This design comes from an exercise in tuning for a short achievable clock period and few clock cycles on the open sky130 flow, not from production work.
At most, simulation tests tie the RTL to the original design; equivalence was not proved.
The series may have gaps, and a smaller design here may also do less where the tests do not look.
No functional check of the RTL was part of runs 3 to 5.

==> flow/config.mk <==
export PLATFORM = sky130hd
export DESIGN_NAME = riscv_core
export DESIGN_NICKNAME = riscv_core
export VERILOG_FILES = /design/flow/design.v
export SDC_FILE = /design/flow/constraint.sdc
export NUM_CORES = 8
export LEC_CHECK = 0
export CAP_MARGIN = 20
export CORE_MARGIN = 2
export CORE_UTILIZATION = 40
export SLEW_MARGIN = 20
==> flow/constraint.sdc <==
create_clock -name core_clock -period 9.0 [get_ports {clock}]
set_input_delay 1.8000 -clock core_clock [delete_from_list [all_inputs] [get_ports {clock}]]
set_output_delay 1.8000 -clock core_clock [all_outputs]
set_load 0.01 [all_outputs]
==> flow/design.v <==
module adder #(
    parameter  WIDTH = 32
) (
    input  [WIDTH-1:0] operand_a,
    input  [WIDTH-1:0] operand_b,
    output [WIDTH-1:0] result
);
    assign result = operand_a + operand_b;
endmodule
module multiplexer #(
    parameter  WIDTH    = 32,
    parameter  CHANNELS = 2) (
        input  [(CHANNELS * WIDTH) - 1:0]   in_bus,
        input  [$clog2(CHANNELS) - 1:0]     sel,
        output [WIDTH - 1:0]                out
);
    genvar ig;
    logic  [WIDTH - 1:0] input_array [0:CHANNELS - 1];
    assign out = input_array[sel];
    for(ig = 0; ig < CHANNELS; ig = ig + 1) begin: array_assignments
        assign input_array[(CHANNELS - 1) - ig] = in_bus[(ig * WIDTH) +: WIDTH];
    end
endmodule
module multiplexer2 #(
    parameter  WIDTH = 32
) (
    input  [WIDTH-1:0] in0,
    input  [WIDTH-1:0] in1,
    input              sel,
    output [WIDTH-1:0] out
);
    multiplexer #(
        .WIDTH(WIDTH),
        .CHANNELS(2)
    ) multiplexer (
        .in_bus({in0, in1}),
        .sel(sel),
        .out(out)
    );
endmodule
module multiplexer4 #(
    parameter  WIDTH = 32
) (
    input  [WIDTH-1:0] in0,
    input  [WIDTH-1:0] in1,
    input  [WIDTH-1:0] in2,
    input  [WIDTH-1:0] in3,
    input  [1:0]       sel,
    output [WIDTH-1:0] out
);
    multiplexer #(
        .WIDTH(WIDTH),
        .CHANNELS(4)
    ) multiplexer (
        .in_bus({in0, in1, in2, in3}),
        .sel(sel),
        .out(out)
    );
endmodule
module multiplexer8 #(
    parameter  WIDTH = 32
) (
    input  [WIDTH-1:0] in0,
    input  [WIDTH-1:0] in1,
    input  [WIDTH-1:0] in2,
    input  [WIDTH-1:0] in3,
    input  [WIDTH-1:0] in4,
    input  [WIDTH-1:0] in5,
    input  [WIDTH-1:0] in6,
    input  [WIDTH-1:0] in7,
    input  [2:0]       sel,
    output [WIDTH-1:0] out
);
    multiplexer #(
        .WIDTH(WIDTH),
        .CHANNELS(8)
    ) multiplexer (
        .in_bus({in0, in1, in2, in3, in4, in5, in6, in7}),
        .sel(sel),
        .out(out)
    );
endmodule
module alu (
    input        [4:0]  alu_function,
    input signed [31:0] operand_a,
    input signed [31:0] operand_b,
    output logic [31:0] result,
    output              result_equal_zero
);
    assign result_equal_zero = (result == 32'b0);
    always_comb begin
        result = 32'b0;
        case (alu_function)
            5'b00001:   result = operand_a +    operand_b;
            5'b00010:   result = operand_a -    operand_b;
            5'b00011:   result = operand_a <<   operand_b[4:0];
            5'b00100:   result = operand_a >>   operand_b[4:0];
            5'b00101:   result = operand_a >>>  operand_b[4:0];
            5'b00110:   result = {31'b0, operand_a == operand_b};
            5'b00111:   result = {31'b0, operand_a < operand_b};
            5'b01000:  result = {31'b0, $unsigned(operand_a) < $unsigned(operand_b)};
            5'b01001:   result = operand_a ^    operand_b;
            5'b01010:    result = operand_a |    operand_b;
            5'b01011:   result = operand_a &    operand_b;
            default:
                result = 32'b0;
        endcase
    end
endmodule
module alu_control (
    input        [1:0] alu_op_type,
    input        [2:0] inst_funct3,
    input        [6:0] inst_funct7,
    output logic [4:0] alu_function
);
    logic [4:0] default_funct;
    logic [4:0] secondary_funct;
    logic [4:0] op_funct;
    logic [4:0] op_imm_funct;
    logic [4:0] branch_funct;
    always_comb
        case (alu_op_type)
            2'b00:           alu_function = 5'b00001;
            2'b10:            alu_function = op_funct;
            2'b11:        alu_function = op_imm_funct;
            2'b01:        alu_function = branch_funct;
            default:                alu_function = 5'bx;
        endcase
    always_comb
        if (inst_funct7[5])     op_funct = secondary_funct;
        else                    op_funct = default_funct;
    always_comb
        if (inst_funct7[5] && inst_funct3[1:0] == 2'b01)
                op_imm_funct = secondary_funct;
        else    op_imm_funct = default_funct;
    always_comb
        case (inst_funct3)
            3'b000:    default_funct = 5'b00001;
            3'b001:        default_funct = 5'b00011;
            3'b010:        default_funct = 5'b00111;
            3'b011:       default_funct = 5'b01000;
            3'b100:        default_funct = 5'b01001;
            3'b101:     default_funct = 5'b00100;
            3'b110:         default_funct = 5'b01010;
            3'b111:        default_funct = 5'b01011;
            default:                default_funct = 5'bx;
        endcase
    always_comb
        case (inst_funct3)
            3'b000:    secondary_funct = 5'b00010;
            3'b101:     secondary_funct = 5'b00101;
            default:                secondary_funct = 5'bx;
        endcase
    always_comb
        case (inst_funct3)
            3'b000:  branch_funct = 5'b00110;
            3'b001:  branch_funct = 5'b00110;
            3'b100:  branch_funct = 5'b00111;
            3'b101:  branch_funct = 5'b00111;
            3'b110: branch_funct = 5'b01000;
            3'b111: branch_funct = 5'b01000;
            default:            branch_funct = 5'bx;
        endcase
endmodule
module control_transfer (
    input  result_equal_zero,
    input  [2:0] inst_funct3,
    output logic take_branch
);
    always_comb
        case (inst_funct3)
            3'b000:  take_branch = !result_equal_zero;
            3'b001:  take_branch = result_equal_zero;
            3'b100:  take_branch = !result_equal_zero;
            3'b101:  take_branch = result_equal_zero;
            3'b110: take_branch = !result_equal_zero;
            3'b111: take_branch = result_equal_zero;
            default: take_branch = 1'bx;
        endcase
endmodule
module immediate_generator (
    input        [31:0] inst,
    output logic [31:0] immediate
);
    always_comb begin
        immediate = 32'b0;
        case (inst[6:0])  
            7'b0000011,
            7'b0000111,
            7'b0010011,
            7'b1100111:    
                immediate = { {21{inst[31]}}, inst[30:25], inst[24:20] };
            7'b0100111,
            7'b0100011:   
                immediate = { {21{inst[31]}}, inst[30:25], inst[11:7] };
            7'b1100011:  
                immediate = { {20{inst[31]}}, inst[7], inst[30:25], inst[11:8], 1'b0 };
            7'b0010111,
            7'b0110111:     
                immediate = { {1{inst[31]}}, inst[30:20], inst[19:12], 12'b0 };
            7'b1101111:     
                immediate = { {12{inst[31]}}, inst[19:12], inst[20], inst[30:25], inst[24:21], 1'b0 };
            default: immediate = 32'b0;
        endcase
    end
endmodule
module instruction_decoder(
    input [31:0] inst,
    output [6:0] inst_opcode,
    output [2:0] inst_funct3,
    output [6:0] inst_funct7,
    output [4:0] inst_rd,
    output [4:0] inst_rs1,
    output [4:0] inst_rs2
);
    assign inst_opcode = inst[6:0];
    assign inst_funct3 = inst[14:12];
    assign inst_funct7 = inst[31:25];
    assign inst_rd     = inst[11:7];
    assign inst_rs1    = inst[19:15];
    assign inst_rs2    = inst[24:20];
endmodule
module regfile (
    input  clock,
    input  write_enable,
    input  [4:0] rd_address,
    input  [4:0] rs1_address,
    input  [4:0] rs2_address,
    input  [31:0] rd_data,
    output [31:0] rs1_data,
    output [31:0] rs2_data
);
    logic [31:0] register [1:31];
    assign rs1_data = rs1_address == 5'b0 ? 32'b0 : register[rs1_address];
    assign rs2_data = rs2_address == 5'b0 ? 32'b0 : register[rs2_address];
    always_ff @(posedge clock)
        if (write_enable)
            if (rd_address != 5'b0) register[rd_address] <= rd_data;
endmodule
module register #(
    parameter  WIDTH    = 32,
    parameter  INITIAL  = 0
) (
    input  clock,
    input  reset,
    input  write_enable,
    input  [WIDTH-1:0] next,
    output logic [WIDTH-1:0] value
);
   always_ff @ (posedge clock or posedge reset)
       if (reset) value <= INITIAL;
       else if (write_enable) value <= next;
endmodule
module data_memory_interface (
    input  clock,
    input  read_enable,
    input  write_enable,
    input  [2:0]  data_format,
    input  [31:0] address,
    input  [31:0] write_data,
    output [31:0] read_data,
    output       [31:0] bus_address,
    input        [31:0] bus_read_data,
    output       [31:0] bus_write_data,
    output logic [3:0]  bus_byte_enable,
    output              bus_read_enable,
    output              bus_write_enable
);
    logic [31:0] position_fix;
    logic [31:0] sign_fix;
    assign bus_address      = address;
    assign bus_write_enable = write_enable;
    assign bus_read_enable  = read_enable;
    assign bus_write_data   = write_data << (8*address[1:0]);
    always_comb begin
       bus_byte_enable = 4'b0000;
       case (data_format[1:0])
           2'b00:   bus_byte_enable = 4'b0001 << address[1:0];
           2'b01:   bus_byte_enable = 4'b0011 << address[1:0];
           2'b10:   bus_byte_enable = 4'b1111 << address[1:0];
           default: bus_byte_enable = 4'b0000;
       endcase
    end
    always_comb begin
       position_fix = bus_read_data >> (8*address[1:0]);
    end
    always_comb begin
       case (data_format[1:0])
           2'b00:   sign_fix = {{24{~data_format[2] & position_fix[7]}}, position_fix[7:0]};
           2'b01:   sign_fix = {{16{~data_format[2] & position_fix[15]}}, position_fix[15:0]};
           2'b10:   sign_fix = position_fix[31:0];
           default: sign_fix = 32'bx;
       endcase
    end
    assign read_data = sign_fix;
endmodule
module pipeline_control (
    input  [6:0] inst_opcode,
    input  take_branch,
    input  [1:0] branch_status,
    input  want_stall,
    output logic pc_write_enable,
    output logic no_stall,
    output logic jump_start,
    output logic inject_bubble,
    output logic regfile_write_enable,
    output logic alu_operand_a_select,
    output logic alu_operand_b_select,
    output logic [1:0] alu_op_type,
    output logic data_mem_read_enable,
    output logic data_mem_write_enable,
    output logic [2:0] reg_writeback_select,
    output logic [1:0] next_pc_select
);
    always_comb
        if (branch_status[0])
        case (inst_opcode)
            7'b1100011: next_pc_select = take_branch ? 2'b01 : 2'b11;
            7'b1100111:   next_pc_select = 2'b10;
            7'b1101111:    next_pc_select = 2'b01;
            default:        next_pc_select = 2'b00;
        endcase
        else next_pc_select = 2'b00;
    always_comb begin
        pc_write_enable         = 1'b1;
        no_stall                = 1'b1;
        jump_start              = 1'b0;
        inject_bubble           = 1'b0;
        if (want_stall && !(|branch_status)) begin
            pc_write_enable = 1'b0;
            no_stall        = 1'b0;
            inject_bubble   = 1'b1;
        end else case (inst_opcode)
            7'b1100011, 7'b1100111, 7'b1101111:
            begin
                pc_write_enable         = |branch_status;
                no_stall                = branch_status[1];
                jump_start              = !(|branch_status);
            end
            default: ;
        endcase
    end
    always_comb begin
        regfile_write_enable    = 1'b0;
        data_mem_read_enable    = 1'b0;
        data_mem_write_enable   = 1'b0;
        case (inst_opcode)
            7'b0000011:
            begin
                regfile_write_enable    = 1'b1;
                data_mem_read_enable    = 1'b1;
            end
            7'b0100011:
                data_mem_write_enable   = 1'b1;
            7'b0110011, 7'b0010011, 7'b0110111, 7'b0010111:
                regfile_write_enable    = 1'b1;
            7'b1100111, 7'b1101111:
                regfile_write_enable    = !(|branch_status);
            default: ;
        endcase
    end
    always_comb begin
        alu_operand_a_select    = 1'b1;  
        alu_operand_b_select    = 1'b1;  
        alu_op_type             = 2'bx;
        reg_writeback_select    = 3'bx;
        case (inst_opcode)
            7'b0000011:
            begin
                alu_operand_a_select    = 1'b0;
                alu_operand_b_select    = 1'b1;
                alu_op_type             = 2'b00;
                reg_writeback_select    = 3'b001;
            end
            7'b0001111:
            begin
            end
            7'b0010011:
            begin
                alu_operand_a_select    = 1'b0;
                alu_operand_b_select    = 1'b1;
                alu_op_type             = 2'b11;
                reg_writeback_select    = 3'b000;
            end
            7'b0010111:
            begin
                alu_operand_a_select    = 1'b1;
                alu_operand_b_select    = 1'b1;
                alu_op_type             = 2'b00;
                reg_writeback_select    = 3'b000;
            end
            7'b0100011:
            begin
                alu_operand_a_select    = 1'b0;
                alu_operand_b_select    = 1'b1;
                alu_op_type             = 2'b00;
            end
            7'b0110011:
            begin
                alu_operand_a_select    = 1'b0;
                alu_operand_b_select    = 1'b0;
                reg_writeback_select    = 3'b000;
                alu_op_type             = 2'b10;
            end
            7'b0110111:
            begin
                alu_operand_a_select    = 1'b0;
                alu_operand_b_select    = 1'b0;
                reg_writeback_select    = 3'b011;
            end
            7'b1100011:
            begin
                alu_operand_a_select    = 1'b0;
                alu_operand_b_select    = 1'b0;
                alu_op_type             = 2'b01;
            end
            7'b1100111:
            begin
                alu_operand_a_select    = 1'b0;
                alu_operand_b_select    = 1'b1;
                alu_op_type             = 2'b00;
                reg_writeback_select    = 3'b010;
            end
            7'b1101111:
            begin
                alu_operand_a_select    = 1'b1;
                alu_operand_b_select    = 1'b1;
                alu_op_type             = 2'b00;
                reg_writeback_select    = 3'b010;
            end
            default: ;
        endcase
    end
endmodule
module pipeline_ctlpath (
    input  [6:0] inst_opcode,
    input  [2:0] inst_funct3,
    input  [6:0] inst_funct7,
    input  alu_result_equal_zero,
    input  [1:0] branch_status,
    input  want_stall,
    output pc_write_enable,
    output no_stall,
    output jump_start,
    output inject_bubble,
    output regfile_write_enable,
    output alu_operand_a_select,
    output alu_operand_b_select,
    output data_mem_read_enable,
    output data_mem_write_enable,
    output [2:0] reg_writeback_select,
    output [4:0] alu_function,
    output [1:0] next_pc_select
);
    logic take_branch;
    logic [1:0] alu_op_type;
    pipeline_control pipeline_control(
        .inst_opcode            (inst_opcode),
        .pc_write_enable        (pc_write_enable),
        .no_stall               (no_stall),
        .want_stall             (want_stall),
        .jump_start             (jump_start),
        .inject_bubble          (inject_bubble),
        .regfile_write_enable   (regfile_write_enable),
        .alu_operand_a_select   (alu_operand_a_select),
        .alu_operand_b_select   (alu_operand_b_select),
        .alu_op_type            (alu_op_type),
        .data_mem_read_enable   (data_mem_read_enable),
        .data_mem_write_enable  (data_mem_write_enable),
        .reg_writeback_select   (reg_writeback_select),
        .take_branch            (take_branch),
        .next_pc_select         (next_pc_select),
        .branch_status          (branch_status)
    );
    control_transfer control_transfer (
        .result_equal_zero  (alu_result_equal_zero),
        .inst_funct3        (inst_funct3),
        .take_branch        (take_branch)
    );
    alu_control alu_control(
        .alu_op_type        (alu_op_type),
        .inst_funct3        (inst_funct3),
        .inst_funct7        (inst_funct7),
        .alu_function       (alu_function)
    );
endmodule
module pipeline_datapath (
    input  clock,
    input  reset,
    input  [31:0] _data_mem_read_data,
    output [31:0] _data_mem_address,
    output [31:0] _data_mem_write_data,
    output _data_mem_read_enable,
    output _data_mem_write_enable,
    output [2:0] _data_mem_format,
    input  [31:0] _inst,
    output [31:0] _pc,
    output [6:0] inst_opcode,
    output [2:0] inst_funct3,
    output [6:0] inst_funct7,
    output alu_result_equal_zero,
    output [1:0] _branch_status,
    output want_stall,
    input pc_write_enable,
    input no_stall,
    input jump_start,
    input inject_bubble,
    input _regfile_write_enable,
    input _alu_operand_a_select,
    input _alu_operand_b_select,
    input [2:0] _reg_writeback_select,
    input [1:0] next_pc_select,
    input [4:0] _alu_function,
    input _read_enable,
    input _write_enable
);
    localparam PL_IF  = 0;  
    localparam PL_ID  = 1;  
    localparam PL_EX  = 2;  
    localparam PL_MEM = 3;  
    localparam PL_WB  = 4;  
    logic [31:0] inst[PL_IF:PL_ID];
    logic [31:0] pc[PL_IF:PL_EX];
    logic [31:0] data_mem_read_data[PL_MEM:PL_WB];
    logic regfile_write_enable[PL_ID:PL_WB];
    logic alu_operand_a_select[PL_ID:PL_EX];
    logic alu_operand_b_select[PL_ID:PL_EX];
    logic [4:0] alu_function[PL_ID:PL_EX];
    logic [2:0] reg_writeback_select[PL_ID:PL_WB];
    logic [2:0] data_mem_format[PL_ID:PL_MEM];
    logic data_mem_read_enable[PL_ID:PL_MEM];
    logic data_mem_write_enable[PL_ID:PL_MEM];
    logic branch_status[PL_ID:PL_MEM];
    logic [31:0] rd_data[PL_WB:PL_WB];
    logic [31:0] rs1_data[PL_ID:PL_EX];
    logic [31:0] rs2_data[PL_ID:PL_MEM];
    logic [31:0] pc_plus_4[PL_IF:PL_WB];
    logic [31:0] pc_plus_immediate[PL_EX:PL_EX];
    logic [31:0] next_pc;
    logic [4:0] inst_rd[PL_ID:PL_WB];
    logic [4:0] inst_rs1[PL_ID:PL_ID];
    logic [4:0] inst_rs2[PL_ID:PL_ID];
    logic [31:0] alu_operand_a[PL_EX:PL_EX];
    logic [31:0] alu_operand_b[PL_EX:PL_EX];
    logic [31:0] alu_result[PL_EX:PL_WB];
    logic [31:0] immediate[PL_ID:PL_WB];
    always_ff @(posedge clock or posedge reset) if (reset) begin
        inst[PL_ID] <= 32'h00000013;  
    end else if (no_stall) begin
        inst[PL_ID] <= inst[PL_IF];
        pc[PL_ID] <= pc[PL_IF];
        pc_plus_4[PL_ID] <= pc_plus_4[PL_IF];
    end
    always_ff @(posedge clock or posedge reset) if (reset) begin
        regfile_write_enable[PL_EX] <= 1'b0;
        data_mem_read_enable[PL_EX] <= 1'b0;
        data_mem_write_enable[PL_EX] <= 1'b0;
        branch_status[PL_EX] <= 1'b0;
    end else begin
        rs1_data[PL_EX] <= rs1_data[PL_ID];
        rs2_data[PL_EX] <= rs2_data[PL_ID];
        immediate[PL_EX] <= immediate[PL_ID];
        pc[PL_EX] <= pc[PL_ID];
        pc_plus_4[PL_EX] <= pc_plus_4[PL_ID];
        inst_rd[PL_EX] <= inst_rd[PL_ID];
        regfile_write_enable[PL_EX] <= regfile_write_enable[PL_ID];
        alu_operand_a_select[PL_EX] <= alu_operand_a_select[PL_ID];
        alu_operand_b_select[PL_EX] <= alu_operand_b_select[PL_ID];
        alu_function[PL_EX] <= alu_function[PL_ID];
        reg_writeback_select[PL_EX] <= reg_writeback_select[PL_ID];
        data_mem_format[PL_EX] <= data_mem_format[PL_ID];
        data_mem_read_enable[PL_EX] <= data_mem_read_enable[PL_ID];
        data_mem_write_enable[PL_EX] <= data_mem_write_enable[PL_ID];
        branch_status[PL_EX] <= branch_status[PL_ID];
        if (inject_bubble) begin
            branch_status[PL_EX] <= 1'b0;
            regfile_write_enable[PL_EX] <= 1'b0;
            data_mem_read_enable[PL_EX] <= 1'b0;
            data_mem_write_enable[PL_EX] <= 1'b0;
        end
    end
    always_ff @(posedge clock or posedge reset) if (reset) begin
        regfile_write_enable[PL_MEM] <= 1'b0;
        data_mem_read_enable[PL_MEM] <= 1'b0;
        data_mem_write_enable[PL_MEM] <= 1'b0;
    end else begin
        rs2_data[PL_MEM] <= rs2_data[PL_EX];
        immediate[PL_MEM] <= immediate[PL_EX];
        alu_result[PL_MEM] <= alu_result[PL_EX];
        pc_plus_4[PL_MEM] <= pc_plus_4[PL_EX];
        inst_rd[PL_MEM] <= inst_rd[PL_EX];
        regfile_write_enable[PL_MEM] <= regfile_write_enable[PL_EX];
        reg_writeback_select[PL_MEM] <= reg_writeback_select[PL_EX];
        data_mem_format[PL_MEM] <= data_mem_format[PL_EX];
        data_mem_read_enable[PL_MEM] <= data_mem_read_enable[PL_EX];
        data_mem_write_enable[PL_MEM] <= data_mem_write_enable[PL_EX];
        branch_status[PL_MEM] <= branch_status[PL_EX];
    end
    always_ff @(posedge clock or posedge reset) if (reset) begin
        regfile_write_enable[PL_WB] <= 1'b0;
    end else begin
        immediate[PL_WB] <= immediate[PL_MEM];
        alu_result[PL_WB] <= alu_result[PL_MEM];
        data_mem_read_data[PL_WB] <= data_mem_read_data[PL_MEM];
        pc_plus_4[PL_WB] <= pc_plus_4[PL_MEM];
        inst_rd[PL_WB] <= inst_rd[PL_MEM];
        regfile_write_enable[PL_WB] <= regfile_write_enable[PL_MEM];
        reg_writeback_select[PL_WB] <= reg_writeback_select[PL_MEM];
    end
    assign inst[PL_IF] = _inst;
    assign data_mem_read_data[PL_MEM]   = _data_mem_read_data;
    assign regfile_write_enable[PL_ID]  = _regfile_write_enable;
    assign alu_operand_a_select[PL_ID]  = _alu_operand_a_select;
    assign alu_operand_b_select[PL_ID]  = _alu_operand_b_select;
    assign alu_function[PL_ID]          = _alu_function;
    assign reg_writeback_select[PL_ID]  = _reg_writeback_select;
    assign data_mem_read_enable[PL_ID]  = _read_enable;
    assign data_mem_write_enable[PL_ID] = _write_enable;
    assign data_mem_format[PL_ID] = inst_funct3;
    assign branch_status[PL_ID] = jump_start;
    assign _pc = pc[PL_IF];
    assign _data_mem_address      = alu_result[PL_MEM];
    assign _data_mem_write_data   = rs2_data[PL_MEM];
    assign _data_mem_format       = data_mem_format[PL_MEM];
    assign _data_mem_read_enable  = data_mem_read_enable[PL_MEM];
    assign _data_mem_write_enable = data_mem_write_enable[PL_MEM];
    assign _branch_status         = {branch_status[PL_MEM], branch_status[PL_EX]};
    assign want_stall =
           regfile_write_enable[PL_MEM] && inst_rd[PL_MEM] == inst_rs1[PL_ID] && |inst_rd[PL_MEM] && alu_operand_a_select[PL_ID] == 1'b0
        || regfile_write_enable[PL_MEM] && inst_rd[PL_MEM] == inst_rs2[PL_ID] && |inst_rd[PL_MEM] && alu_operand_b_select[PL_ID] == 1'b0
        || regfile_write_enable[PL_MEM] && inst_rd[PL_MEM] == inst_rs2[PL_ID] && |inst_rd[PL_MEM] && (data_mem_read_enable[PL_ID] || data_mem_write_enable[PL_ID])
        || regfile_write_enable[PL_EX] && inst_rd[PL_EX] == inst_rs1[PL_ID] && |inst_rd[PL_EX] && alu_operand_a_select[PL_ID] == 1'b0
        || regfile_write_enable[PL_EX] && inst_rd[PL_EX] == inst_rs2[PL_ID] && |inst_rd[PL_EX] && alu_operand_b_select[PL_ID] == 1'b0
        || regfile_write_enable[PL_EX] && inst_rd[PL_EX] == inst_rs2[PL_ID] && |inst_rd[PL_EX] && (data_mem_read_enable[PL_ID] || data_mem_write_enable[PL_ID])
        || regfile_write_enable[PL_WB] && inst_rd[PL_WB] == inst_rs1[PL_ID] && |inst_rd[PL_WB] && alu_operand_a_select[PL_ID] == 1'b0
        || regfile_write_enable[PL_WB] && inst_rd[PL_WB] == inst_rs2[PL_ID] && |inst_rd[PL_WB] && alu_operand_b_select[PL_ID] == 1'b0
        || regfile_write_enable[PL_WB] && inst_rd[PL_WB] == inst_rs2[PL_ID] && |inst_rd[PL_WB] && (data_mem_read_enable[PL_ID] || data_mem_write_enable[PL_ID]);
    adder #(
        .WIDTH(32)
    ) adder_pc_plus_4 (
        .operand_a      (32'h00000004),
        .operand_b      (pc[PL_IF]),
        .result         (pc_plus_4[PL_IF])
    );
    adder #(
       .WIDTH(32)
    ) adder_pc_plus_immediate (
        .operand_a      (pc[PL_EX]),
        .operand_b      (immediate[PL_EX]),
        .result         (pc_plus_immediate[PL_EX])
    );
    alu alu(
        .alu_function       (alu_function[PL_EX]),
        .operand_a          (alu_operand_a[PL_EX]),
        .operand_b          (alu_operand_b[PL_EX]),
        .result             (alu_result[PL_EX]),
        .result_equal_zero  (alu_result_equal_zero)
    );
    multiplexer4 #(
        .WIDTH(32)
    ) mux_next_pc_select (
        .in0 (pc_plus_4[PL_IF]),
        .in1 (pc_plus_immediate[PL_EX]),
        .in2 ({alu_result[PL_EX][31:1], 1'b0}),
        .in3 (pc_plus_4[PL_EX]),
        .sel (next_pc_select),
        .out (next_pc)
    );
    multiplexer2 #(
        .WIDTH(32)
    ) mux_operand_a (
        .in0 (rs1_data[PL_EX]),
        .in1 (pc[PL_EX]),
        .sel (alu_operand_a_select[PL_EX]),
        .out (alu_operand_a[PL_EX])
    );
    multiplexer2 #(
        .WIDTH(32)
    ) mux_operand_b (
        .in0 (rs2_data[PL_EX]),
        .in1 (immediate[PL_EX]),
        .sel (alu_operand_b_select[PL_EX]),
        .out (alu_operand_b[PL_EX])
    );
    multiplexer8 #(
        .WIDTH(32)
    ) mux_reg_writeback (
        .in0 (alu_result[PL_WB]),
        .in1 (data_mem_read_data[PL_WB]),
        .in2 (pc_plus_4[PL_WB]),
        .in3 (immediate[PL_WB]),
        .in4 (32'b0),
        .in5 (32'b0),
        .in6 (32'b0),
        .in7 (32'b0),
        .sel (reg_writeback_select[PL_WB]),
        .out (rd_data[PL_WB])
    );
    register #(
        .WIDTH(32),
        .INITIAL(32'h00400000)
    ) program_counter(
        .clock              (clock),
        .reset              (reset),
        .write_enable       (pc_write_enable),
        .next               (next_pc),
        .value              (pc[PL_IF])
    );
    regfile regfile(
        .clock              (clock),
        .write_enable       (regfile_write_enable[PL_WB]),
        .rd_address         (inst_rd[PL_WB]),
        .rs1_address        (inst_rs1[PL_ID]),
        .rs2_address        (inst_rs2[PL_ID]),
        .rd_data            (rd_data[PL_WB]),
        .rs1_data           (rs1_data[PL_ID]),
        .rs2_data           (rs2_data[PL_ID])
    );
    instruction_decoder instruction_decoder(
        .inst                   (inst[PL_ID]),
        .inst_opcode            (inst_opcode),
        .inst_funct7            (inst_funct7),
        .inst_funct3            (inst_funct3),
        .inst_rd                (inst_rd[PL_ID]),
        .inst_rs1               (inst_rs1[PL_ID]),
        .inst_rs2               (inst_rs2[PL_ID])
    );
    immediate_generator immediate_generator(
        .inst                   (inst[PL_ID]),
        .immediate              (immediate[PL_ID])
    );
endmodule
module riscv_core (
    input  clock,
    input  reset,
    output [31:0] bus_address,
    input  [31:0] bus_read_data,
    output [31:0] bus_write_data,
    output [3:0]  bus_byte_enable,
    output        bus_read_enable,
    output        bus_write_enable,
    input  [31:0] inst,
    output [31:0] pc
);
    logic pc_write_enable;
    logic regfile_write_enable;
    logic alu_operand_a_select;
    logic alu_operand_b_select;
    logic [2:0] reg_writeback_select;
    logic [6:0] inst_opcode;
    logic [2:0] inst_funct3;
    logic [2:0] data_format;
    logic [6:0] inst_funct7;
    logic [1:0] next_pc_select;
    logic [4:0] alu_function;
    logic alu_result_equal_zero;
    logic [31:0] read_data;
    logic [31:0] write_data;
    logic [31:0] address;
    logic read_enable_id;
    logic write_enable_id;
    logic read_enable;
    logic write_enable;
    logic [1:0] branch_status;
    logic no_stall;
    logic jump_start;
    logic want_stall;
    logic inject_bubble;
    pipeline_datapath pipeline_datapath (
        .clock                  (clock),
        .reset                  (reset),
        ._inst                  (inst),
        ._data_mem_read_data    (read_data),
        ._data_mem_address      (address),
        ._data_mem_write_data   (write_data),
        ._data_mem_read_enable  (read_enable),
        ._data_mem_write_enable (write_enable),
        ._data_mem_format       (data_format),
        ._pc                    (pc),
        .inst_opcode            (inst_opcode),
        .inst_funct3            (inst_funct3),
        .inst_funct7            (inst_funct7),
        .pc_write_enable        (pc_write_enable),
        ._regfile_write_enable  (regfile_write_enable),
        ._alu_operand_a_select  (alu_operand_a_select),
        ._alu_operand_b_select  (alu_operand_b_select),
        ._reg_writeback_select  (reg_writeback_select),
        .next_pc_select         (next_pc_select),
        .alu_result_equal_zero  (alu_result_equal_zero),
        ._alu_function          (alu_function),
        ._read_enable           (read_enable_id),
        ._write_enable          (write_enable_id),
        ._branch_status         (branch_status),
        .no_stall               (no_stall),
        .jump_start             (jump_start),
        .want_stall             (want_stall),
        .inject_bubble          (inject_bubble)
    );
    pipeline_ctlpath pipeline_ctlpath(
        .inst_opcode            (inst_opcode),
        .inst_funct3            (inst_funct3),
        .inst_funct7            (inst_funct7),
        .alu_result_equal_zero  (alu_result_equal_zero),
        .pc_write_enable        (pc_write_enable),
        .regfile_write_enable   (regfile_write_enable),
        .alu_operand_a_select   (alu_operand_a_select),
        .alu_operand_b_select   (alu_operand_b_select),
        .data_mem_read_enable   (read_enable_id),
        .data_mem_write_enable  (write_enable_id),
        .reg_writeback_select   (reg_writeback_select),
        .alu_function           (alu_function),
        .next_pc_select         (next_pc_select),
        .branch_status          (branch_status),
        .no_stall               (no_stall),
        .jump_start             (jump_start),
        .want_stall             (want_stall),
        .inject_bubble          (inject_bubble)
    );
    data_memory_interface data_memory_interface (
        .clock                  (clock),
        .read_enable            (read_enable),
        .write_enable           (write_enable),
        .data_format            (data_format),
        .address                (address),
        .write_data             (write_data),
        .read_data              (read_data),
        .bus_address            (bus_address),
        .bus_read_data          (bus_read_data),
        .bus_write_data         (bus_write_data),
        .bus_read_enable        (bus_read_enable),
        .bus_write_enable       (bus_write_enable),
        .bus_byte_enable        (bus_byte_enable)
    );
endmodule
==> flow/run.sh <==
#!/bin/bash
# synth_recipe.tcl (not shown) runs the flow's synth.tcl, then flattens the netlist and writes it again
# the make line also repeats each setting of config.mk as NAME=value (left out here)
make -C /OpenROAD-flow-scripts/flow DESIGN_CONFIG=/design/flow/config.mk WORK_HOME=/design/flow/orfs CLKGATE_MAP_FILE= SYNTH_SCRIPT=/design/flow/synth_recipe.tcl finish
Run 1, top view of the die:
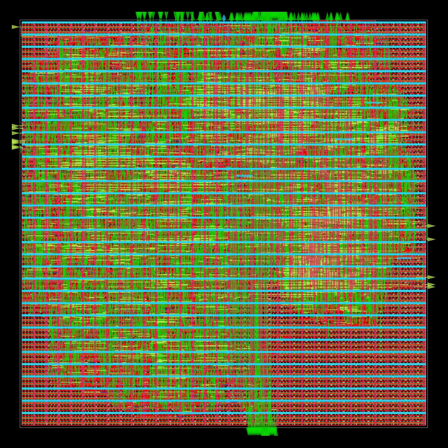
standard-cell rows: 165
final non-filler cell total: 8381
Die H: 454 um

Run 1, M3 wires:
Drawn at 1 px/um.
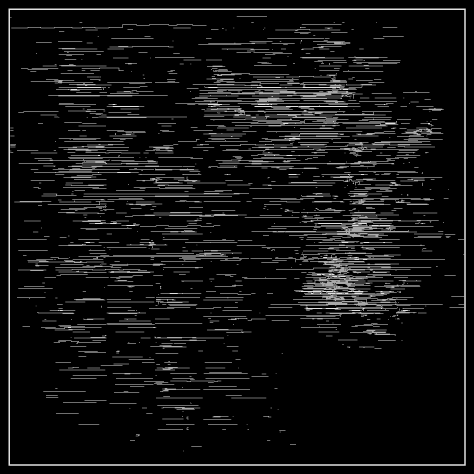
The layer holds 9.8% of the routed length. The wires run mostly horizontal. The layer carries 31.2 mm of wire.
total number of vias: 55681
total wirelength of the detailed-routed design: 319 mm
met3 Track Usage GR: 0.0587

Run 1, routing congestion:
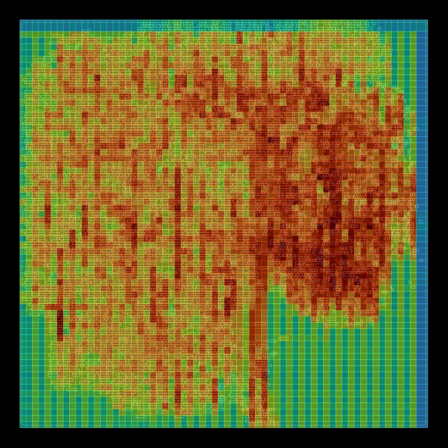
routing usage on met2: 0.475
Tot GR Track Use: 0.304
post-DR wirelength/cell: 38.0 um
met1 GRT Util: 0.397

Run 1, register map, names as in the netlist:
Drawn at 1 px/um. Other sequential cells in the stronger grey, the rest of the logic in the fainter grey.
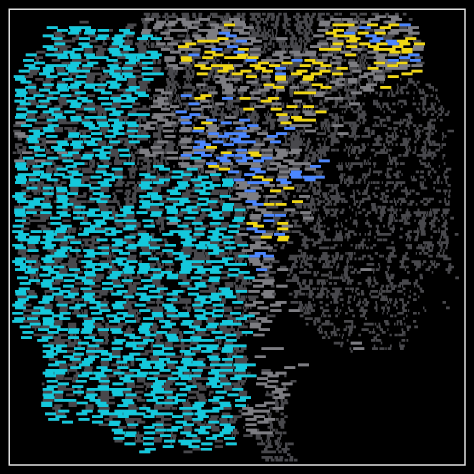
Key: cyan = `pipeline_datapath.regfile.register` [sequential cells 992]; blue = `pipeline_datapath.immediate` [sequential cells 96]; yellow = `pipeline_datapath.pc_plus_4` [sequential cells 128]
Another 358 sequential cells are not coloured.
footprint of the flip-flops and latches: 0.0469 sq mm
final cell utilization of the core: 0.454
Seq/total area: 0.513

[run 1: logic make-up after synthesis]
kind of cell	count (synthesis)	synth area share
XOR/XNOR	94	0.0102
AO/OA/AOI/OAI	1023	0.0828
multiplexers	1048	0.219
AND/OR/NAND/NOR	1065	0.0606
flip-flops	1574	0.579
buffers and inverters	507	0.0258
adder cells (fa/ha/maj)	149	0.0233
[run 1: synth_stat cells (22+ instances only)]
cell | n | area, sq um
sky130_fd_sc_hd__edfxtp_1 | 1502 | 45100
sky130_fd_sc_hd__mux4_2 | 568 | 12800
sky130_fd_sc_hd__nor2_1 | 427 | 1600
sky130_fd_sc_hd__mux2i_1 | 411 | 4110
sky130_fd_sc_hd__a21oi_1 | 296 | 1480
sky130_fd_sc_hd__clkbuf_1 | 264 | 991
sky130_fd_sc_hd__nand2_1 | 247 | 927
sky130_fd_sc_hd__o21ai_0 | 183 | 916
sky130_fd_sc_hd__ha_1 | 146 | 1830
sky130_fd_sc_hd__inv_1 | 123 | 462
sky130_fd_sc_hd__nand3_1 | 83 | 415
sky130_fd_sc_hd__o22ai_1 | 79 | 494
sky130_fd_sc_hd__nor3_1 | 74 | 370
sky130_fd_sc_hd__dfrtp_1 | 68 | 1700
sky130_fd_sc_hd__buf_1 | 66 | 248
sky130_fd_sc_hd__xnor2_1 | 63 | 552
sky130_fd_sc_hd__mux2_2 | 56 | 631
sky130_fd_sc_hd__a211oi_1 | 48 | 360
sky130_fd_sc_hd__a21o_1 | 48 | 360
sky130_fd_sc_hd__a31oi_1 | 39 | 244
sky130_fd_sc_hd__o211ai_1 | 35 | 263
sky130_fd_sc_hd__o221ai_1 | 34 | 298
sky130_fd_sc_hd__xor2_1 | 31 | 272
sky130_fd_sc_hd__nor4_1 | 28 | 175
sky130_fd_sc_hd__and2_1 | 27 | 169
sky130_fd_sc_hd__a221oi_1 | 26 | 228
sky130_fd_sc_hd__nand2b_1 | 25 | 156
sky130_fd_sc_hd__nand4_1 | 25 | 156
sky130_fd_sc_hd__buf_2 | 24 | 120
sky130_fd_sc_hd__nor2b_1 | 24 | 150
sky130_fd_sc_hd__o21bai_1 | 23 | 173
sky130_fd_sc_hd__or3_1 | 22 | 138
[run 1: metrics by stage]
stage                     hold WS [ns]
after global routing             0.356
after detailed placement         0.335
after global placement           0.339
after floorplan                  0.331
after CTS                        0.348
final                            0.344
==> notes.md, run 1 <==
- Status: complete, no violations
- Synth Warn #: 86
- Number of buffers between clock root and the deepest sink: 3
- Number of buffers and inverters on the critical path: 3
- Peak clock frequency supported by timing: ~130 MHz
- Count of buffers added by post-CTS timing repair for setup: 0
- Tap cell count: 2672
- Number of clock buffers in the layout: 210
- Synth-to-layout area growth: 13.0%
- Flip-flop and latch count after synthesis: 1574
- Final sequential cell count: about 1600
- Critical-path cell list: buf_4 > mux2i_1 > inv_1 > buf_4 > ha_1 > a21oi_1 > o21ai_0 > a311oi_1 > o22ai_1 > o21ai_0 > a211oi_1 > a211oi_2 > and3_1 > a41oi_1 > or4b_4 > o31a_1 > nor3_4 > o21ai_0 > o211a_1
- Number of buffers created by CTS: roughly 170
- RSZ-0062 raised after global routing: false
- Type of element capturing the critical path: flip-flop
- Leading cell kind: flip-flops and latches
- Post-Place Setup Slack: approximately 1.3 ns
- Count of inverters other than clock inverters in the layout: between 100 and 150
- Highest-delay cell along the critical path: sky130_fd_sc_hd__nor3_4
- Period Utilization, post-route: 0.886
- Setup Viol. Count Final: 0
- Largest net degree at the start of global routing: between 150 and 200
- Crit-path max FO: 24
- Hold depth: 0
- Multi-Input Combinational: between 3000 and 4000
- Worst path setup slack after routing: roughly 1.0 ns
- Worst rel slew slack: 0.187
- Slew @ Worst Pin: around 1.2 ns
- Final Hold Fails: 0
- Commonest non-fill, non-tap cell in the layout: sky130_fd_sc_hd__edfxtp_1
- Ratio of routed vias to standard cells: 6.64
- Cts repair resizes: 0
- Number of levels the H-tree was split into: 4
- Post-Syn Area: 0.0811 sq mm
- Data arrival at the endpoint of the critical path: around 8.7 ns
- Number of signal-net buffers in the layout: 327
- Number of antenna-violating nets in the routed design: 0
- Summed area of non-filler cells in the final layout: 0.0916 sq mm
- 1st-pass router iterations: 8
- Post-synth EDFFs: approximately 1500
- Die area: roughly 0.21 sq mm
- Most used cells in the layout excluding fill and tap cells: sky130_fd_sc_hd__edfxtp_1 (1502), sky130_fd_sc_hd__mux4_2 (568), sky130_fd_sc_hd__mux2i_1 (404)
- GPL Wtd Cong: around 1.1
- Total overflow reported by the global router: 0
- Top routing layer in use: met5
- Crit Reg-Reg Endpoint: pipeline_datapath.program_counter.value[4]$_DFFE_PP0P_
- Startpoint-to-endpoint class of the critical path: flip-flop to flip-flop
- Critical path depth: 19
- Largest registers ranked by flip-flop count: pipeline_datapath.regfile.register: 992 flops, pipeline_datapath.pc_plus_4: 128 flops, pipeline_datapath.immediate: 96 flops
- Met2 wire length: 147 mm
- Largest register by flop count: pipeline_datapath.regfile.register
- Worst Clk Skew: 0.0383 ns
- FFs w/ async S/R, synth: 0.0457
- Iteration-0 DRC count of the detailed router: a little over 8000
- Multi-input logic area: 0.0324 sq mm
- Width of the die: between 400 and 500 um
- Final #Nets: around 5800
- Clock tree cell share of total cell area: 0.0593
- Sum of negative setup slack: 0 ns
- Endpoint of the most critical setup path: pipeline_datapath.program_counter.value[4]$_DFFE_PP0P_
- Clk Latency, worst-skew pair: around 0.83 ns
- Worst setup slack for register-to-register paths: slightly above 1 ns
- Most frequently used flop master after synthesis: sky130_fd_sc_hd__edfxtp_1
- Number of flip-flops under the largest register name: between 900 and 1000
- WL met1: between 100 and 150 mm
- TritonCTS clock tree: yes
- Reg2reg path depth: 19
- Count of filler cells inserted in the layout: around 18000
- Sequential cell area fraction in the yosys report: 0.579
- Hold bufs inserted after CTS: 0
- IO Pins: ~170
- Final count of pins violating max slew: 0
- DRC errors left: 0
- Crit Reg-Reg Startpoint: pipeline_datapath.alu_operand_b_select[2]$_DFFE_PN_
- First-pass GRT wire length: between 400 and 500 mm
- Dominant delay contributor by cell family on the critical path: compound AO/OA/AOI/OAI gates
- Clock-pin slew of the registers on the worst-case setup and hold paths: roughly 0.06 ns
- Delay of the slowest cell on the worst path: roughly 0.9 ns
- Final-layout non-clock buffer area share: 0.0323
- Vias in the first global route: 53225
- Worst hold-check path type: flip-flop to flip-flop
- Reported max-cap violation count: 0
- Number of placed instances with taps included: between 8000 and 9000
- Beginning of the critical path: pipeline_datapath.alu_operand_b_select[2]$_DFFE_PN_
- Netlist cell types: slightly above 100
- Starting utilization of the core area: 0.402
- Number of inserted diodes: 6
- Initial antenna violation count: 14
- Buffer type at the clock tree root: sky130_fd_sc_hd__clkbuf_16
- Dpl hpwl: ~220 mm
- Number of instances in the synthesized netlist: between 5000 and 6000
- Hold worst-path end: pipeline_datapath.data_mem_write_enable[3]$_DFF_PP0_
- Required time at the worst-slack endpoint: ~10 ns
- Fraction of area in multi-input gates: 0.354
- Proportion of layout cells with a drive suffix above 1: 0.199
- Area of the placeable core: 0.202 sq mm
- Routed wl met3: ~31 mm
- Total clock sinks: roughly 1600
- Syn avg cell area: 14.8 sq um
- Worst min-delay path startpoint: pipeline_datapath.data_mem_write_enable[2]$_DFF_PP0_
- Placed instance area: 0.0861 sq mm
- IO buf count: approximately 170
Testbench counts for the RTL of run 1, summed over its fixed seeds: cycles 334,902.
Run 1, met2 routing:
Drawn at 1 px/um.
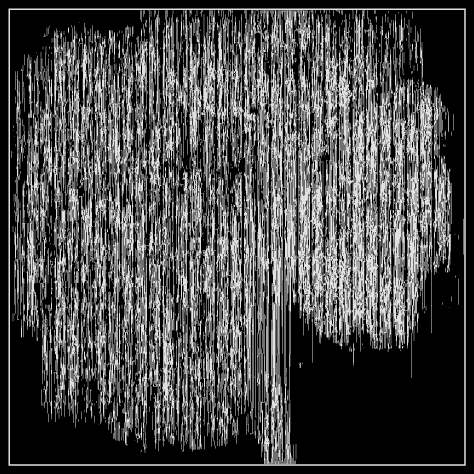

## Run 2: files that changed since run 1, shown whole
==> flow/design.v <==
module riscv_core (
    input  clock,
    input  reset,
    output [31:0] bus_address,
    input  [31:0] bus_read_data,
    output [31:0] bus_write_data,
    output [3:0]  bus_byte_enable,
    output        bus_read_enable,
    output        bus_write_enable,
    input  [31:0] inst,
    output [31:0] pc
);
    localparam [29:0] RESET_PC = 30'h00100000;  
    logic [31:2] pc_f;
    logic        btb_valid [0:31];
    logic [8:0]  btb_tag   [0:31];
    logic [31:2] btb_tgt   [0:31];
    logic [1:0]  btb_ctr   [0:31];
    logic        valid_d;
    logic [31:0] inst_d;
    logic [31:2] pc_d;
    logic        pt_d;        
    logic        ph_d;        
    logic [1:0]  pc_ctr_d;    
    logic [31:2] ptgt_d;      
    logic        valid_x;
    logic [31:0] opa_x, opb_x, sd_x;
    logic        fa_m_x, fa_w_x, fb_m_x, fb_w_x, fs_m_x, fs_w_x;
    logic [31:2] pc_x;
    logic [31:2] pc4_x;
    logic [31:2] pcimm_x;
    logic        pt_x, ph_x;
    logic [1:0]  ctr_x;
    logic [31:2] ptgt_x;
    logic        is_branch_x, is_jal_x, is_jalr_x, is_load_x, is_store_x, is_link_x;
    logic        wr_x;
    logic [4:0]  rd_x;
    logic [2:0]  f3_x;
    logic        op_add_x, op_sll_x, op_srl_x, op_sra_x, op_slt_x, op_sltu_x;
    logic        op_xor_x, op_or_x, op_and_x;
    logic        sub_x;
    logic        c_eq_x, c_ne_x, c_lt_x, c_ge_x, c_ltu_x, c_geu_x;
    logic        valid_m;
    logic [31:0] res_m;
    logic        wr_m;
    logic [4:0]  rd_m;
    logic        re_m, we_m;
    logic [31:0] wdata_m;
    logic [3:0]  be_m;
    logic [2:0]  f3_m;
    logic        jalr_m;
    logic        pt_m;
    logic [31:2] ptgt_m;
    logic [31:2] jtgt_m;
    logic [31:2] pc_m;
    logic [31:0] res_w;
    logic        wr_w;
    logic [4:0]  rd_w;
    logic [31:0] regs [1:31];
    logic        upd_v;
    logic [4:0]  upd_idx;
    logic [8:0]  upd_tag;
    logic [31:2] upd_tgt;
    logic [1:0]  upd_ctr;
    logic        upd_valid;
    assign pc = {pc_f, 2'b00};
    logic [4:0]  f_idx;
    logic        f_hit, f_taken;
    logic [31:2] f_tgt;
    logic [1:0]  f_ctr;
    logic [31:2] pc4_f;
    assign f_idx   = pc_f[6:2];
    assign f_hit   = btb_valid[f_idx] && btb_tag[f_idx] == pc_f[15:7];
    assign f_ctr   = btb_ctr[f_idx];
    assign f_taken = f_hit && f_ctr[1];
    assign f_tgt   = btb_tgt[f_idx];
    assign pc4_f   = pc_f + 30'd1;
    logic [6:0] opcode_d;
    logic [4:0] rd_d, rs1_d, rs2_d;
    logic [2:0] f3_d;
    logic       f7b5_d;
    assign opcode_d = inst_d[6:0];
    assign rd_d     = inst_d[11:7];
    assign f3_d     = inst_d[14:12];
    assign rs1_d    = inst_d[19:15];
    assign rs2_d    = inst_d[24:20];
    assign f7b5_d   = inst_d[30];
    logic is_lui_d, is_auipc_d, is_jal_d, is_jalr_d, is_branch_d, is_load_d;
    logic is_store_d, is_opimm_d, is_op_d;
    assign is_lui_d    = opcode_d == 7'b0110111;
    assign is_auipc_d  = opcode_d == 7'b0010111;
    assign is_jal_d    = opcode_d == 7'b1101111;
    assign is_jalr_d   = opcode_d == 7'b1100111;
    assign is_branch_d = opcode_d == 7'b1100011;
    assign is_load_d   = opcode_d == 7'b0000011;
    assign is_store_d  = opcode_d == 7'b0100011;
    assign is_opimm_d  = opcode_d == 7'b0010011;
    assign is_op_d     = opcode_d == 7'b0110011;
    logic writes_d, uses1_d, uses2_d;
    assign writes_d = (is_lui_d | is_auipc_d | is_jal_d | is_jalr_d | is_load_d |
                       is_opimm_d | is_op_d) && rd_d != 5'd0;
    assign uses1_d  = (is_jalr_d | is_branch_d | is_load_d | is_store_d | is_opimm_d |
                       is_op_d) && rs1_d != 5'd0;
    assign uses2_d  = (is_branch_d | is_store_d | is_op_d) && rs2_d != 5'd0;
    logic [31:0] imm_d;
    always_comb begin
        if (is_store_d)
            imm_d = {{21{inst_d[31]}}, inst_d[30:25], inst_d[11:7]};
        else if (is_branch_d)
            imm_d = {{20{inst_d[31]}}, inst_d[7], inst_d[30:25], inst_d[11:8], 1'b0};
        else if (is_lui_d | is_auipc_d)
            imm_d = {inst_d[31:12], 12'b0};
        else if (is_jal_d)
            imm_d = {{12{inst_d[31]}}, inst_d[19:12], inst_d[20], inst_d[30:21], 1'b0};
        else
            imm_d = {{21{inst_d[31]}}, inst_d[30:20]};
    end
    logic [31:2] pcimm_d;
    assign pcimm_d = pc_d + imm_d[31:2];
    logic [31:0] rf1_d, rf2_d, rs1v_d, rs2v_d;
    assign rf1_d = rs1_d == 5'd0 ? 32'b0 : regs[rs1_d];
    assign rf2_d = rs2_d == 5'd0 ? 32'b0 : regs[rs2_d];
    assign rs1v_d = (wr_w && rd_w == rs1_d) ? res_w : rf1_d;
    assign rs2v_d = (wr_w && rd_w == rs2_d) ? res_w : rf2_d;
    logic hx1, hx2, hm1, hm2;
    assign hx1 = valid_x && wr_x && rd_x == rs1_d;
    assign hx2 = valid_x && wr_x && rd_x == rs2_d;
    assign hm1 = valid_m && wr_m && rd_m == rs1_d;
    assign hm2 = valid_m && wr_m && rd_m == rs2_d;
    logic a_rs1_d, b_rs2_d;
    assign a_rs1_d = is_jalr_d | is_branch_d | is_load_d | is_store_d | is_opimm_d | is_op_d;
    assign b_rs2_d = is_branch_d | is_op_d;
    logic stall_d;
    assign stall_d = valid_d && valid_x && is_load_x && wr_x &&
                     ((uses1_d && rd_x == rs1_d) || (uses2_d && rd_x == rs2_d));
    logic [31:0] a_x, b_x, s_x;
    assign a_x = fa_m_x ? res_m : fa_w_x ? res_w : opa_x;
    assign b_x = fb_m_x ? res_m : fb_w_x ? res_w : opb_x;
    assign s_x = fs_m_x ? res_m : fs_w_x ? res_w : sd_x;
    logic [32:0] sum33_x;
    logic [31:0] sum_x;
    assign sum33_x = {a_x, 1'b1} + {b_x ^ {32{sub_x}}, sub_x};
    assign sum_x   = sum33_x[32:1];
    logic eq_x, ltu_x, lt_x;
    assign eq_x  = a_x == b_x;
    assign ltu_x = a_x < b_x;
    assign lt_x  = (a_x[31] ^ b_x[31]) ? a_x[31] : ltu_x;
    logic [31:0] sll_x, srl_x, sra_x;
    logic [63:0] sra64_x;
    assign sll_x   = a_x << b_x[4:0];
    assign srl_x   = a_x >> b_x[4:0];
    assign sra64_x = {{32{a_x[31]}}, a_x} >> b_x[4:0];
    assign sra_x   = sra64_x[31:0];
    logic [31:0] result_x;
    assign result_x = ({32{op_add_x}}  & sum_x)
                    | ({32{op_sll_x}}  & sll_x)
                    | ({32{op_srl_x}}  & srl_x)
                    | ({32{op_sra_x}}  & sra_x)
                    | ({32{op_slt_x}}  & {31'b0, lt_x})
                    | ({32{op_sltu_x}} & {31'b0, ltu_x})
                    | ({32{op_xor_x}}  & (a_x ^ b_x))
                    | ({32{op_or_x}}   & (a_x | b_x))
                    | ({32{op_and_x}}  & (a_x & b_x))
                    | ({32{is_link_x}} & {pc4_x, 2'b00});
    logic cond_x;
    assign cond_x = (c_eq_x & eq_x) | (c_ne_x & ~eq_x) | (c_lt_x & lt_x) | (c_ge_x & ~lt_x)
                  | (c_ltu_x & ltu_x) | (c_geu_x & ~ltu_x);
    logic redirect_m;
    logic tgt_ok_x, taken_x, mis_x, redirect_x;
    logic [31:2] rtgt_x;
    assign tgt_ok_x   = ptgt_x == pcimm_x;
    assign taken_x    = is_branch_x ? cond_x : is_jal_x;
    assign mis_x      = is_jalr_x ? 1'b0 :
                        taken_x ? !(pt_x && tgt_ok_x) : pt_x;
    assign redirect_x = valid_x && !redirect_m && mis_x;
    assign rtgt_x     = taken_x ? pcimm_x : pc4_x;
    assign redirect_m = jalr_m && !(pt_m && ptgt_m == jtgt_m);
    assign bus_address      = res_m;
    assign bus_read_enable  = re_m;
    assign bus_write_enable = we_m;
    assign bus_write_data   = wdata_m;
    assign bus_byte_enable  = be_m;
    logic [31:0] ld_sh_m, ld_m;
    assign ld_sh_m = bus_read_data >> {res_m[1:0], 3'b000};
    always_comb
        case (f3_m[1:0])
            2'b00:   ld_m = {{24{~f3_m[2] & ld_sh_m[7]}}, ld_sh_m[7:0]};
            2'b01:   ld_m = {{16{~f3_m[2] & ld_sh_m[15]}}, ld_sh_m[15:0]};
            default: ld_m = bus_read_data;
        endcase
    always_ff @(posedge clock or posedge reset)
        if (reset)
            pc_f <= RESET_PC;
        else if (redirect_m)
            pc_f <= jtgt_m;
        else if (redirect_x)
            pc_f <= rtgt_x;
        else if (!stall_d)
            pc_f <= f_taken ? f_tgt : pc4_f;
    always_ff @(posedge clock or posedge reset)
        if (reset) begin
            valid_d <= 1'b0;
            valid_x <= 1'b0;
            valid_m <= 1'b0;
            re_m    <= 1'b0;
            we_m    <= 1'b0;
            wr_m    <= 1'b0;
            jalr_m  <= 1'b0;
            wr_w    <= 1'b0;
            upd_v   <= 1'b0;
        end else begin
            if (redirect_m || redirect_x)
                valid_d <= 1'b0;
            else if (!stall_d)
                valid_d <= 1'b1;
            valid_x <= valid_d && !stall_d && !redirect_m && !redirect_x;
            valid_m <= valid_x && !redirect_m;
            re_m    <= valid_x && !redirect_m && is_load_x;
            we_m    <= valid_x && !redirect_m && is_store_x;
            wr_m    <= valid_x && !redirect_m && wr_x;
            jalr_m  <= valid_x && !redirect_m && is_jalr_x;
            wr_w    <= wr_m;
            if (redirect_m) begin
                upd_v <= 1'b1;
            end else begin
                upd_v <= valid_x && (is_jal_x || (is_branch_x && (cond_x || ph_x)));
            end
        end
    always_ff @(posedge clock)
        if (!stall_d) begin
            inst_d   <= inst;
            pc_d     <= pc_f;
            pt_d     <= f_taken;
            ph_d     <= f_hit;
            pc_ctr_d <= f_ctr;
            ptgt_d   <= f_tgt;
        end
    always_ff @(posedge clock) begin
        opa_x   <= is_lui_d ? 32'b0 : is_auipc_d ? {pc_d, 2'b00} : rs1v_d;
        opb_x   <= b_rs2_d ? rs2v_d : imm_d;
        sd_x    <= rs2v_d;
        fa_m_x  <= a_rs1_d && hx1;
        fa_w_x  <= a_rs1_d && !hx1 && hm1;
        fb_m_x  <= b_rs2_d && hx2;
        fb_w_x  <= b_rs2_d && !hx2 && hm2;
        fs_m_x  <= hx2;
        fs_w_x  <= !hx2 && hm2;
        pc_x    <= pc_d;
        pc4_x   <= pc_d + 30'd1;
        pcimm_x <= pcimm_d;
        pt_x    <= pt_d;
        ph_x    <= ph_d;
        ctr_x   <= pc_ctr_d;
        ptgt_x  <= ptgt_d;
        is_branch_x <= is_branch_d;
        is_jal_x    <= is_jal_d;
        is_jalr_x   <= is_jalr_d;
        is_load_x   <= is_load_d;
        is_store_x  <= is_store_d;
        is_link_x   <= is_jal_d | is_jalr_d;
        wr_x    <= writes_d;
        rd_x    <= rd_d;
        f3_x    <= f3_d;
        sub_x   <= is_op_d && f3_d == 3'b000 && f7b5_d;
        op_add_x  <= !(is_op_d || is_opimm_d) ? !(is_jal_d | is_jalr_d) : f3_d == 3'b000;
        op_sll_x  <= (is_op_d || is_opimm_d) && f3_d == 3'b001;
        op_slt_x  <= (is_op_d || is_opimm_d) && f3_d == 3'b010;
        op_sltu_x <= (is_op_d || is_opimm_d) && f3_d == 3'b011;
        op_xor_x  <= (is_op_d || is_opimm_d) && f3_d == 3'b100;
        op_srl_x  <= (is_op_d || is_opimm_d) && f3_d == 3'b101 && !f7b5_d;
        op_sra_x  <= (is_op_d || is_opimm_d) && f3_d == 3'b101 && f7b5_d;
        op_or_x   <= (is_op_d || is_opimm_d) && f3_d == 3'b110;
        op_and_x  <= (is_op_d || is_opimm_d) && f3_d == 3'b111;
        c_eq_x  <= f3_d == 3'b000;
        c_ne_x  <= f3_d == 3'b001;
        c_lt_x  <= f3_d == 3'b100;
        c_ge_x  <= f3_d == 3'b101;
        c_ltu_x <= f3_d == 3'b110;
        c_geu_x <= f3_d == 3'b111;
    end
    always_ff @(posedge clock) begin
        res_m  <= result_x;
        rd_m   <= rd_x;
        f3_m   <= f3_x;
        pt_m   <= pt_x;
        ptgt_m <= ptgt_x;
        jtgt_m <= sum_x[31:2];
        pc_m   <= pc_x;
        case (f3_x[1:0])
            2'b00:   wdata_m <= {4{s_x[7:0]}};
            2'b01:   wdata_m <= {2{s_x[15:0]}};
            default: wdata_m <= s_x;
        endcase
        case (f3_x[1:0])
            2'b00:   be_m <= 4'b0001 << sum_x[1:0];
            2'b01:   be_m <= sum_x[1] ? 4'b1100 : 4'b0011;
            default: be_m <= 4'b1111;
        endcase
    end
    always_ff @(posedge clock) begin
        res_w <= re_m ? ld_m : res_m;
        rd_w  <= rd_m;
    end
    always_ff @(posedge clock)
        if (wr_w)
            regs[rd_w] <= res_w;
    always_ff @(posedge clock)
        if (redirect_m) begin
            upd_idx   <= pc_m[6:2];
            upd_tag   <= pc_m[15:7];
            upd_tgt   <= jtgt_m;
            upd_ctr   <= 2'b11;
            upd_valid <= 1'b1;
        end else begin
            upd_idx   <= pc_x[6:2];
            upd_tag   <= pc_x[15:7];
            upd_tgt   <= pcimm_x;
            upd_valid <= 1'b1;
            if (is_jal_x)
                upd_ctr <= 2'b11;
            else if (cond_x)
                upd_ctr <= !ph_x ? 2'b10 : (ctr_x == 2'b11 ? 2'b11 : ctr_x + 2'd1);
            else
                upd_ctr <= ctr_x == 2'b00 ? 2'b00 : ctr_x - 2'd1;
        end
    always_ff @(posedge clock or posedge reset)
        if (reset) begin
            for (int i = 0; i < 32; i++) btb_valid[i] <= 1'b0;
        end else if (upd_v) begin
            btb_valid[upd_idx] <= upd_valid;
        end
    always_ff @(posedge clock)
        if (upd_v) begin
            btb_tag[upd_idx] <= upd_tag;
            btb_tgt[upd_idx] <= upd_tgt;
            btb_ctr[upd_idx] <= upd_ctr;
        end
endmodule
==> flow/config.mk <==
export PLATFORM = sky130hd
export DESIGN_NAME = riscv_core
export DESIGN_NICKNAME = riscv_core
export VERILOG_FILES = /design/flow/design.v
export SDC_FILE = /design/flow/constraint.sdc
export NUM_CORES = 8
export LEC_CHECK = 0
export ABC_CLOCK_PERIOD_IN_PS = 2500
export CAP_MARGIN = 20
export CORE_MARGIN = 2
export CORE_UTILIZATION = 40
export SETUP_SLACK_MARGIN = 5
export SLEW_MARGIN = 20
Run 2, met2 routing:
Drawn at 1 px/um.
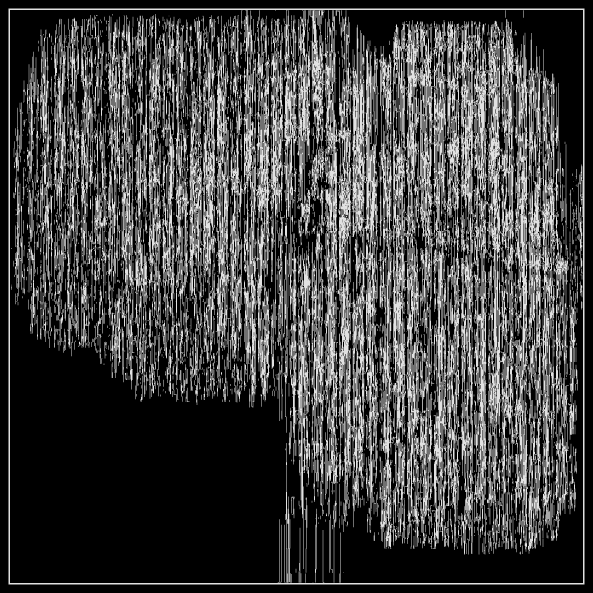
The longest straight run is 215 um. 7399 nets have wire on it. The layer carries 207 mm of wire. The layer holds 46% of the routed length.
total wirelength of the detailed-routed design: 448 mm
routing usage on met2: 0.416

Run 2, routing congestion:
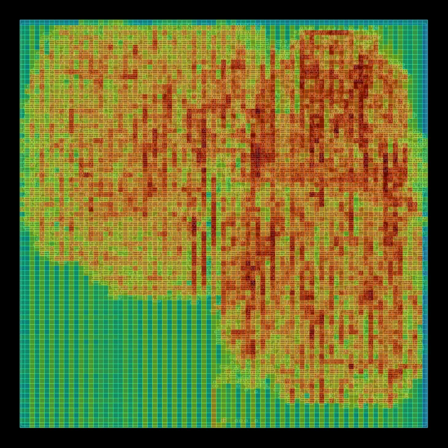
Tot GR Track Use: 0.265
post-DR wirelength/cell: 35.2 um
met3 Track Usage GR: 0.0511

Run 2, register map, names as in the netlist:
Drawn at 1 px/um. Other sequential cells in the stronger grey, the rest of the logic in the fainter grey.
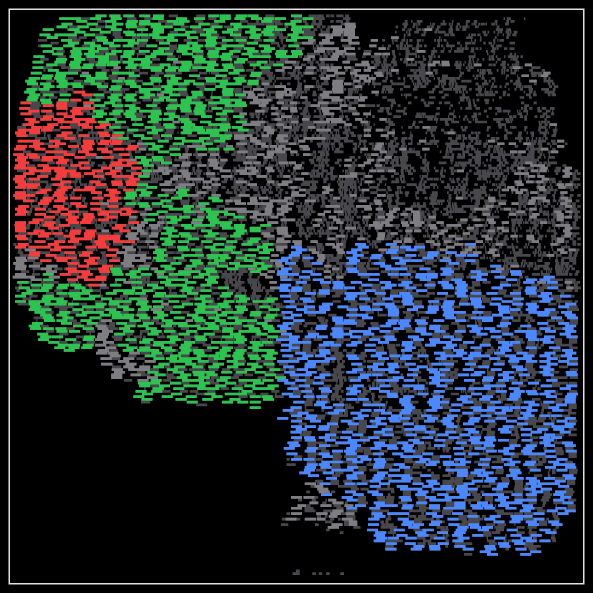
Key: red = `btb_tag` [sequential cells 288]; blue = `regs` [sequential cells 992]; green = `btb_tgt` [sequential cells 960]
Another 716 sequential cells are not coloured.
footprint of the flip-flops and latches: 0.0837 sq mm
Seq/total area: 0.556
final cell utilization of the core: 0.468

Run 2, wiring heat map:
Drawn at 0.5 px/um. The die is cut into 29 by 29 equal tiles; dark blue is low, red is high, scaled to the fullest tile. Values are wire area over tile area, all layers added.
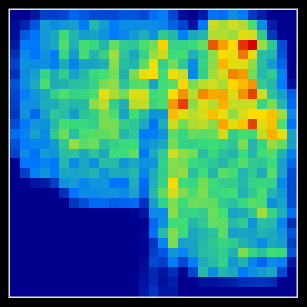
The emptiest ninth of the die: bottom left. 24% of the tiles are over half the peak. 20% of the tiles are nearly empty. The fullest tile reaches 0.69. The mean over all tiles is 0.23.
total number of vias: 79014

==> run 2 against run 1 <==
  * Fmax rose by 65%
  * Clock skew grew 0.019 ns
  * Clock-buffer cell count rose by 219
  * Die area increased by 59%
  * Sequential cell count rose by 1382
  * Routed wire length increased by 41%
  * First-iteration DRC count is 32% higher
  * Synthesized cell count rose by 44%
  * Final cell count increased by 52%
  * Synthesized area grew 60%
  * Critical endpoint is now pc_f[11]$_DFFE_PP0P_
  * Highest routed layer unchanged
==> notes.md, run 2 <==
- Leading post-synthesis cells by cell area: sky130_fd_sc_hd__edfxtp_1 (56%), sky130_fd_sc_hd__mux4_2 (16%), sky130_fd_sc_hd__dfxtp_1 (7.5%) (was sky130_fd_sc_hd__edfxtp_1 (56%), sky130_fd_sc_hd__mux4_2 (16%), sky130_fd_sc_hd__mux2i_1 (5.1%))
- Sequential cell area fraction in the yosys report: 0.645 (was 0.579)
- Final non-filler cell total: 12736 (was 8381)
- Synth-to-layout area growth: 16.3% (was 13.0%)
- Startpoint-to-endpoint class of the critical path: flip-flop to flip-flop (unchanged)
- Starting utilization of the core area: 0.403 (was 0.402)
- Multi-input logic area: 0.0450 sq mm (was 0.0324 sq mm)
- DRC errors left: 0 (unchanged)
- Setup Viol. Count Final: 0 (unchanged)
- Arithmetic-cell share of the synthesized area counting full adders, half adders and majority gates: 0.0160 (was 0.0233)
- Die H: 573 um (was 454 um)
- Clock period minus worst slack: 4.85 ns (was 7.97 ns)
- Ratio of routed vias to standard cells: 6.20 (was 6.64)
- Crit Reg-Reg Startpoint: fa_w_x$_DFF_P_ (was pipeline_datapath.alu_operand_b_select[2]$_DFFE_PN_)
- Final count of pins violating max slew: 0 (unchanged)
- Fraction of synthesized cell area taken by the top area cell type: 0.556 (about the same)
- Number of buffers between clock root and the deepest sink: 4 (was 3)
- Post-synth EDFFs: 2400 (was 1502)
- Worst Clk Skew: 0.0578 ns (was 0.0383 ns)
- Hold worst-path end: ptgt_x[3]$_DFF_P_ (was pipeline_datapath.data_mem_write_enable[3]$_DFF_PP0_)
- Cell accounting for the most synthesized area: sky130_fd_sc_hd__edfxtp_1 (unchanged)
- FFs w/ async S/R, synth: 0.0240 (was 0.0457)
- Largest register by flop count: regs (was pipeline_datapath.regfile.register)
- Worst setup slack for register-to-register paths: 4.15 ns (was 1.03 ns)
- Syn avg cell area: 16.5 sq um (was 14.8 sq um)
- Vias in the first global route: 77862 (was 53225)
- Largest net degree at the start of global routing: 126 (was 172)
- Crit Reg-Reg Endpoint: pc_f[11]$_DFFE_PP0P_ (was pipeline_datapath.program_counter.value[4]$_DFFE_PP0P_)
- Worst min-delay path startpoint: ptgt_d[3]$_DFFE_PN_ (was pipeline_datapath.data_mem_write_enable[2]$_DFF_PP0_)
- Number of buffers created by CTS: 318 (was 165)
- Most used cell along the critical path: sky130_fd_sc_hd__buf_12 (was sky130_fd_sc_hd__o21ai_0)
- Number of instances in the synthesized netlist: 7842 (was 5460)
- Post-Syn Area: 0.130 sq mm (was 0.0811 sq mm)
- Status: complete, no violations (unchanged)
- Total overflow reported by the global router: 0 (unchanged)
- Number of levels the H-tree was split into: 5 (was 4)
- Reported max-cap violation count: 0 (unchanged)
- Required time at the worst-slack endpoint: 9.78 ns (was 9.72 ns)
- Clock-pin slew of the registers on the worst-case setup and hold paths: 0.07 ns (was 0.06 ns)
- GPL Wtd Cong: 1.01 (was 1.10)
- Total clock sinks: 2956 (was 1574)
- Sum of negative setup slack: 0 ns (unchanged)
- TritonCTS clock tree: yes (unchanged)
- Hold depth: 0 (unchanged)
- Proportion of layout cells with a drive suffix above 1: 0.261 (was 0.199)
- Final Hold Fails: 0 (unchanged)
- Clk Latency, worst-skew pair: 0.92 ns (was 0.83 ns)
- Die area: 0.328 sq mm (was 0.206 sq mm)
- 1st-pass router iterations: 8 (unchanged)
- Standard-cell rows: 208 (was 165)
- Simple-gate share of the synthesized area: 0.0462 (was 0.0606)
- Synth Warn #: 2 (was 86)
- Reg2reg path depth: 17 (was 19)
- Commonest non-fill, non-tap cell in the layout: sky130_fd_sc_hd__edfxtp_1 (unchanged)
- Data arrival at the endpoint of the critical path: 5.63 ns (was 8.69 ns)
- Number of buffers and inverters on the critical path: 5 (was 3)
- Critical-path cell list: buf_4 > mux2_2 > mux2i_4 > ha_1 > nor4_4 > nand4_1 > buf_4 > nor3_4 > mux2i_2 > nand2_1 > o31ai_4 > buf_12 > o21a_4 > buf_12 > or3b_4 > buf_12 > mux2_4 (was buf_4 > mux2i_1 > inv_1 > buf_4 > ha_1 > a21oi_1 > o21ai_0 > a311oi_1 > o22ai_1 > o21ai_0 > a211oi_1 > a211oi_2 > and3_1 > a41oi_1 > or4b_4 > o31a_1 > nor3_4 > o21ai_0 > o211a_1)
- Netlist cell types: 95 (was 102)
- Type of element capturing the critical path: flip-flop (unchanged)
- Largest registers ranked by flip-flop count: regs: 992 flops, btb_tgt: 960 flops, btb_tag: 288 flops (was pipeline_datapath.regfile.register: 992 flops, pipeline_datapath.pc_plus_4: 128 flops, pipeline_datapath.immediate: 96 flops)
- Top cells by count, synth: sky130_fd_sc_hd__edfxtp_1 (2400), sky130_fd_sc_hd__mux4_2 (915), sky130_fd_sc_hd__dfxtp_1 (485) (was sky130_fd_sc_hd__edfxtp_1 (1502), sky130_fd_sc_hd__mux4_2 (568), sky130_fd_sc_hd__nor2_1 (427))
- Crit-path max FO: 25 (was 24)
- Hold bufs inserted after CTS: 0 (unchanged)
- Iteration-0 DRC count of the detailed router: 10917 (was 8283)
- Dominant cell by count in the synthesized netlist: sky130_fd_sc_hd__edfxtp_1 (unchanged)
- Number of placed instances with taps included: 11996 (was 8080)
- Number of flip-flops under the largest register name: 992 (unchanged)
- Largest family of logic cells by synthesized area: multiplexers (unchanged)
- Worst hold-check path type: flip-flop to flip-flop (unchanged)
- First-pass GRT wire length: 618 mm (was 435 mm)
- Width of the die: 573 um (was 454 um)
- Beginning of the critical path: fa_w_x$_DFF_P_ (was pipeline_datapath.alu_operand_b_select[2]$_DFFE_PN_)
- Most used cells in the layout excluding fill and tap cells: sky130_fd_sc_hd__edfxtp_1 (2400), sky130_fd_sc_hd__mux4_2 (915), sky130_fd_sc_hd__nand2_1 (462) (was sky130_fd_sc_hd__edfxtp_1 (1502), sky130_fd_sc_hd__mux4_2 (568), sky130_fd_sc_hd__mux2i_1 (404))
- Nature of the critical path startpoint: flip-flop (unchanged)
- Final #Nets: 8391 (was 5790)
- Flip-flop and latch count after synthesis: 2956 (was 1574)
- Peak clock frequency supported by timing: 206 MHz (was 125 MHz)
- Buffer type at the clock tree root: sky130_fd_sc_hd__clkbuf_16 (unchanged)
- Count of filler cells inserted in the layout: 27233 (was 17680)
- Most frequently used flop master after synthesis: sky130_fd_sc_hd__edfxtp_1 (unchanged)
- Dominant delay contributor by cell family on the critical path: simple AND/OR/NAND/NOR gates (was compound AO/OA/AOI/OAI gates)
- Area of the placeable core: 0.322 sq mm (was 0.202 sq mm)
- Worst rel slew slack: 0.170 (was 0.187)
- Slew @ Worst Pin: 1.23 ns (was 1.21 ns)
- Number of antenna-violating nets in the routed design: 0 (unchanged)
- Period Utilization, post-route: 0.539 (was 0.886)
- Worst hold margin: 0.316 ns (was 0.344 ns)
- Dpl hpwl: 270 mm (was 220 mm)
- RSZ-0062 raised after global routing: true (was false)
- Synth Area in XOR/XNOR: 0.0163 (was 0.0102)
- IO buf count: 165 (was 167)
- Highest-delay cell along the critical path: sky130_fd_sc_hd__dfxtp_4 (was sky130_fd_sc_hd__nor3_4)
- Delay of the slowest cell on the worst path: 0.46 ns (was 0.90 ns)
- Complex-gate fraction of the synthesized area: 0.0562 (was 0.0828)
- Initial antenna violation count: 39 (was 14)
- Proportion of synthesized area in mux cells: 0.199 (was 0.219)
- IO Pins: 168 (unchanged)
Testbench counts for the RTL of run 2, summed over its fixed seeds: cycles 139,780.
run 2: changes by cell type in the layout (fill, tap and decap cells not counted), sizes merged, moves of 37 or more:
cell / change
o21ai: +44
clkinv: +57
buf: +155
mux2: +52
clkbuf: +222
mux4: +356
dfxtp: +485
mux2i: -56
a22oi: +37
edfxtp: +898
nand2: +217
o22ai: -46
xnor2: +119
run 2: cells by family after synthesis:
kind of cell               count (synthesis)
DFF                                     2956
muxes                                   1400
and+or+nand+nor                         1305
AOI/OAI and AO/OA                       1122
buffers and inverters                    653
xor gates and xnor gates                 240
adders and majority gates                165
other                                      1
run 2: layout make-up:
type | count | share of cell area
Tap cell | 4305 | 0.0358
Sequential cell | 2956 | 0.556
Inverter | 150 | 0.00377
Antenna cell | 11 | 0.000183
Clock buffer | 429 | 0.0590
Timing Repair Buffer | 495 | 0.0356
Multi-Input combinational cell | 4239 | 0.299
Clock inverter | 151 | 0.0112
run 2: worst max-delay path by stage:
stage / cells past startpoint / end
6_report: 17 / pc_f[11]$_DFFE_PP0P_
5_1_grt: 17 / pc_f[11]$_DFFE_PP0P_
4_1_cts: 19 / pc_f[11]$_DFFE_PP0P_
3_5_place_dp: 17 / pc_f[9]$_DFFE_PP0P_
3_3_place_gp: 16 / pc_f[8]$_DFFE_PP0P_
2_1_floorplan: 18 / pc_f[16]$_DFFE_PP0P_
run 2: layer usage:
layer	GRT usage	vias up	part of all wire
met4	0.117	24	0.051
met3	0.0511	886	0.094
met1	0.361	41611	0.39
met5	0	-	0.00037
li1	-	31916	-
met2	0.416	4577	0.46
run 2: repair_timing:
item	CTS	global route
cloned	19	3
endpoints found under the setup margin	197	80
pin swaps	39	51
buffers inserted	89	37
resized for setup	262	81
run 2: per-stage QoR:
step	utilization	instance area (sq um)	setup slack (ns)
after detailed placement	0.425	137000	2.67
final	0.468	151000	4.15
after global routing	0.468	151000	4.13
after CTS	0.466	150000	4.27
after floorplan	-	130000	4.81
after global placement	0.425	137000	2.69
Run 2, top view of the die:
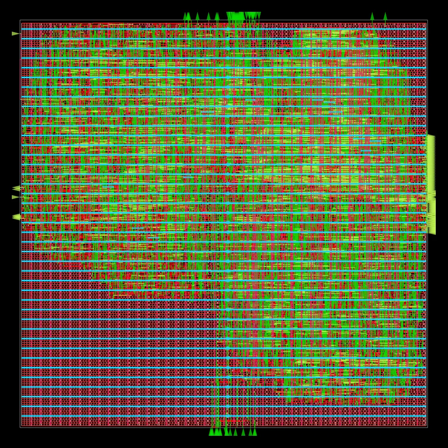

## Run 3: files that changed since run 2, shown whole
==> flow/design.v <==
module riscv_core (
    input  clock,
    input  reset,
    output [31:0] bus_address,
    input  [31:0] bus_read_data,
    output [31:0] bus_write_data,
    output [3:0]  bus_byte_enable,
    output        bus_read_enable,
    output        bus_write_enable,
    input  [31:0] inst,
    output [31:0] pc
);
    localparam [29:0] RESET_PC = 30'h00100000;  
    logic [31:2] pc_f;
    logic        btb_valid [0:31];
    logic [8:0]  btb_tag   [0:31];
    logic [31:2] btb_tgt   [0:31];
    logic [1:0]  btb_ctr   [0:31];
    logic        valid_d;
    logic        stall_r;     
    logic [31:0] inst_d;
    logic [31:0] oh1_d, oh2_d;    
    logic [31:2] pc_d, pc4_d;
    logic        pt_d;        
    logic        ph_d;        
    logic [1:0]  ctr_d;       
    logic [31:2] ptgt_d;      
    logic        valid_x;
    logic [31:0] opa_x, opb_x, sd_x, rs1v_x, imm_x;
    logic        fa_m_x, fa_w_x, fb_m_x, fb_w_x, fs_m_x, fs_w_x, fj_m_x, fj_w_x;
    logic [31:2] pc_x, pc4_x, pcimm_x, ptgt_x;
    logic        pt_x, ph_x;
    logic [1:0]  ctr_x;
    logic        is_branch_x, is_jal_x, is_jalr_x, is_load_x, is_store_x, is_sfb_x;
    logic        wr_x;
    logic [4:0]  rd_x;
    logic [2:0]  f3_x;
    logic        op_add_x, op_sll_x, op_sr_x, op_sra_x, op_slt_x, op_sltu_x, sub_x;
    logic [3:0]  lut_x;       
    logic        c_eq_x, c_ne_x, c_lt_x, c_ge_x, c_ltu_x, c_geu_x;
    logic [31:0] res_m;
    logic        wr_m;
    logic [4:0]  rd_m;
    logic        re_m, we_m;
    logic [31:0] wdata_m;
    logic [3:0]  be_m;
    logic [2:0]  f3_m;
    logic        jalr_m;
    logic        pt_m;
    logic [31:2] ptgt_m, jtgt_m, pc_m;
    logic [31:0] res_w;
    logic [31:0] regs [1:31];
    logic        upd_v;
    logic [4:0]  upd_idx;
    logic [8:0]  upd_tag;
    logic [31:2] upd_tgt;
    logic [1:0]  upd_ctr;
    assign pc = {pc_f, 2'b00};
    logic [4:0]  f_idx;
    logic        f_hit, f_taken;
    logic [31:2] f_tgt;
    logic [1:0]  f_ctr;
    logic [31:2] pc4_f;
    assign f_idx   = pc_f[6:2];
    assign f_hit   = btb_valid[f_idx] && btb_tag[f_idx] == pc_f[15:7];
    assign f_ctr   = btb_ctr[f_idx];
    assign f_taken = f_hit && f_ctr[1];
    assign f_tgt   = btb_tgt[f_idx];
    assign pc4_f   = pc_f + 30'd1;
    logic [6:0] opcode_f;
    logic [4:0] rs1_f, rs2_f;
    logic       uses1_f, uses2_f;
    logic [31:0] oh1_f, oh2_f;
    assign opcode_f = inst[6:0];
    assign rs1_f    = inst[19:15];
    assign rs2_f    = inst[24:20];
    assign uses1_f  = opcode_f == 7'b1100111 || opcode_f == 7'b1100011 ||
                      opcode_f == 7'b0000011 || opcode_f == 7'b0100011 ||
                      opcode_f == 7'b0010011 || opcode_f == 7'b0110011;
    assign uses2_f  = opcode_f == 7'b1100011 || opcode_f == 7'b0100011 ||
                      opcode_f == 7'b0110011;
    always_comb begin
        for (int i = 0; i < 32; i++) begin
            oh1_f[i] = i != 0 && rs1_f == i;
            oh2_f[i] = i != 0 && rs2_f == i;
        end
    end
    logic [6:0] opcode_d;
    logic [4:0] rd_d, rs1_d, rs2_d;
    logic [2:0] f3_d;
    logic       f7b5_d;
    assign opcode_d = inst_d[6:0];
    assign rd_d     = inst_d[11:7];
    assign f3_d     = inst_d[14:12];
    assign rs1_d    = inst_d[19:15];
    assign rs2_d    = inst_d[24:20];
    assign f7b5_d   = inst_d[30];
    logic is_lui_d, is_auipc_d, is_jal_d, is_jalr_d, is_branch_d, is_load_d;
    logic is_store_d, is_opimm_d, is_op_d, is_alu_d;
    assign is_lui_d    = opcode_d == 7'b0110111;
    assign is_auipc_d  = opcode_d == 7'b0010111;
    assign is_jal_d    = opcode_d == 7'b1101111;
    assign is_jalr_d   = opcode_d == 7'b1100111;
    assign is_branch_d = opcode_d == 7'b1100011;
    assign is_load_d   = opcode_d == 7'b0000011;
    assign is_store_d  = opcode_d == 7'b0100011;
    assign is_opimm_d  = opcode_d == 7'b0010011;
    assign is_op_d     = opcode_d == 7'b0110011;
    assign is_alu_d    = is_op_d | is_opimm_d;
    logic writes_d;
    assign writes_d = (is_lui_d | is_auipc_d | is_jal_d | is_jalr_d | is_load_d | is_alu_d)
                      && rd_d != 5'd0;
    logic is_sfb_d;
    assign is_sfb_d = is_branch_d && inst_d[31:25] == 7'b0 && inst_d[11:7] == 5'b01000;
    logic [31:0] imm_d;
    always_comb begin
        if (is_store_d)
            imm_d = {{21{inst_d[31]}}, inst_d[30:25], inst_d[11:7]};
        else if (is_branch_d)
            imm_d = {{20{inst_d[31]}}, inst_d[7], inst_d[30:25], inst_d[11:8], 1'b0};
        else if (is_lui_d | is_auipc_d)
            imm_d = {inst_d[31:12], 12'b0};
        else if (is_jal_d)
            imm_d = {{12{inst_d[31]}}, inst_d[19:12], inst_d[20], inst_d[30:21], 1'b0};
        else
            imm_d = {{21{inst_d[31]}}, inst_d[30:20]};
    end
    logic [31:2] pcimm_d;
    assign pcimm_d = pc_d + imm_d[31:2];
    logic [31:0] rf1_d, rf2_d;
    always_comb begin
        rf1_d = 32'b0;
        rf2_d = 32'b0;
        for (int i = 1; i < 32; i++) begin
            rf1_d = rf1_d | ({32{oh1_d[i]}} & regs[i]);
            rf2_d = rf2_d | ({32{oh2_d[i]}} & regs[i]);
        end
    end
    logic hx1, hx2, hm1, hm2;
    assign hx1 = valid_x && wr_x && rd_x == rs1_d;
    assign hx2 = valid_x && wr_x && rd_x == rs2_d;
    assign hm1 = wr_m && rd_m == rs1_d;
    assign hm2 = wr_m && rd_m == rs2_d;
    logic a_rs1_d, b_rs2_d, link_d;
    assign a_rs1_d = is_branch_d | is_load_d | is_store_d | is_alu_d;
    assign b_rs2_d = is_branch_d | is_op_d;
    assign link_d  = is_jal_d | is_jalr_d;
    logic [31:0] a_x, b_x, s_x, j_x;
    assign a_x = fa_m_x ? res_m : fa_w_x ? res_w : opa_x;
    assign b_x = fb_m_x ? res_m : fb_w_x ? res_w : opb_x;
    assign s_x = fs_m_x ? res_m : fs_w_x ? res_w : sd_x;
    assign j_x = fj_m_x ? res_m : fj_w_x ? res_w : rs1v_x;
    logic [32:0] sum33_x;
    logic [31:0] sum_x;
    assign sum33_x = {a_x, 1'b1} + {b_x ^ {32{sub_x}}, sub_x};
    assign sum_x   = sum33_x[32:1];
    logic eq_x, ltu_x, lt_x;
    assign eq_x  = a_x == b_x;
    assign ltu_x = a_x < b_x;
    assign lt_x  = (a_x[31] ^ b_x[31]) ? a_x[31] : ltu_x;
    logic [31:0] sll_x, sr_x;
    logic [63:0] sr64_x;
    assign sll_x  = a_x << b_x[4:0];
    assign sr64_x = {{32{op_sra_x & a_x[31]}}, a_x} >> b_x[4:0];
    assign sr_x   = sr64_x[31:0];
    logic [31:0] lg_x;
    assign lg_x = ({32{lut_x[3]}} &  a_x &  b_x) | ({32{lut_x[2]}} &  a_x & ~b_x)
                | ({32{lut_x[1]}} & ~a_x &  b_x) | ({32{lut_x[0]}} & ~a_x & ~b_x);
    logic [31:0] result_x;
    assign result_x = ({32{op_add_x}} & sum_x)
                    | ({32{op_sll_x}} & sll_x)
                    | ({32{op_sr_x}}  & sr_x)
                    | lg_x
                    | {31'b0, (op_slt_x & lt_x) | (op_sltu_x & ltu_x)};
    logic cond_x;
    assign cond_x = (c_eq_x & eq_x) | (c_ne_x & ~eq_x) | (c_lt_x & lt_x) | (c_ge_x & ~lt_x)
                  | (c_ltu_x & ltu_x) | (c_geu_x & ~ltu_x);
    logic [31:0] jt_x;
    assign jt_x = j_x + imm_x;
    logic redirect_m;
    logic tgt_ok_x, taken_x, sfb_ok_x, mis_x, redirect_x, kill_d;
    logic [31:2] rtgt_x;
    assign tgt_ok_x   = ptgt_x == pcimm_x;
    assign taken_x    = is_branch_x ? cond_x : is_jal_x;
    assign sfb_ok_x   = is_sfb_x && valid_d && !pt_d;
    assign mis_x      = is_jalr_x || sfb_ok_x ? 1'b0 :
                        taken_x ? !(pt_x && tgt_ok_x) : pt_x;
    assign redirect_x = valid_x && !redirect_m && mis_x;
    assign kill_d     = valid_x && !redirect_m && sfb_ok_x && cond_x;
    assign rtgt_x     = taken_x ? pcimm_x : pc4_x;
    assign redirect_m = jalr_m && !(pt_m && ptgt_m == jtgt_m);
    assign bus_address      = res_m;
    assign bus_read_enable  = re_m;
    assign bus_write_enable = we_m;
    assign bus_write_data   = wdata_m;
    assign bus_byte_enable  = be_m;
    logic [31:0] ld_sh_m, ld_m, mres_m;
    assign ld_sh_m = bus_read_data >> {res_m[1:0], 3'b000};
    always_comb
        case (f3_m[1:0])
            2'b00:   ld_m = {{24{~f3_m[2] & ld_sh_m[7]}}, ld_sh_m[7:0]};
            2'b01:   ld_m = {{16{~f3_m[2] & ld_sh_m[15]}}, ld_sh_m[15:0]};
            default: ld_m = bus_read_data;
        endcase
    assign mres_m = re_m ? ld_m : res_m;
    logic stall_next;
    assign stall_next = !stall_r && valid_d && is_load_d && writes_d &&
                        !redirect_m && !redirect_x && !kill_d &&
                        ((uses1_f && rs1_f == rd_d) || (uses2_f && rs2_f == rd_d));
    always_ff @(posedge clock or posedge reset)
        if (reset)
            pc_f <= RESET_PC;
        else if (redirect_x)
            pc_f <= rtgt_x;
        else if (redirect_m)
            pc_f <= jtgt_m;
        else if (!stall_r)
            pc_f <= f_taken ? f_tgt : pc4_f;
    always_ff @(posedge clock or posedge reset)
        if (reset) begin
            valid_d <= 1'b0;
            stall_r <= 1'b0;
            valid_x <= 1'b0;
            re_m    <= 1'b0;
            we_m    <= 1'b0;
            wr_m    <= 1'b0;
            jalr_m  <= 1'b0;
            upd_v   <= 1'b0;
        end else begin
            if (redirect_m || redirect_x)
                valid_d <= 1'b0;
            else if (!stall_r)
                valid_d <= 1'b1;
            stall_r <= stall_next;
            valid_x <= valid_d && !stall_r && !redirect_m && !redirect_x && !kill_d;
            re_m    <= valid_x && !redirect_m && is_load_x;
            we_m    <= valid_x && !redirect_m && is_store_x;
            wr_m    <= valid_x && !redirect_m && wr_x;
            jalr_m  <= valid_x && !redirect_m && is_jalr_x;
            upd_v   <= redirect_m ||
                       (valid_x && !is_sfb_x && (is_jal_x || (is_branch_x && (cond_x || ph_x))));
        end
    always_ff @(posedge clock)
        if (!stall_r) begin
            inst_d <= inst;
            oh1_d  <= oh1_f;
            oh2_d  <= oh2_f;
            pc_d   <= pc_f;
            pc4_d  <= pc4_f;
            pt_d   <= f_taken;
            ph_d   <= f_hit;
            ctr_d  <= f_ctr;
            ptgt_d <= f_tgt;
        end
    always_ff @(posedge clock) begin
        opa_x   <= is_lui_d ? 32'b0 : is_auipc_d ? {pc_d, 2'b00} : link_d ? {pc4_d, 2'b00} : rf1_d;
        opb_x   <= b_rs2_d ? rf2_d : link_d ? 32'b0 : imm_d;
        sd_x    <= rf2_d;
        rs1v_x  <= rf1_d;
        imm_x   <= imm_d;
        fa_m_x  <= a_rs1_d && hx1;
        fa_w_x  <= a_rs1_d && !hx1 && hm1;
        fb_m_x  <= b_rs2_d && hx2;
        fb_w_x  <= b_rs2_d && !hx2 && hm2;
        fs_m_x  <= hx2;
        fs_w_x  <= !hx2 && hm2;
        fj_m_x  <= hx1;
        fj_w_x  <= !hx1 && hm1;
        pc_x    <= pc_d;
        pc4_x   <= pc4_d;
        pcimm_x <= pcimm_d;
        pt_x    <= pt_d;
        ph_x    <= ph_d;
        ctr_x   <= ctr_d;
        ptgt_x  <= ptgt_d;
        is_branch_x <= is_branch_d;
        is_jal_x    <= is_jal_d;
        is_jalr_x   <= is_jalr_d;
        is_load_x   <= is_load_d;
        is_store_x  <= is_store_d;
        is_sfb_x    <= is_sfb_d && !pt_d;
        wr_x    <= writes_d;
        rd_x    <= rd_d;
        f3_x    <= f3_d;
        sub_x     <= is_op_d && f3_d == 3'b000 && f7b5_d;
        op_add_x  <= !is_alu_d || f3_d == 3'b000;
        op_sll_x  <= is_alu_d && f3_d == 3'b001;
        op_slt_x  <= is_alu_d && f3_d == 3'b010;
        op_sltu_x <= is_alu_d && f3_d == 3'b011;
        op_sr_x   <= is_alu_d && f3_d == 3'b101;
        op_sra_x  <= f7b5_d;
        lut_x[3]  <= is_alu_d && (f3_d == 3'b110 || f3_d == 3'b111);
        lut_x[2]  <= is_alu_d && (f3_d == 3'b100 || f3_d == 3'b110);
        lut_x[1]  <= is_alu_d && (f3_d == 3'b100 || f3_d == 3'b110);
        lut_x[0]  <= 1'b0;
        c_eq_x  <= f3_d == 3'b000;
        c_ne_x  <= f3_d == 3'b001;
        c_lt_x  <= f3_d == 3'b100;
        c_ge_x  <= f3_d == 3'b101;
        c_ltu_x <= f3_d == 3'b110;
        c_geu_x <= f3_d == 3'b111;
    end
    always_ff @(posedge clock) begin
        res_m  <= result_x;
        rd_m   <= rd_x;
        f3_m   <= f3_x;
        pt_m   <= pt_x;
        ptgt_m <= ptgt_x;
        jtgt_m <= jt_x[31:2];
        pc_m   <= pc_x;
        case (f3_x[1:0])
            2'b00:   wdata_m <= {4{s_x[7:0]}};
            2'b01:   wdata_m <= {2{s_x[15:0]}};
            default: wdata_m <= s_x;
        endcase
        case (f3_x[1:0])
            2'b00:   be_m <= 4'b0001 << sum_x[1:0];
            2'b01:   be_m <= sum_x[1] ? 4'b1100 : 4'b0011;
            default: be_m <= 4'b1111;
        endcase
    end
    always_ff @(posedge clock) begin
        res_w <= mres_m;
        if (wr_m)
            regs[rd_m] <= mres_m;
    end
    always_ff @(posedge clock)
        if (redirect_m) begin
            upd_idx <= pc_m[6:2];
            upd_tag <= pc_m[15:7];
            upd_tgt <= jtgt_m;
            upd_ctr <= 2'b11;
        end else begin
            upd_idx <= pc_x[6:2];
            upd_tag <= pc_x[15:7];
            upd_tgt <= pcimm_x;
            if (is_jal_x)
                upd_ctr <= 2'b11;
            else if (cond_x)
                upd_ctr <= !ph_x ? 2'b10 : (ctr_x == 2'b11 ? 2'b11 : ctr_x + 2'd1);
            else
                upd_ctr <= ctr_x == 2'b00 ? 2'b00 : ctr_x - 2'd1;
        end
    always_ff @(posedge clock or posedge reset)
        if (reset) begin
            for (int i = 0; i < 32; i++) btb_valid[i] <= 1'b0;
        end else if (upd_v) begin
            btb_valid[upd_idx] <= 1'b1;
        end
    always_ff @(posedge clock)
        if (upd_v) begin
            btb_tag[upd_idx] <= upd_tag;
            btb_tgt[upd_idx] <= upd_tgt;
            btb_ctr[upd_idx] <= upd_ctr;
        end
endmodule
Run 3, top view of the die:
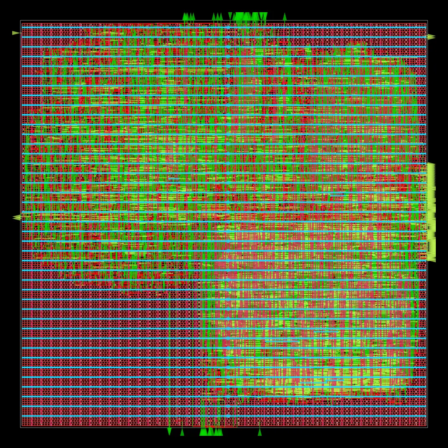
width of the die: 570 um
summed area of non-filler cells in the final layout: 0.151 sq mm

Run 3, wiring heat map:
Drawn at 0.5 px/um. The die is cut into 29 by 29 equal tiles; dark blue is low, red is high, scaled to the fullest tile. Values are wire area over tile area, all layers added.
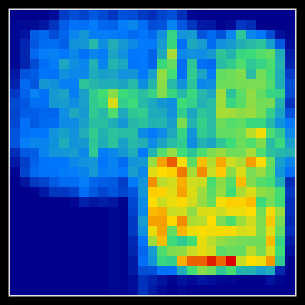
The densest ninth of the die: right middle. The emptiest ninth of the die: bottom left. 25% of the tiles are over half the peak.
total number of vias: 88635
total wirelength of the detailed-routed design: 514 mm
Tot GR Track Use: 0.305
post-DR wirelength/cell: 38.6 um

==> run 3 against run 2 <==
  * Final cell count up 4.6%
  * Critical path depth unchanged
  * Sequential cell count grew 141
  * Routed wire length rose by 15%
  * Clock-buffer cell count rose by 1
==> notes.md, run 3 <==
- TritonCTS clock tree: yes (unchanged)
- RSZ-0062 raised after global routing: true (unchanged)
- Clock-pin slew of the registers on the worst-case setup and hold paths: 0.06 ns (was 0.07 ns)
- Dominant cell by count in the synthesized netlist: sky130_fd_sc_hd__edfxtp_1 (unchanged)
- Met2 wire length: 220 mm (was 207 mm)
- Most used cell along the critical path: sky130_fd_sc_hd__buf_6 (was sky130_fd_sc_hd__buf_12)
- Number of antenna-violating nets in the routed design: 0 (unchanged)
- Crit-path max FO: 7 (was 25)
- Critical-path cell list: mux2i_1 > nor2_1 > a21oi_2 > ha_1 > nand4_1 > buf_6 > nor4b_4 > nand3_2 > mux2i_1 > nand2b_1 > mux2i_4 > buf_6 > a21o_1 > nand3_4 > buf_6 > clkbuf_16 > a221oi_2 (was buf_4 > mux2_2 > mux2i_4 > ha_1 > nor4_4 > nand4_1 > buf_4 > nor3_4 > mux2i_2 > nand2_1 > o31ai_4 > buf_12 > o21a_4 > buf_12 > or3b_4 > buf_12 > mux2_4)
- Largest registers ranked by flip-flop count: regs: 992 flops, btb_tgt: 960 flops, btb_tag: 288 flops (unchanged)
- Arithmetic-cell share of the synthesized area counting full adders, half adders and majority gates: 0.0127 (was 0.0160)
- Critical path depth: 17 (unchanged)
- Number of instances in the synthesized netlist: 8469 (was 7842)
- Hold worst-path end: ptgt_x[23]$_DFF_P_ (was ptgt_x[3]$_DFF_P_)
- Nature of the critical path startpoint: flip-flop (unchanged)
- Period Utilization, post-route: 0.457 (was 0.539)
- Data arrival at the endpoint of the critical path: 4.89 ns (was 5.63 ns)
- Largest register by flop count: regs (unchanged)
- Simple-gate share of the synthesized area: 0.0634 (was 0.0462)
- Initial antenna violation count: 26 (was 39)
- GPL Wtd Cong: 0.952 (was 1.01)
- IO Pins: 168 (unchanged)
- Final count of pins violating max slew: 0 (unchanged)
- Dpl hpwl: 286 mm (was 270 mm)
- Post-synth EDFFs: 2492 (was 2400)
- Worst Clk Skew: 0.0850 ns (was 0.0578 ns)
- Vias in the first global route: 84471 (was 77862)
- Endpoint of the most critical setup path: pc_f[20]$_DFFE_PP0P_ (was pc_f[11]$_DFFE_PP0P_)
- Fraction of synthesized cell area taken by the top area cell type: 0.584 (was 0.556)
- Setup Viol. Count Final: 0 (unchanged)
- Reported max-cap violation count: 0 (unchanged)
- WL met1: 190 mm (was 176 mm)
- Die area: 0.325 sq mm (was 0.328 sq mm)
- Synth-to-layout area growth: 17.5% (was 16.3%)
- Worst rel slew slack: 0.187 (was 0.170)
- Crit Reg-Reg Startpoint: res_w[25]$_DFF_P_ (was fa_w_x$_DFF_P_)
- Total overflow reported by the global router: 0 (unchanged)
- Final Hold Fails: 0 (unchanged)
- Clk Latency, worst-skew pair: 0.95 ns (was 0.92 ns)
- Proportion of layout cells with a drive suffix above 1: 0.198 (was 0.261)
- Complex-gate fraction of the synthesized area: 0.106 (was 0.0562)
- Worst hold-check path type: flip-flop to flip-flop (unchanged)
- Iteration-0 DRC count of the detailed router: 17149 (was 10917)
- Synth Area in XOR/XNOR: 0.0178 (was 0.0163)
- Cell accounting for the most synthesized area: sky130_fd_sc_hd__edfxtp_1 (unchanged)
- Commonest non-fill, non-tap cell in the layout: sky130_fd_sc_hd__edfxtp_1 (unchanged)
- Top routing layer in use: met5 (unchanged)
- Largest net degree at the start of global routing: 80 (was 126)
- Sequential cell area fraction in the yosys report: 0.681 (was 0.645)
- Routed wl met3: 65.2 mm (was 42.1 mm)
- Peak clock frequency supported by timing: 243 MHz (was 206 MHz)
- Number of levels the H-tree was split into: 5 (unchanged)
- Reg2reg path depth: 17 (unchanged)
- Number of buffers between clock root and the deepest sink: 4 (unchanged)
- Sum of negative setup slack: 0 ns (unchanged)
- Status: complete, no violations (unchanged)
- Top cells by count, synth: sky130_fd_sc_hd__edfxtp_1 (2492), sky130_fd_sc_hd__a22oi_1 (658), sky130_fd_sc_hd__dfxtp_1 (535) (was sky130_fd_sc_hd__edfxtp_1 (2400), sky130_fd_sc_hd__mux4_2 (915), sky130_fd_sc_hd__dfxtp_1 (485))
- Proportion of synthesized area in mux cells: 0.101 (was 0.199)
- Number of buffers created by CTS: 323 (was 318)
- Worst min-delay path startpoint: ptgt_d[23]$_DFFE_PN_ (was ptgt_d[3]$_DFFE_PN_)
- Worst hold margin: 0.335 ns (was 0.316 ns)
- IO buf count: 165 (unchanged)
- 1st-pass router iterations: 13 (was 8)
- Required time at the worst-slack endpoint: 9.78 ns (about the same)
- Netlist cell types: 83 (was 95)
- Type of element capturing the critical path: flip-flop (unchanged)
- Post-Syn Area: 0.128 sq mm (was 0.130 sq mm)
- Number of buffers and inverters on the critical path: 4 (was 5)
- Startpoint-to-endpoint class of the critical path: flip-flop to flip-flop (unchanged)
- Starting utilization of the core area: 0.402 (was 0.403)
- Delay of the slowest cell on the worst path: 0.69 ns (was 0.46 ns)
- Slew @ Worst Pin: 1.22 ns (was 1.23 ns)
- Standard-cell rows: 207 (was 208)
- Worst setup slack for register-to-register paths: 4.89 ns (was 4.15 ns)
- Number of flip-flops under the largest register name: 992 (unchanged)
- DRC errors left: 0 (unchanged)
- Leading post-synthesis cells by cell area: sky130_fd_sc_hd__edfxtp_1 (58%), sky130_fd_sc_hd__dfxtp_1 (8.4%), sky130_fd_sc_hd__mux4_2 (6.7%) (was sky130_fd_sc_hd__edfxtp_1 (56%), sky130_fd_sc_hd__mux4_2 (16%), sky130_fd_sc_hd__dfxtp_1 (7.5%))
- Most used cells in the layout excluding fill and tap cells: sky130_fd_sc_hd__edfxtp_1 (2492), sky130_fd_sc_hd__a22oi_1 (658), sky130_fd_sc_hd__nand2_1 (490) (was sky130_fd_sc_hd__edfxtp_1 (2400), sky130_fd_sc_hd__mux4_2 (915), sky130_fd_sc_hd__nand2_1 (462))
- Final #Nets: 9061 (was 8391)
- Highest-delay cell along the critical path: sky130_fd_sc_hd__dfxtp_1 (was sky130_fd_sc_hd__dfxtp_4)
- Count of filler cells inserted in the layout: 27173 (was 27233)
- Synth Warn #: 2 (unchanged)
- Clock period minus worst slack: 4.11 ns (was 4.85 ns)
- Area of the placeable core: 0.319 sq mm (was 0.322 sq mm)
- Hold depth: 0 (unchanged)
- Crit Reg-Reg Endpoint: pc_f[20]$_DFFE_PP0P_ (was pc_f[11]$_DFFE_PP0P_)
- Total clock sinks: 3097 (was 2956)
- Most frequently used flop master after synthesis: sky130_fd_sc_hd__edfxtp_1 (unchanged)
- First-pass GRT wire length: 693 mm (was 618 mm)
- Dominant delay contributor by cell family on the critical path: simple AND/OR/NAND/NOR gates (unchanged)
- Syn avg cell area: 15.1 sq um (was 16.5 sq um)
- Beginning of the critical path: res_w[25]$_DFF_P_ (was fa_w_x$_DFF_P_)
- Flip-flop and latch count after synthesis: 3097 (was 2956)
- Largest family of logic cells by synthesized area: compound AO/OA/AOI/OAI gates (was multiplexers)
- Ratio of routed vias to standard cells: 6.65 (was 6.20)
- Buffer type at the clock tree root: sky130_fd_sc_hd__clkbuf_16 (unchanged)
- FFs w/ async S/R, synth: 0.0226 (was 0.0240)
Run 3, routing congestion:
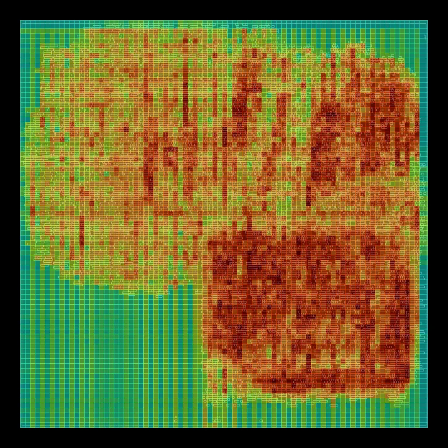
highest-utilization routing layer at the global route stage: met2
met1 GRT Util: 0.404
final cell utilization of the core: 0.473
routing usage on met2: 0.450
met3 Track Usage GR: 0.0811

Run 3, register map, names as in the netlist:
Drawn at 1 px/um. Other sequential cells in the stronger grey, the rest of the logic in the fainter grey.
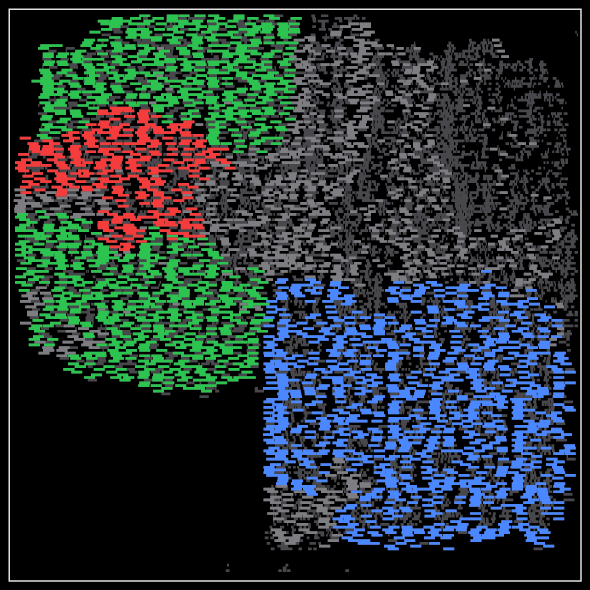
Key: blue = `regs` [sequential cells 992]; green = `btb_tgt` [sequential cells 960]; red = `btb_tag` [sequential cells 288, where top left]
Seq/total area: 0.580
footprint of the flip-flops and latches: 0.0874 sq mm

==> run 3: cell types whose count changed after synthesis, moves of 43 or more <==
cell                       previous run  this run
sky130_fd_sc_hd__a21oi_1            304       241
sky130_fd_sc_hd__a221oi_1            45       166
sky130_fd_sc_hd__a222oi_1             4        66
sky130_fd_sc_hd__a22o_1              16       135
sky130_fd_sc_hd__a22oi_1             56       658
sky130_fd_sc_hd__clkbuf_1           301       381
sky130_fd_sc_hd__dfxtp_1            485       535
sky130_fd_sc_hd__edfxtp_1          2400      2492
sky130_fd_sc_hd__inv_1              144        61
sky130_fd_sc_hd__mux2_2             108        65
sky130_fd_sc_hd__mux4_2             915       379
sky130_fd_sc_hd__nand3_1             62       255
sky130_fd_sc_hd__nand4_1             55       103
sky130_fd_sc_hd__or4_1                6        69
==> run 3: final cells by class <==
type	instances	area (sq um)	share of cell area
antenna	19	47.5	0.000316
clock buffer	430	8970	0.0595
clock inverter	158	1520	0.0101
inverter	68	338	0.00224
multi-input combinational	4782	40900	0.271
sequential	3097	87400	0.580
tap	4180	5230	0.0347
timing repair buffer	590	6210	0.0412
timing repair inverter	3	43.8	0.000291
==> run 3: per-stage QoR <==
stage / setup WS, ns / std cells / cell area (sq um) / utilization
3_3_place_gp: 3.33 / 12530 / 136000 / 0.426
5_1_grt: 4.87 / 13318 / 151000 / 0.473
2_1_floorplan: 5.00 / 8470 / 128000 / -
6_report: 4.89 / 13327 / 151000 / 0.473
4_1_cts: 4.79 / 13226 / 149000 / 0.467
3_5_place_dp: 3.33 / 12531 / 136000 / 0.426
==> run 3: routing by layer <==
metal  up-vias  GRT usage
met5         -    0.00149
met4        11      0.184
met3      1853     0.0811
met2      7291      0.450
met1     44729      0.404
li1      34751          -
==> run 3: logic make-up (layout without fill, tap and decap cells) <==
logic type	Yosys count	count (layout)
other	1	21
xor gates and xnor gates	261	261
adders and majority gates	130	130
buffers and inverters	592	1249
and+or+nand+nor	1685	1686
DFF	3097	3097
muxes	810	810
AOI/OAI and AO/OA	1893	1893
==> run 3: timing repair <==
item,CTS,global route
endpoints found under the setup margin,176,60
pin swaps,28,51
setup buffers,82,65
gates cloned,25,15
gates resized for setup,303,186
hold buffers,0,0
Run 3, met2 routing:
Drawn at 1 px/um.
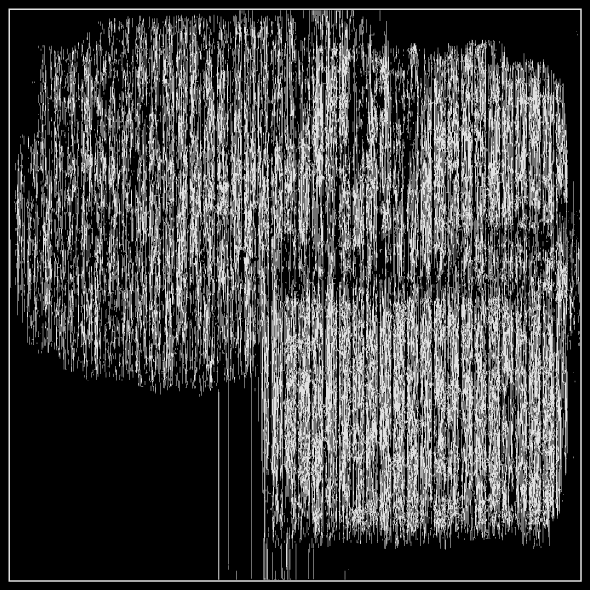

==> run 4, diff against run 3 <==
==> flow/flow/run.sh (new file) <==
#!/bin/bash
# Standard layout, with timing repair aimed well below the 9 ns clock.
set -euo pipefail
bash standard.sh SETUP_SLACK_MARGIN=6.5 finish > standard_flow.log 2>&1
==> flow/standard.sh (new file) <==
#!/bin/bash
# synth_recipe.tcl (not shown) runs the flow's synth.tcl, then flattens the netlist and writes it again
# the make line also repeats each setting of config.mk as NAME=value (left out here)
make -C /OpenROAD-flow-scripts/flow DESIGN_CONFIG=/design/flow/config.mk WORK_HOME=/design/flow/orfs CLKGATE_MAP_FILE= SYNTH_SCRIPT=/design/flow/synth_recipe.tcl "${@:-finish}"
removed: flow/run.sh
Run 4, met2 routing:
Drawn at 1 px/um.
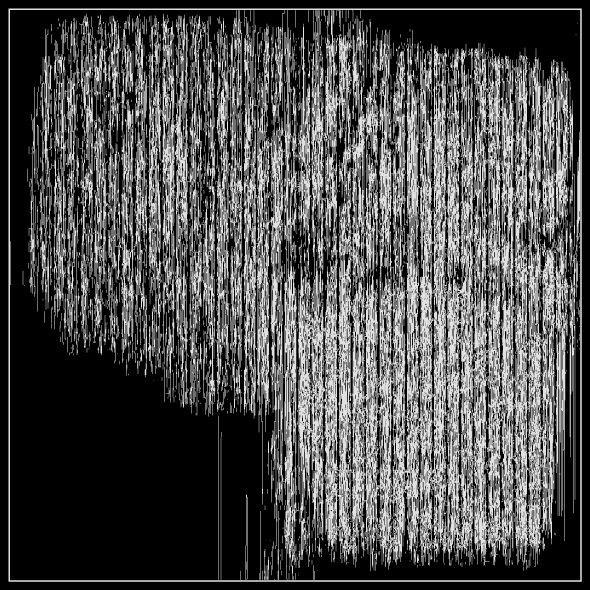
The layer holds 42% of the routed length. The layer carries 241 mm of wire.
routing usage on met2: 0.496
total wirelength of the detailed-routed design: 577 mm
total number of vias: 95574

Run 4, top view of the die:
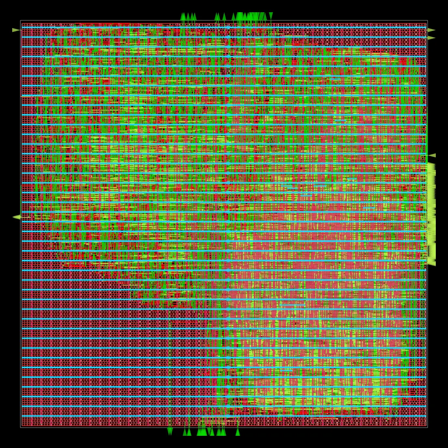
IO Pins: 168
final cell utilization of the core: 0.512
standard-cell rows: 207
Die H: 570 um

Run 4, wiring heat map:
Drawn at 0.5 px/um. The die is cut into 29 by 29 equal tiles; dark blue is low, red is high, scaled to the fullest tile. Values are wire area over tile area, all layers added.
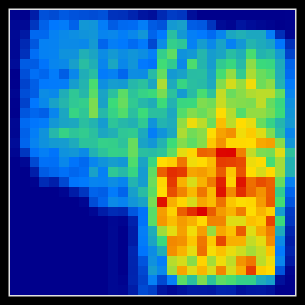
The fullest tile reaches 0.89. The emptiest ninth of the die: bottom left. 19% of the tiles are nearly empty. The densest ninth of the die: right middle. The mean over all tiles is 0.33.
Tot GR Track Use: 0.342
post-DR wirelength/cell: 41.5 um

Run 4, M3 wires:
Drawn at 1 px/um.
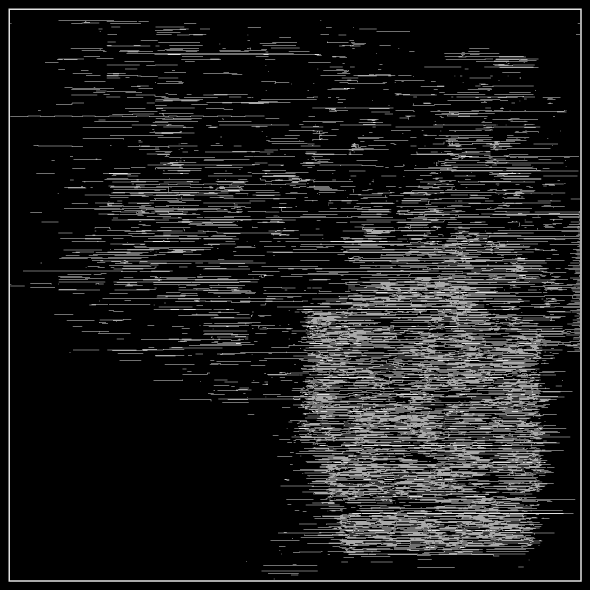
1787 nets have wire on it. The wires run mostly horizontal. The layer holds 14% of the routed length.
met3 Track Usage GR: 0.117

==> run 4 against run 3 <==
  * Still clean on timing, DRC and antenna
  * Utilization up 3.9 points
  * Clock skew up 0.016 ns
  * Setup slack worse by 0.042 ns
  * Routed wire length up 12%
  * Non-clock buffer count up 522
==> notes.md, run 4 <==
- Buffer type at the clock tree root: sky130_fd_sc_hd__clkbuf_16 (unchanged)
- Dominant cell by count in the synthesized netlist: sky130_fd_sc_hd__edfxtp_1 (unchanged)
- Delay of the slowest cell on the worst path: 0.37 ns (was 0.69 ns)
- Number of antenna-violating nets in the routed design: 0 (unchanged)
- Sum of negative setup slack: 0 ns (unchanged)
- FFs w/ async S/R, synth: 0.0226 (unchanged)
- Most used cells in the layout excluding fill and tap cells: sky130_fd_sc_hd__edfxtp_1 (2492), sky130_fd_sc_hd__a22oi_1 (652), sky130_fd_sc_hd__dfxtp_1 (458) (was sky130_fd_sc_hd__edfxtp_1 (2492), sky130_fd_sc_hd__a22oi_1 (658), sky130_fd_sc_hd__nand2_1 (490))
- Complex-gate fraction of the synthesized area: 0.106 (unchanged)
- TritonCTS clock tree: yes (unchanged)
- Number of flip-flops under the largest register name: 992 (unchanged)
- Count of filler cells inserted in the layout: 25743 (was 27173)
- Starting utilization of the core area: 0.402 (unchanged)
- Synth Warn #: 2 (unchanged)
- Crit-path max FO: 7 (unchanged)
- Final Hold Fails: 0 (unchanged)
- Proportion of synthesized area in mux cells: 0.101 (unchanged)
- Routed wl met3: 83.7 mm (was 65.2 mm)
- Required time at the worst-slack endpoint: 9.81 ns (was 9.78 ns)
- Initial antenna violation count: 40 (was 26)
- Netlist cell types: 83 (unchanged)
- Slew @ Worst Pin: 1.29 ns (was 1.22 ns)
- Width of the die: 570 um (unchanged)
- Simple-gate share of the synthesized area: 0.0634 (unchanged)
- Vias in the first global route: 90375 (was 84471)
- Period Utilization, post-route: 0.461 (was 0.457)
- Largest registers ranked by flip-flop count: regs: 992 flops, btb_tgt: 960 flops, btb_tag: 288 flops (unchanged)
- Clock period minus worst slack: 4.15 ns (was 4.11 ns)
- Most used cell along the critical path: sky130_fd_sc_hd__buf_6 (unchanged)
- DRC errors left: 0 (unchanged)
- RSZ-0062 raised after global routing: true (unchanged)
- Flip-flop and latch count after synthesis: 3097 (unchanged)
- Post-Syn Area: 0.128 sq mm (unchanged)
- Number of buffers between clock root and the deepest sink: 4 (unchanged)
- Syn avg cell area: 15.1 sq um (unchanged)
- Total overflow reported by the global router: 0 (unchanged)
- Reported max-cap violation count: 0 (unchanged)
- IO buf count: 165 (unchanged)
- Final count of pins violating max slew: 0 (unchanged)
- Dpl hpwl: 290 mm (was 286 mm)
- Top routing layer in use: met5 (unchanged)
- Total clock sinks: 3097 (unchanged)
- Largest family of logic cells by synthesized area: compound AO/OA/AOI/OAI gates (unchanged)
- Synth Area in XOR/XNOR: 0.0178 (unchanged)
- Clk Latency, worst-skew pair: 0.96 ns (was 0.95 ns)
- Synth-to-layout area growth: 27.3% (was 17.5%)
- Number of levels the H-tree was split into: 5 (unchanged)
- Peak clock frequency supported by timing: 241 MHz (was 243 MHz)
- Setup Viol. Count Final: 0 (unchanged)
- Nature of the critical path startpoint: flip-flop (unchanged)
- Final #Nets: 9639 (was 9061)
- Top cells by count, synth: sky130_fd_sc_hd__edfxtp_1 (2492), sky130_fd_sc_hd__a22oi_1 (658), sky130_fd_sc_hd__dfxtp_1 (535) (unchanged)
- Most frequently used flop master after synthesis: sky130_fd_sc_hd__edfxtp_1 (unchanged)
- Met2 wire length: 241 mm (was 220 mm)
- Area of the placeable core: 0.319 sq mm (unchanged)
- Sequential cell area fraction in the yosys report: 0.681 (unchanged)
- GPL Wtd Cong: 0.977 (was 0.952)
- Commonest non-fill, non-tap cell in the layout: sky130_fd_sc_hd__edfxtp_1 (unchanged)
- Ratio of routed vias to standard cells: 6.86 (was 6.65)
- Worst hold-check path type: flip-flop to flip-flop (unchanged)
- Highest-delay cell along the critical path: sky130_fd_sc_hd__dfxtp_4 (was sky130_fd_sc_hd__dfxtp_1)
- Number of placed instances with taps included: 12504 (was 12531)
- Met1 GRT Util: 0.429 (was 0.404)
- Placed instance area: 0.136 sq mm (about the same)
- Iteration-0 DRC count of the detailed router: 18755 (was 17149)
- Clock-pin slew of the registers on the worst-case setup and hold paths: 0.06 ns (about the same)
- Die area: 0.325 sq mm (unchanged)
- Proportion of layout cells with a drive suffix above 1: 0.312 (was 0.198)
- Post-synth EDFFs: 2492 (unchanged)
- Worst rel slew slack: 0.137 (was 0.187)
- Worst Clk Skew: 0.101 ns (was 0.0850 ns)
- Number of instances in the synthesized netlist: 8469 (unchanged)
- 1st-pass router iterations: 14 (was 13)
- Type of element capturing the critical path: flip-flop (unchanged)
- Startpoint-to-endpoint class of the critical path: flip-flop to flip-flop (unchanged)
- Fraction of synthesized cell area taken by the top area cell type: 0.584 (unchanged)
- Leading post-synthesis cells by cell area: sky130_fd_sc_hd__edfxtp_1 (58%), sky130_fd_sc_hd__dfxtp_1 (8.4%), sky130_fd_sc_hd__mux4_2 (6.7%) (unchanged)
- Cell accounting for the most synthesized area: sky130_fd_sc_hd__edfxtp_1 (unchanged)
- WL met1: 198 mm (was 190 mm)
- Highest-utilization routing layer at the global route stage: met2 (unchanged)
- Status: complete, no violations (unchanged)
- Largest net degree at the start of global routing: 93 (was 80)
- Largest register by flop count: regs (unchanged)
- First-pass GRT wire length: 766 mm (was 693 mm)
- Arithmetic-cell share of the synthesized area counting full adders, half adders and majority gates: 0.0127 (unchanged)
- Summed area of non-filler cells in the final layout: 0.163 sq mm (was 0.151 sq mm)
- Number of buffers created by CTS: 328 (was 323)
- Final non-filler cell total: 13922 (was 13327)
- Hold bufs inserted after CTS: 0 (unchanged)
- Data arrival at the endpoint of the critical path: 4.96 ns (was 4.89 ns)
- Critical-path cell list: buf_6 > buf_6 > buf_12 > mux2i_2 > o21ai_2 > buf_6 > inv_8 > ha_4 > nor2b_1 > o211ai_1 > a21bo_2 > o211ai_1 > buf_4 > a21oi_4 > mux2i_4 > buf_6 > and2_4 > a21oi_4 > buf_6 > buf_12 > mux2i_2 > a221oi_4 (was mux2i_1 > nor2_1 > a21oi_2 > ha_1 > nand4_1 > buf_6 > nor4b_4 > nand3_2 > mux2i_1 > nand2b_1 > mux2i_4 > buf_6 > a21o_1 > nand3_4 > buf_6 > clkbuf_16 > a221oi_2)
==> run 4: cell counts after synthesis <==
No cell type changed its count.
==> run 4: worst max-delay path, delay by kind of cell (launching register included) <==
kind / cells / cell delay, ns
AOI/OAI and AO/OA: 7 / 1.25
buffers and inverters: 9 / 1.17
muxes: 3 / 0.65
DFF: 1 / 0.37
and+or+nand+nor: 2 / 0.28
adders and majority gates: 1 / 0.23
==> run 4: final cells by class <==
| class | count | area [sq um] | share of cell area |
|---|---|---|---|
| inverter | 68 | 313 | 0.00192 |
| tap | 4180 | 5230 | 0.0321 |
| clock inverter | 166 | 1770 | 0.0109 |
| multi-input combinational | 4836 | 44800 | 0.274 |
| clock buffer | 437 | 9170 | 0.0562 |
| antenna | 26 | 65.1 | 0.000399 |
| sequential | 3097 | 87500 | 0.536 |
| timing repair buffer | 1112 | 14300 | 0.0877 |
==> run 4: cells by family (layout without fill, tap and decap cells) <==
group,count (synthesis),after routing
flip-flops,3097,3097
AO/OA/AOI/OAI,1893,1920
AND/OR/NAND/NOR,1685,1691
XOR/XNOR,261,261
adder cells (fa/ha/maj),130,130
buffers and inverters,592,1783
multiplexers,810,832
other,1,28
==> run 4: final timing paths <==
path	depth (start not counted)	start	slack, ns	endpoint
max in group asynchronous	3	reset	6.70	pc_f[28]$_DFFE_PP0P_
worst min-delay path	0	f3_x[2]$_DFF_P_	0.33	f3_m[2]$_DFF_P_
worst min register to register	0	f3_x[2]$_DFF_P_	0.33	f3_m[2]$_DFF_P_
worst max register to register	22	fb_w_x$_DFF_P_	4.85	pc_f[26]$_DFFE_PP0P_
min in group asynchronous	2	reset	1.20	pc_f[2]$_DFFE_PP0P_
worst max-delay path	22	fb_w_x$_DFF_P_	4.85	pc_f[26]$_DFFE_PP0P_
==> run 4: repair_timing <==
action                     in CTS  in global routing
gates cloned                  129                 25
setup endpoints to repair    3411               1710
setup buffers                 431                202
resized for setup            1733                565
pin swaps                     211                242
==> run 4: metrics by stage <==
step                worst slack, ns  hold WS [ns]
CTS                            5.08         0.332
detailed placement             3.18         0.318
global placement               3.08         0.316
finish                         4.85         0.334
global route                   4.80         0.338
floorplan                      5.39         0.310
Run 4, register map, names as in the netlist:
Drawn at 1 px/um. Other sequential cells in the stronger grey, the rest of the logic in the fainter grey.
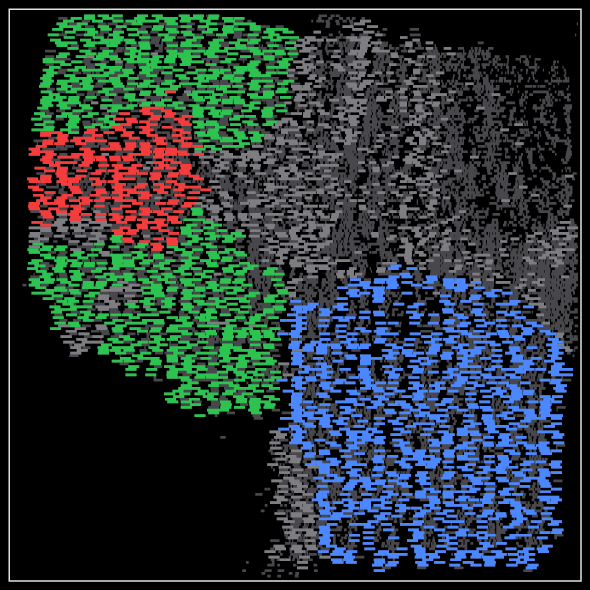

==> run 5, diff against run 4 <==
--- a/flow/design.v
+++ b/flow/design.v
@@ -27,7 +27,9 @@
     logic [31:2] ptgt_d;      
     logic        valid_x;
     logic [31:0] opa_x, opb_x, sd_x, rs1v_x, imm_x;
-    logic        fa_m_x, fa_w_x, fb_m_x, fb_w_x, fs_m_x, fs_w_x, fj_m_x, fj_w_x;
+    logic        fa_m_x, fa_w_x, fb_m_x, fb_w_x, fs_l_x, fs_m_x, fs_w_x, fj_m_x, fj_w_x;
+    logic        emis_x;      
+    logic [31:2] etgt_x;
     logic [31:2] pc_x, pc4_x, pcimm_x, ptgt_x;
     logic        pt_x, ph_x;
     logic [1:0]  ctr_x;
@@ -45,9 +47,8 @@
     logic [31:0] wdata_m;
     logic [3:0]  be_m;
     logic [2:0]  f3_m;
-    logic        jalr_m;
-    logic        pt_m;
-    logic [31:2] ptgt_m, jtgt_m, pc_m;
+    logic        mis_m;       
+    logic [31:2] tgt_m;
     logic [31:0] res_w;
     logic [31:0] regs [1:31];
     logic        upd_v;
@@ -77,8 +78,7 @@
     assign uses1_f  = opcode_f == 7'b1100111 || opcode_f == 7'b1100011 ||
                       opcode_f == 7'b0000011 || opcode_f == 7'b0100011 ||
                       opcode_f == 7'b0010011 || opcode_f == 7'b0110011;
-    assign uses2_f  = opcode_f == 7'b1100011 || opcode_f == 7'b0100011 ||
-                      opcode_f == 7'b0110011;
+    assign uses2_f  = opcode_f == 7'b1100011 || opcode_f == 7'b0110011;
     always_comb begin
         for (int i = 0; i < 32; i++) begin
             oh1_f[i] = i != 0 && rs1_f == i;
@@ -127,6 +127,9 @@
     end
     logic [31:2] pcimm_d;
     assign pcimm_d = pc_d + imm_d[31:2];
+    logic emis_d;
+    assign emis_d = is_jal_d ? !(pt_d && ptgt_d == pcimm_d) :
+                    pt_d && !(is_branch_d || is_jalr_d);
     logic [31:0] rf1_d, rf2_d;
     always_comb begin
         rf1_d = 32'b0;
@@ -148,7 +151,8 @@
     logic [31:0] a_x, b_x, s_x, j_x;
     assign a_x = fa_m_x ? res_m : fa_w_x ? res_w : opa_x;
     assign b_x = fb_m_x ? res_m : fb_w_x ? res_w : opb_x;
-    assign s_x = fs_m_x ? res_m : fs_w_x ? res_w : sd_x;
+    logic [31:0] ld_m;
+    assign s_x = fs_l_x ? ld_m : fs_m_x ? res_m : fs_w_x ? res_w : sd_x;
     assign j_x = fj_m_x ? res_m : fj_w_x ? res_w : rs1v_x;
     logic [32:0] sum33_x;
     logic [31:0] sum_x;
@@ -178,23 +182,20 @@
     logic [31:0] jt_x;
     assign jt_x = j_x + imm_x;
     logic redirect_m;
-    logic tgt_ok_x, taken_x, sfb_ok_x, mis_x, redirect_x, kill_d;
-    logic [31:2] rtgt_x;
+    logic tgt_ok_x, sfb_ok_x, bmis_x, jmis_x, redirect_x, kill_d;
     assign tgt_ok_x   = ptgt_x == pcimm_x;
-    assign taken_x    = is_branch_x ? cond_x : is_jal_x;
     assign sfb_ok_x   = is_sfb_x && valid_d && !pt_d;
-    assign mis_x      = is_jalr_x || sfb_ok_x ? 1'b0 :
-                        taken_x ? !(pt_x && tgt_ok_x) : pt_x;
-    assign redirect_x = valid_x && !redirect_m && mis_x;
+    assign bmis_x     = is_branch_x && !sfb_ok_x && (cond_x ? !(pt_x && tgt_ok_x) : pt_x);
+    assign jmis_x     = is_jalr_x && !(pt_x && ptgt_x == jt_x[31:2]);
+    assign redirect_x = valid_x && !redirect_m && emis_x;
     assign kill_d     = valid_x && !redirect_m && sfb_ok_x && cond_x;
-    assign rtgt_x     = taken_x ? pcimm_x : pc4_x;
-    assign redirect_m = jalr_m && !(pt_m && ptgt_m == jtgt_m);
+    assign redirect_m = mis_m;
     assign bus_address      = res_m;
     assign bus_read_enable  = re_m;
     assign bus_write_enable = we_m;
     assign bus_write_data   = wdata_m;
     assign bus_byte_enable  = be_m;
-    logic [31:0] ld_sh_m, ld_m, mres_m;
+    logic [31:0] ld_sh_m, mres_m;
     assign ld_sh_m = bus_read_data >> {res_m[1:0], 3'b000};
     always_comb
         case (f3_m[1:0])
@@ -210,10 +211,10 @@
     always_ff @(posedge clock or posedge reset)
         if (reset)
             pc_f <= RESET_PC;
-        else if (redirect_x)
-            pc_f <= rtgt_x;
         else if (redirect_m)
-            pc_f <= jtgt_m;
+            pc_f <= tgt_m;
+        else if (redirect_x)
+            pc_f <= etgt_x;
         else if (!stall_r)
             pc_f <= f_taken ? f_tgt : pc4_f;
     always_ff @(posedge clock or posedge reset)
@@ -224,7 +225,7 @@
             re_m    <= 1'b0;
             we_m    <= 1'b0;
             wr_m    <= 1'b0;
-            jalr_m  <= 1'b0;
+            mis_m   <= 1'b0;
             upd_v   <= 1'b0;
         end else begin
             if (redirect_m || redirect_x)
@@ -236,9 +237,9 @@
             re_m    <= valid_x && !redirect_m && is_load_x;
             we_m    <= valid_x && !redirect_m && is_store_x;
             wr_m    <= valid_x && !redirect_m && wr_x;
-            jalr_m  <= valid_x && !redirect_m && is_jalr_x;
-            upd_v   <= redirect_m ||
-                       (valid_x && !is_sfb_x && (is_jal_x || (is_branch_x && (cond_x || ph_x))));
+            mis_m   <= valid_x && !redirect_m && (bmis_x || jmis_x);
+            upd_v   <= valid_x && !redirect_m && !is_sfb_x &&
+                       (is_jal_x || (is_branch_x && (cond_x || ph_x)) || jmis_x);
         end
     always_ff @(posedge clock)
         if (!stall_r) begin
@@ -262,8 +263,11 @@
         fa_w_x  <= a_rs1_d && !hx1 && hm1;
         fb_m_x  <= b_rs2_d && hx2;
         fb_w_x  <= b_rs2_d && !hx2 && hm2;
-        fs_m_x  <= hx2;
+        fs_l_x  <= hx2 && is_load_x;
+        fs_m_x  <= hx2 && !is_load_x;
         fs_w_x  <= !hx2 && hm2;
+        emis_x  <= emis_d;
+        etgt_x  <= is_jal_d ? pcimm_d : pc4_d;
         fj_m_x  <= hx1;
         fj_w_x  <= !hx1 && hm1;
         pc_x    <= pc_d;
@@ -304,10 +308,7 @@
         res_m  <= result_x;
         rd_m   <= rd_x;
         f3_m   <= f3_x;
-        pt_m   <= pt_x;
-        ptgt_m <= ptgt_x;
-        jtgt_m <= jt_x[31:2];
-        pc_m   <= pc_x;
+        tgt_m  <= is_jalr_x ? jt_x[31:2] : cond_x ? pcimm_x : pc4_x;
         case (f3_x[1:0])
             2'b00:   wdata_m <= {4{s_x[7:0]}};
             2'b01:   wdata_m <= {2{s_x[15:0]}};
@@ -324,17 +325,11 @@
         if (wr_m)
             regs[rd_m] <= mres_m;
     end
-    always_ff @(posedge clock)
-        if (redirect_m) begin
-            upd_idx <= pc_m[6:2];
-            upd_tag <= pc_m[15:7];
-            upd_tgt <= jtgt_m;
-            upd_ctr <= 2'b11;
-        end else begin
+    always_ff @(posedge clock) begin
             upd_idx <= pc_x[6:2];
             upd_tag <= pc_x[15:7];
-            upd_tgt <= pcimm_x;
-            if (is_jal_x)
+            upd_tgt <= is_jalr_x ? jt_x[31:2] : pcimm_x;
+            if (is_jal_x || is_jalr_x)
                 upd_ctr <= 2'b11;
             else if (cond_x)
                 upd_ctr <= !ph_x ? 2'b10 : (ctr_x == 2'b11 ? 2'b11 : ctr_x + 2'd1);
Run 5, register map, names as in the netlist:
Drawn at 1 px/um. Other sequential cells in the stronger grey, the rest of the logic in the fainter grey.
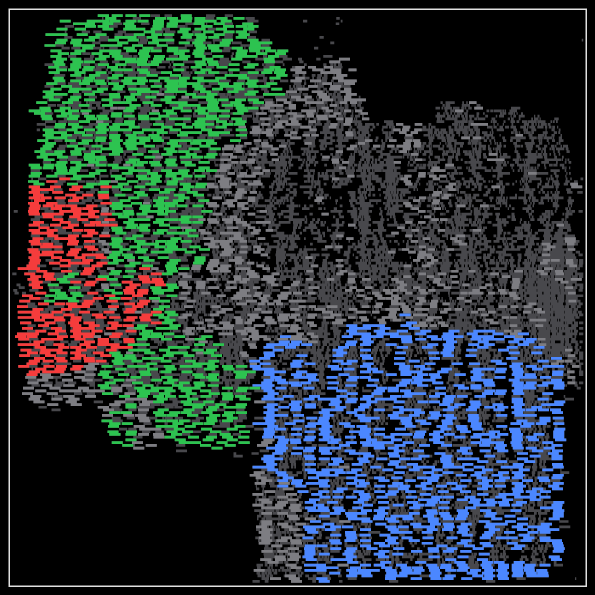
Key: red = `btb_tag` [sequential cells 288, where left middle]; green = `btb_tgt` [sequential cells 960]; blue = `regs` [sequential cells 992]
Another 844 sequential cells are not coloured.
Seq/total area: 0.521
final cell utilization of the core: 0.517

Run 5, routing congestion:
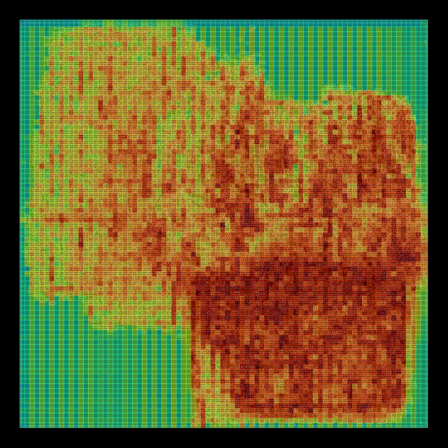
post-DR wirelength/cell: 40.0 um
Tot GR Track Use: 0.338
met1 GRT Util: 0.429

==> run 5 against run 4 <==
  * Still clean on timing, DRC and antenna
  * Sequential share of layout area down 1.6 points
  * Routed wire length grew 1.5%
  * Hold slack worse by 0.020 ns
  * Die area up 1.9%
  * Final cell count increased by 5.3%
  * Utilization grew 0.44 points
==> notes.md, run 5 <==
- Status: complete, no violations (unchanged)
- Number of buffers between clock root and the deepest sink: 4 (unchanged)
- Clk Latency, worst-skew pair: 0.98 ns (was 0.96 ns)
- Ratio of routed vias to standard cells: 6.85 (was 6.86)
- Placed instance area: 0.139 sq mm (was 0.136 sq mm)
- Type of element capturing the critical path: flip-flop (unchanged)
- Startpoint-to-endpoint class of the critical path: flip-flop to flip-flop (unchanged)
- Total overflow reported by the global router: 0 (unchanged)
- Netlist cell types: 91 (was 83)
- Buffer type at the clock tree root: sky130_fd_sc_hd__clkbuf_16 (unchanged)
- Cell accounting for the most synthesized area: sky130_fd_sc_hd__edfxtp_1 (unchanged)
- First-pass GRT wire length: 779 mm (was 766 mm)
- GPL Wtd Cong: 0.983 (was 0.977)
- Worst hold-check path type: flip-flop to flip-flop (unchanged)
- Area of the placeable core: 0.325 sq mm (was 0.319 sq mm)
- Dpl hpwl: 303 mm (was 290 mm)
- Synth-to-layout area growth: 28.4% (was 27.3%)
- Standard-cell rows: 209 (was 207)
- FFs w/ async S/R, synth: 0.0227 (was 0.0226)
- Largest net degree at the start of global routing: 87 (was 93)
- Required time at the worst-slack endpoint: 9.79 ns (was 9.81 ns)
- Initial antenna violation count: 40 (unchanged)
Run 5, top view of the die:
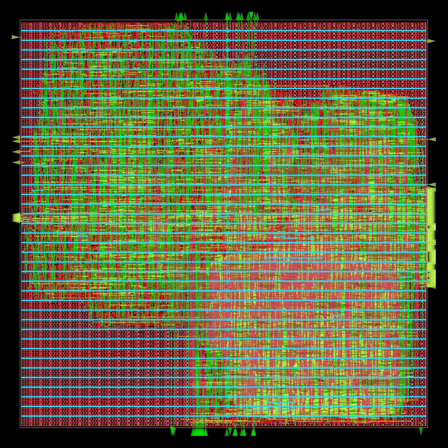
width of the die: 575 um
final non-filler cell total: 14657

Run 5, M3 wires:
Drawn at 1 px/um.
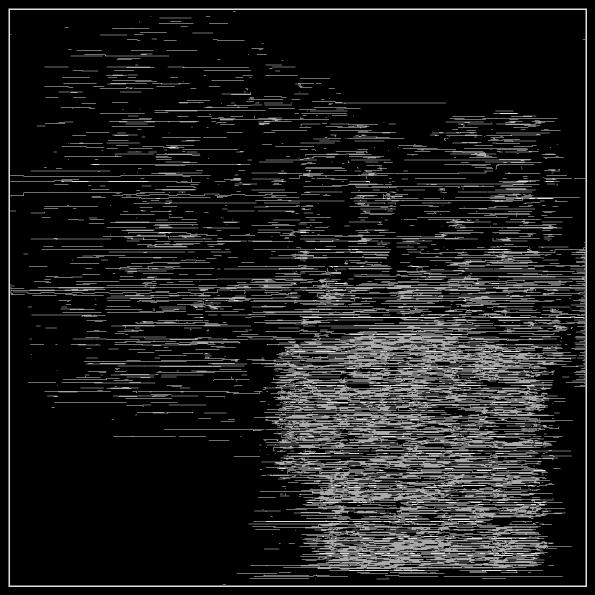
The layer carries 86.7 mm of wire. 1907 nets have wire on it.
total number of vias: 100407
met3 Track Usage GR: 0.122
total wirelength of the detailed-routed design: 586 mm

## run 5: changes by cell type after synthesis, sizes merged, moves of 32 or more
cell / change
a21oi: +150
clkbuf: +46
inv: +44
mux2i: -69
mux4: +32
nand2: +99
nor2: +62
o21ai: +145
xor2: +52
## run 5: metal layers
metal,vias to the layer above,global-route usage,part of all wire
met5,-,0.00172,0.00053
met4,29,0.218,0.086
met3,2560,0.122,0.15
met2,9302,0.490,0.42
met1,50433,0.429,0.35
li1,38083,-,-
## run 5: what timing repair did
action                                  4_1_cts  5_1_grt
cloned                                      138       31
gates resized for setup                    1967      536
pin swaps                                   234      235
setup buffers                               518      189
endpoints found under the setup margin     3122     1617
## run 5: worst max-delay path, stage by stage, from the launching register on
cell	delay (ns)
sky130_fd_sc_hd__dfxtp_4	0.38
sky130_fd_sc_hd__buf_12	0.13
sky130_fd_sc_hd__buf_16	0.15
sky130_fd_sc_hd__mux2i_1	0.22
sky130_fd_sc_hd__o21ai_1	0.14
sky130_fd_sc_hd__ha_4	0.39
sky130_fd_sc_hd__xnor2_1	0.20
sky130_fd_sc_hd__a2111o_1	0.46
sky130_fd_sc_hd__a2111o_1	0.30
sky130_fd_sc_hd__nor4_2	0.18
sky130_fd_sc_hd__o311ai_1	0.17
sky130_fd_sc_hd__or4_1	0.53
sky130_fd_sc_hd__nor4_2	0.19
sky130_fd_sc_hd__nand4_1	0.20
sky130_fd_sc_hd__o41ai_4	0.33
sky130_fd_sc_hd__buf_6	0.18
sky130_fd_sc_hd__a31oi_1	0.08
## run 5: logic make-up after synthesis
logic type               synth area share
multiplexers                       0.0986
adder cells (fa/ha/maj)            0.0125
buffers and inverters              0.0204
AND/OR/NAND/NOR                    0.0680
XOR/XNOR                           0.0198
other                           0.0000287
flip-flops                          0.666
AO/OA/AOI/OAI                       0.114
## run 5: area by class of cell
type / count / area share
clock inverters: 182 / 0.0104
flip-flops and latches: 3084 / 0.521
multi-input cells: 5288 / 0.290
repair inverters: 2 / 0.000104
inverters: 112 / 0.00312
repair buffers: 1197 / 0.0891
clock buffers: 429 / 0.0540
diodes: 38 / 0.000567
well taps: 4325 / 0.0323

==> afterwards: timing with drivers on the ports <==
Ports are ideal in the flow. The routed layouts listed here were re-timed in OpenROAD. Step 1, drivers: a clkbuf_16 drives clock and a buf_2 each remaining input, both assumed. Step 2 adds t to the input delays and takes it off the output delays; t is the mean of the earliest and latest rising clock arrival at the registers after step 1. Input paths then give back, and output paths get back, about the clock's delay inside the block. Slacks: ideal ports / drivers / drivers and shift; pairs: ideal ports / drivers.
run	t, ns	slack for setup (ns)	cell pins on the clock port's net
run 1	0.905	1.025 / 1.025 / 1.025	1
run 2	0.996	4.153 / 4.153 / 4.153	1
run 3	1.012	4.891 / 4.891 / 4.221	1
run 4	1.023	4.849 / 4.849 / 4.454	1
run 5	1.035	4.546 / 4.546 / 4.546	1
After both steps every run listed still meets setup and hold. For run 3, which loses most, drivers alone change the setup slack by 0.000 ns; drivers and shift together by -0.670 ns.
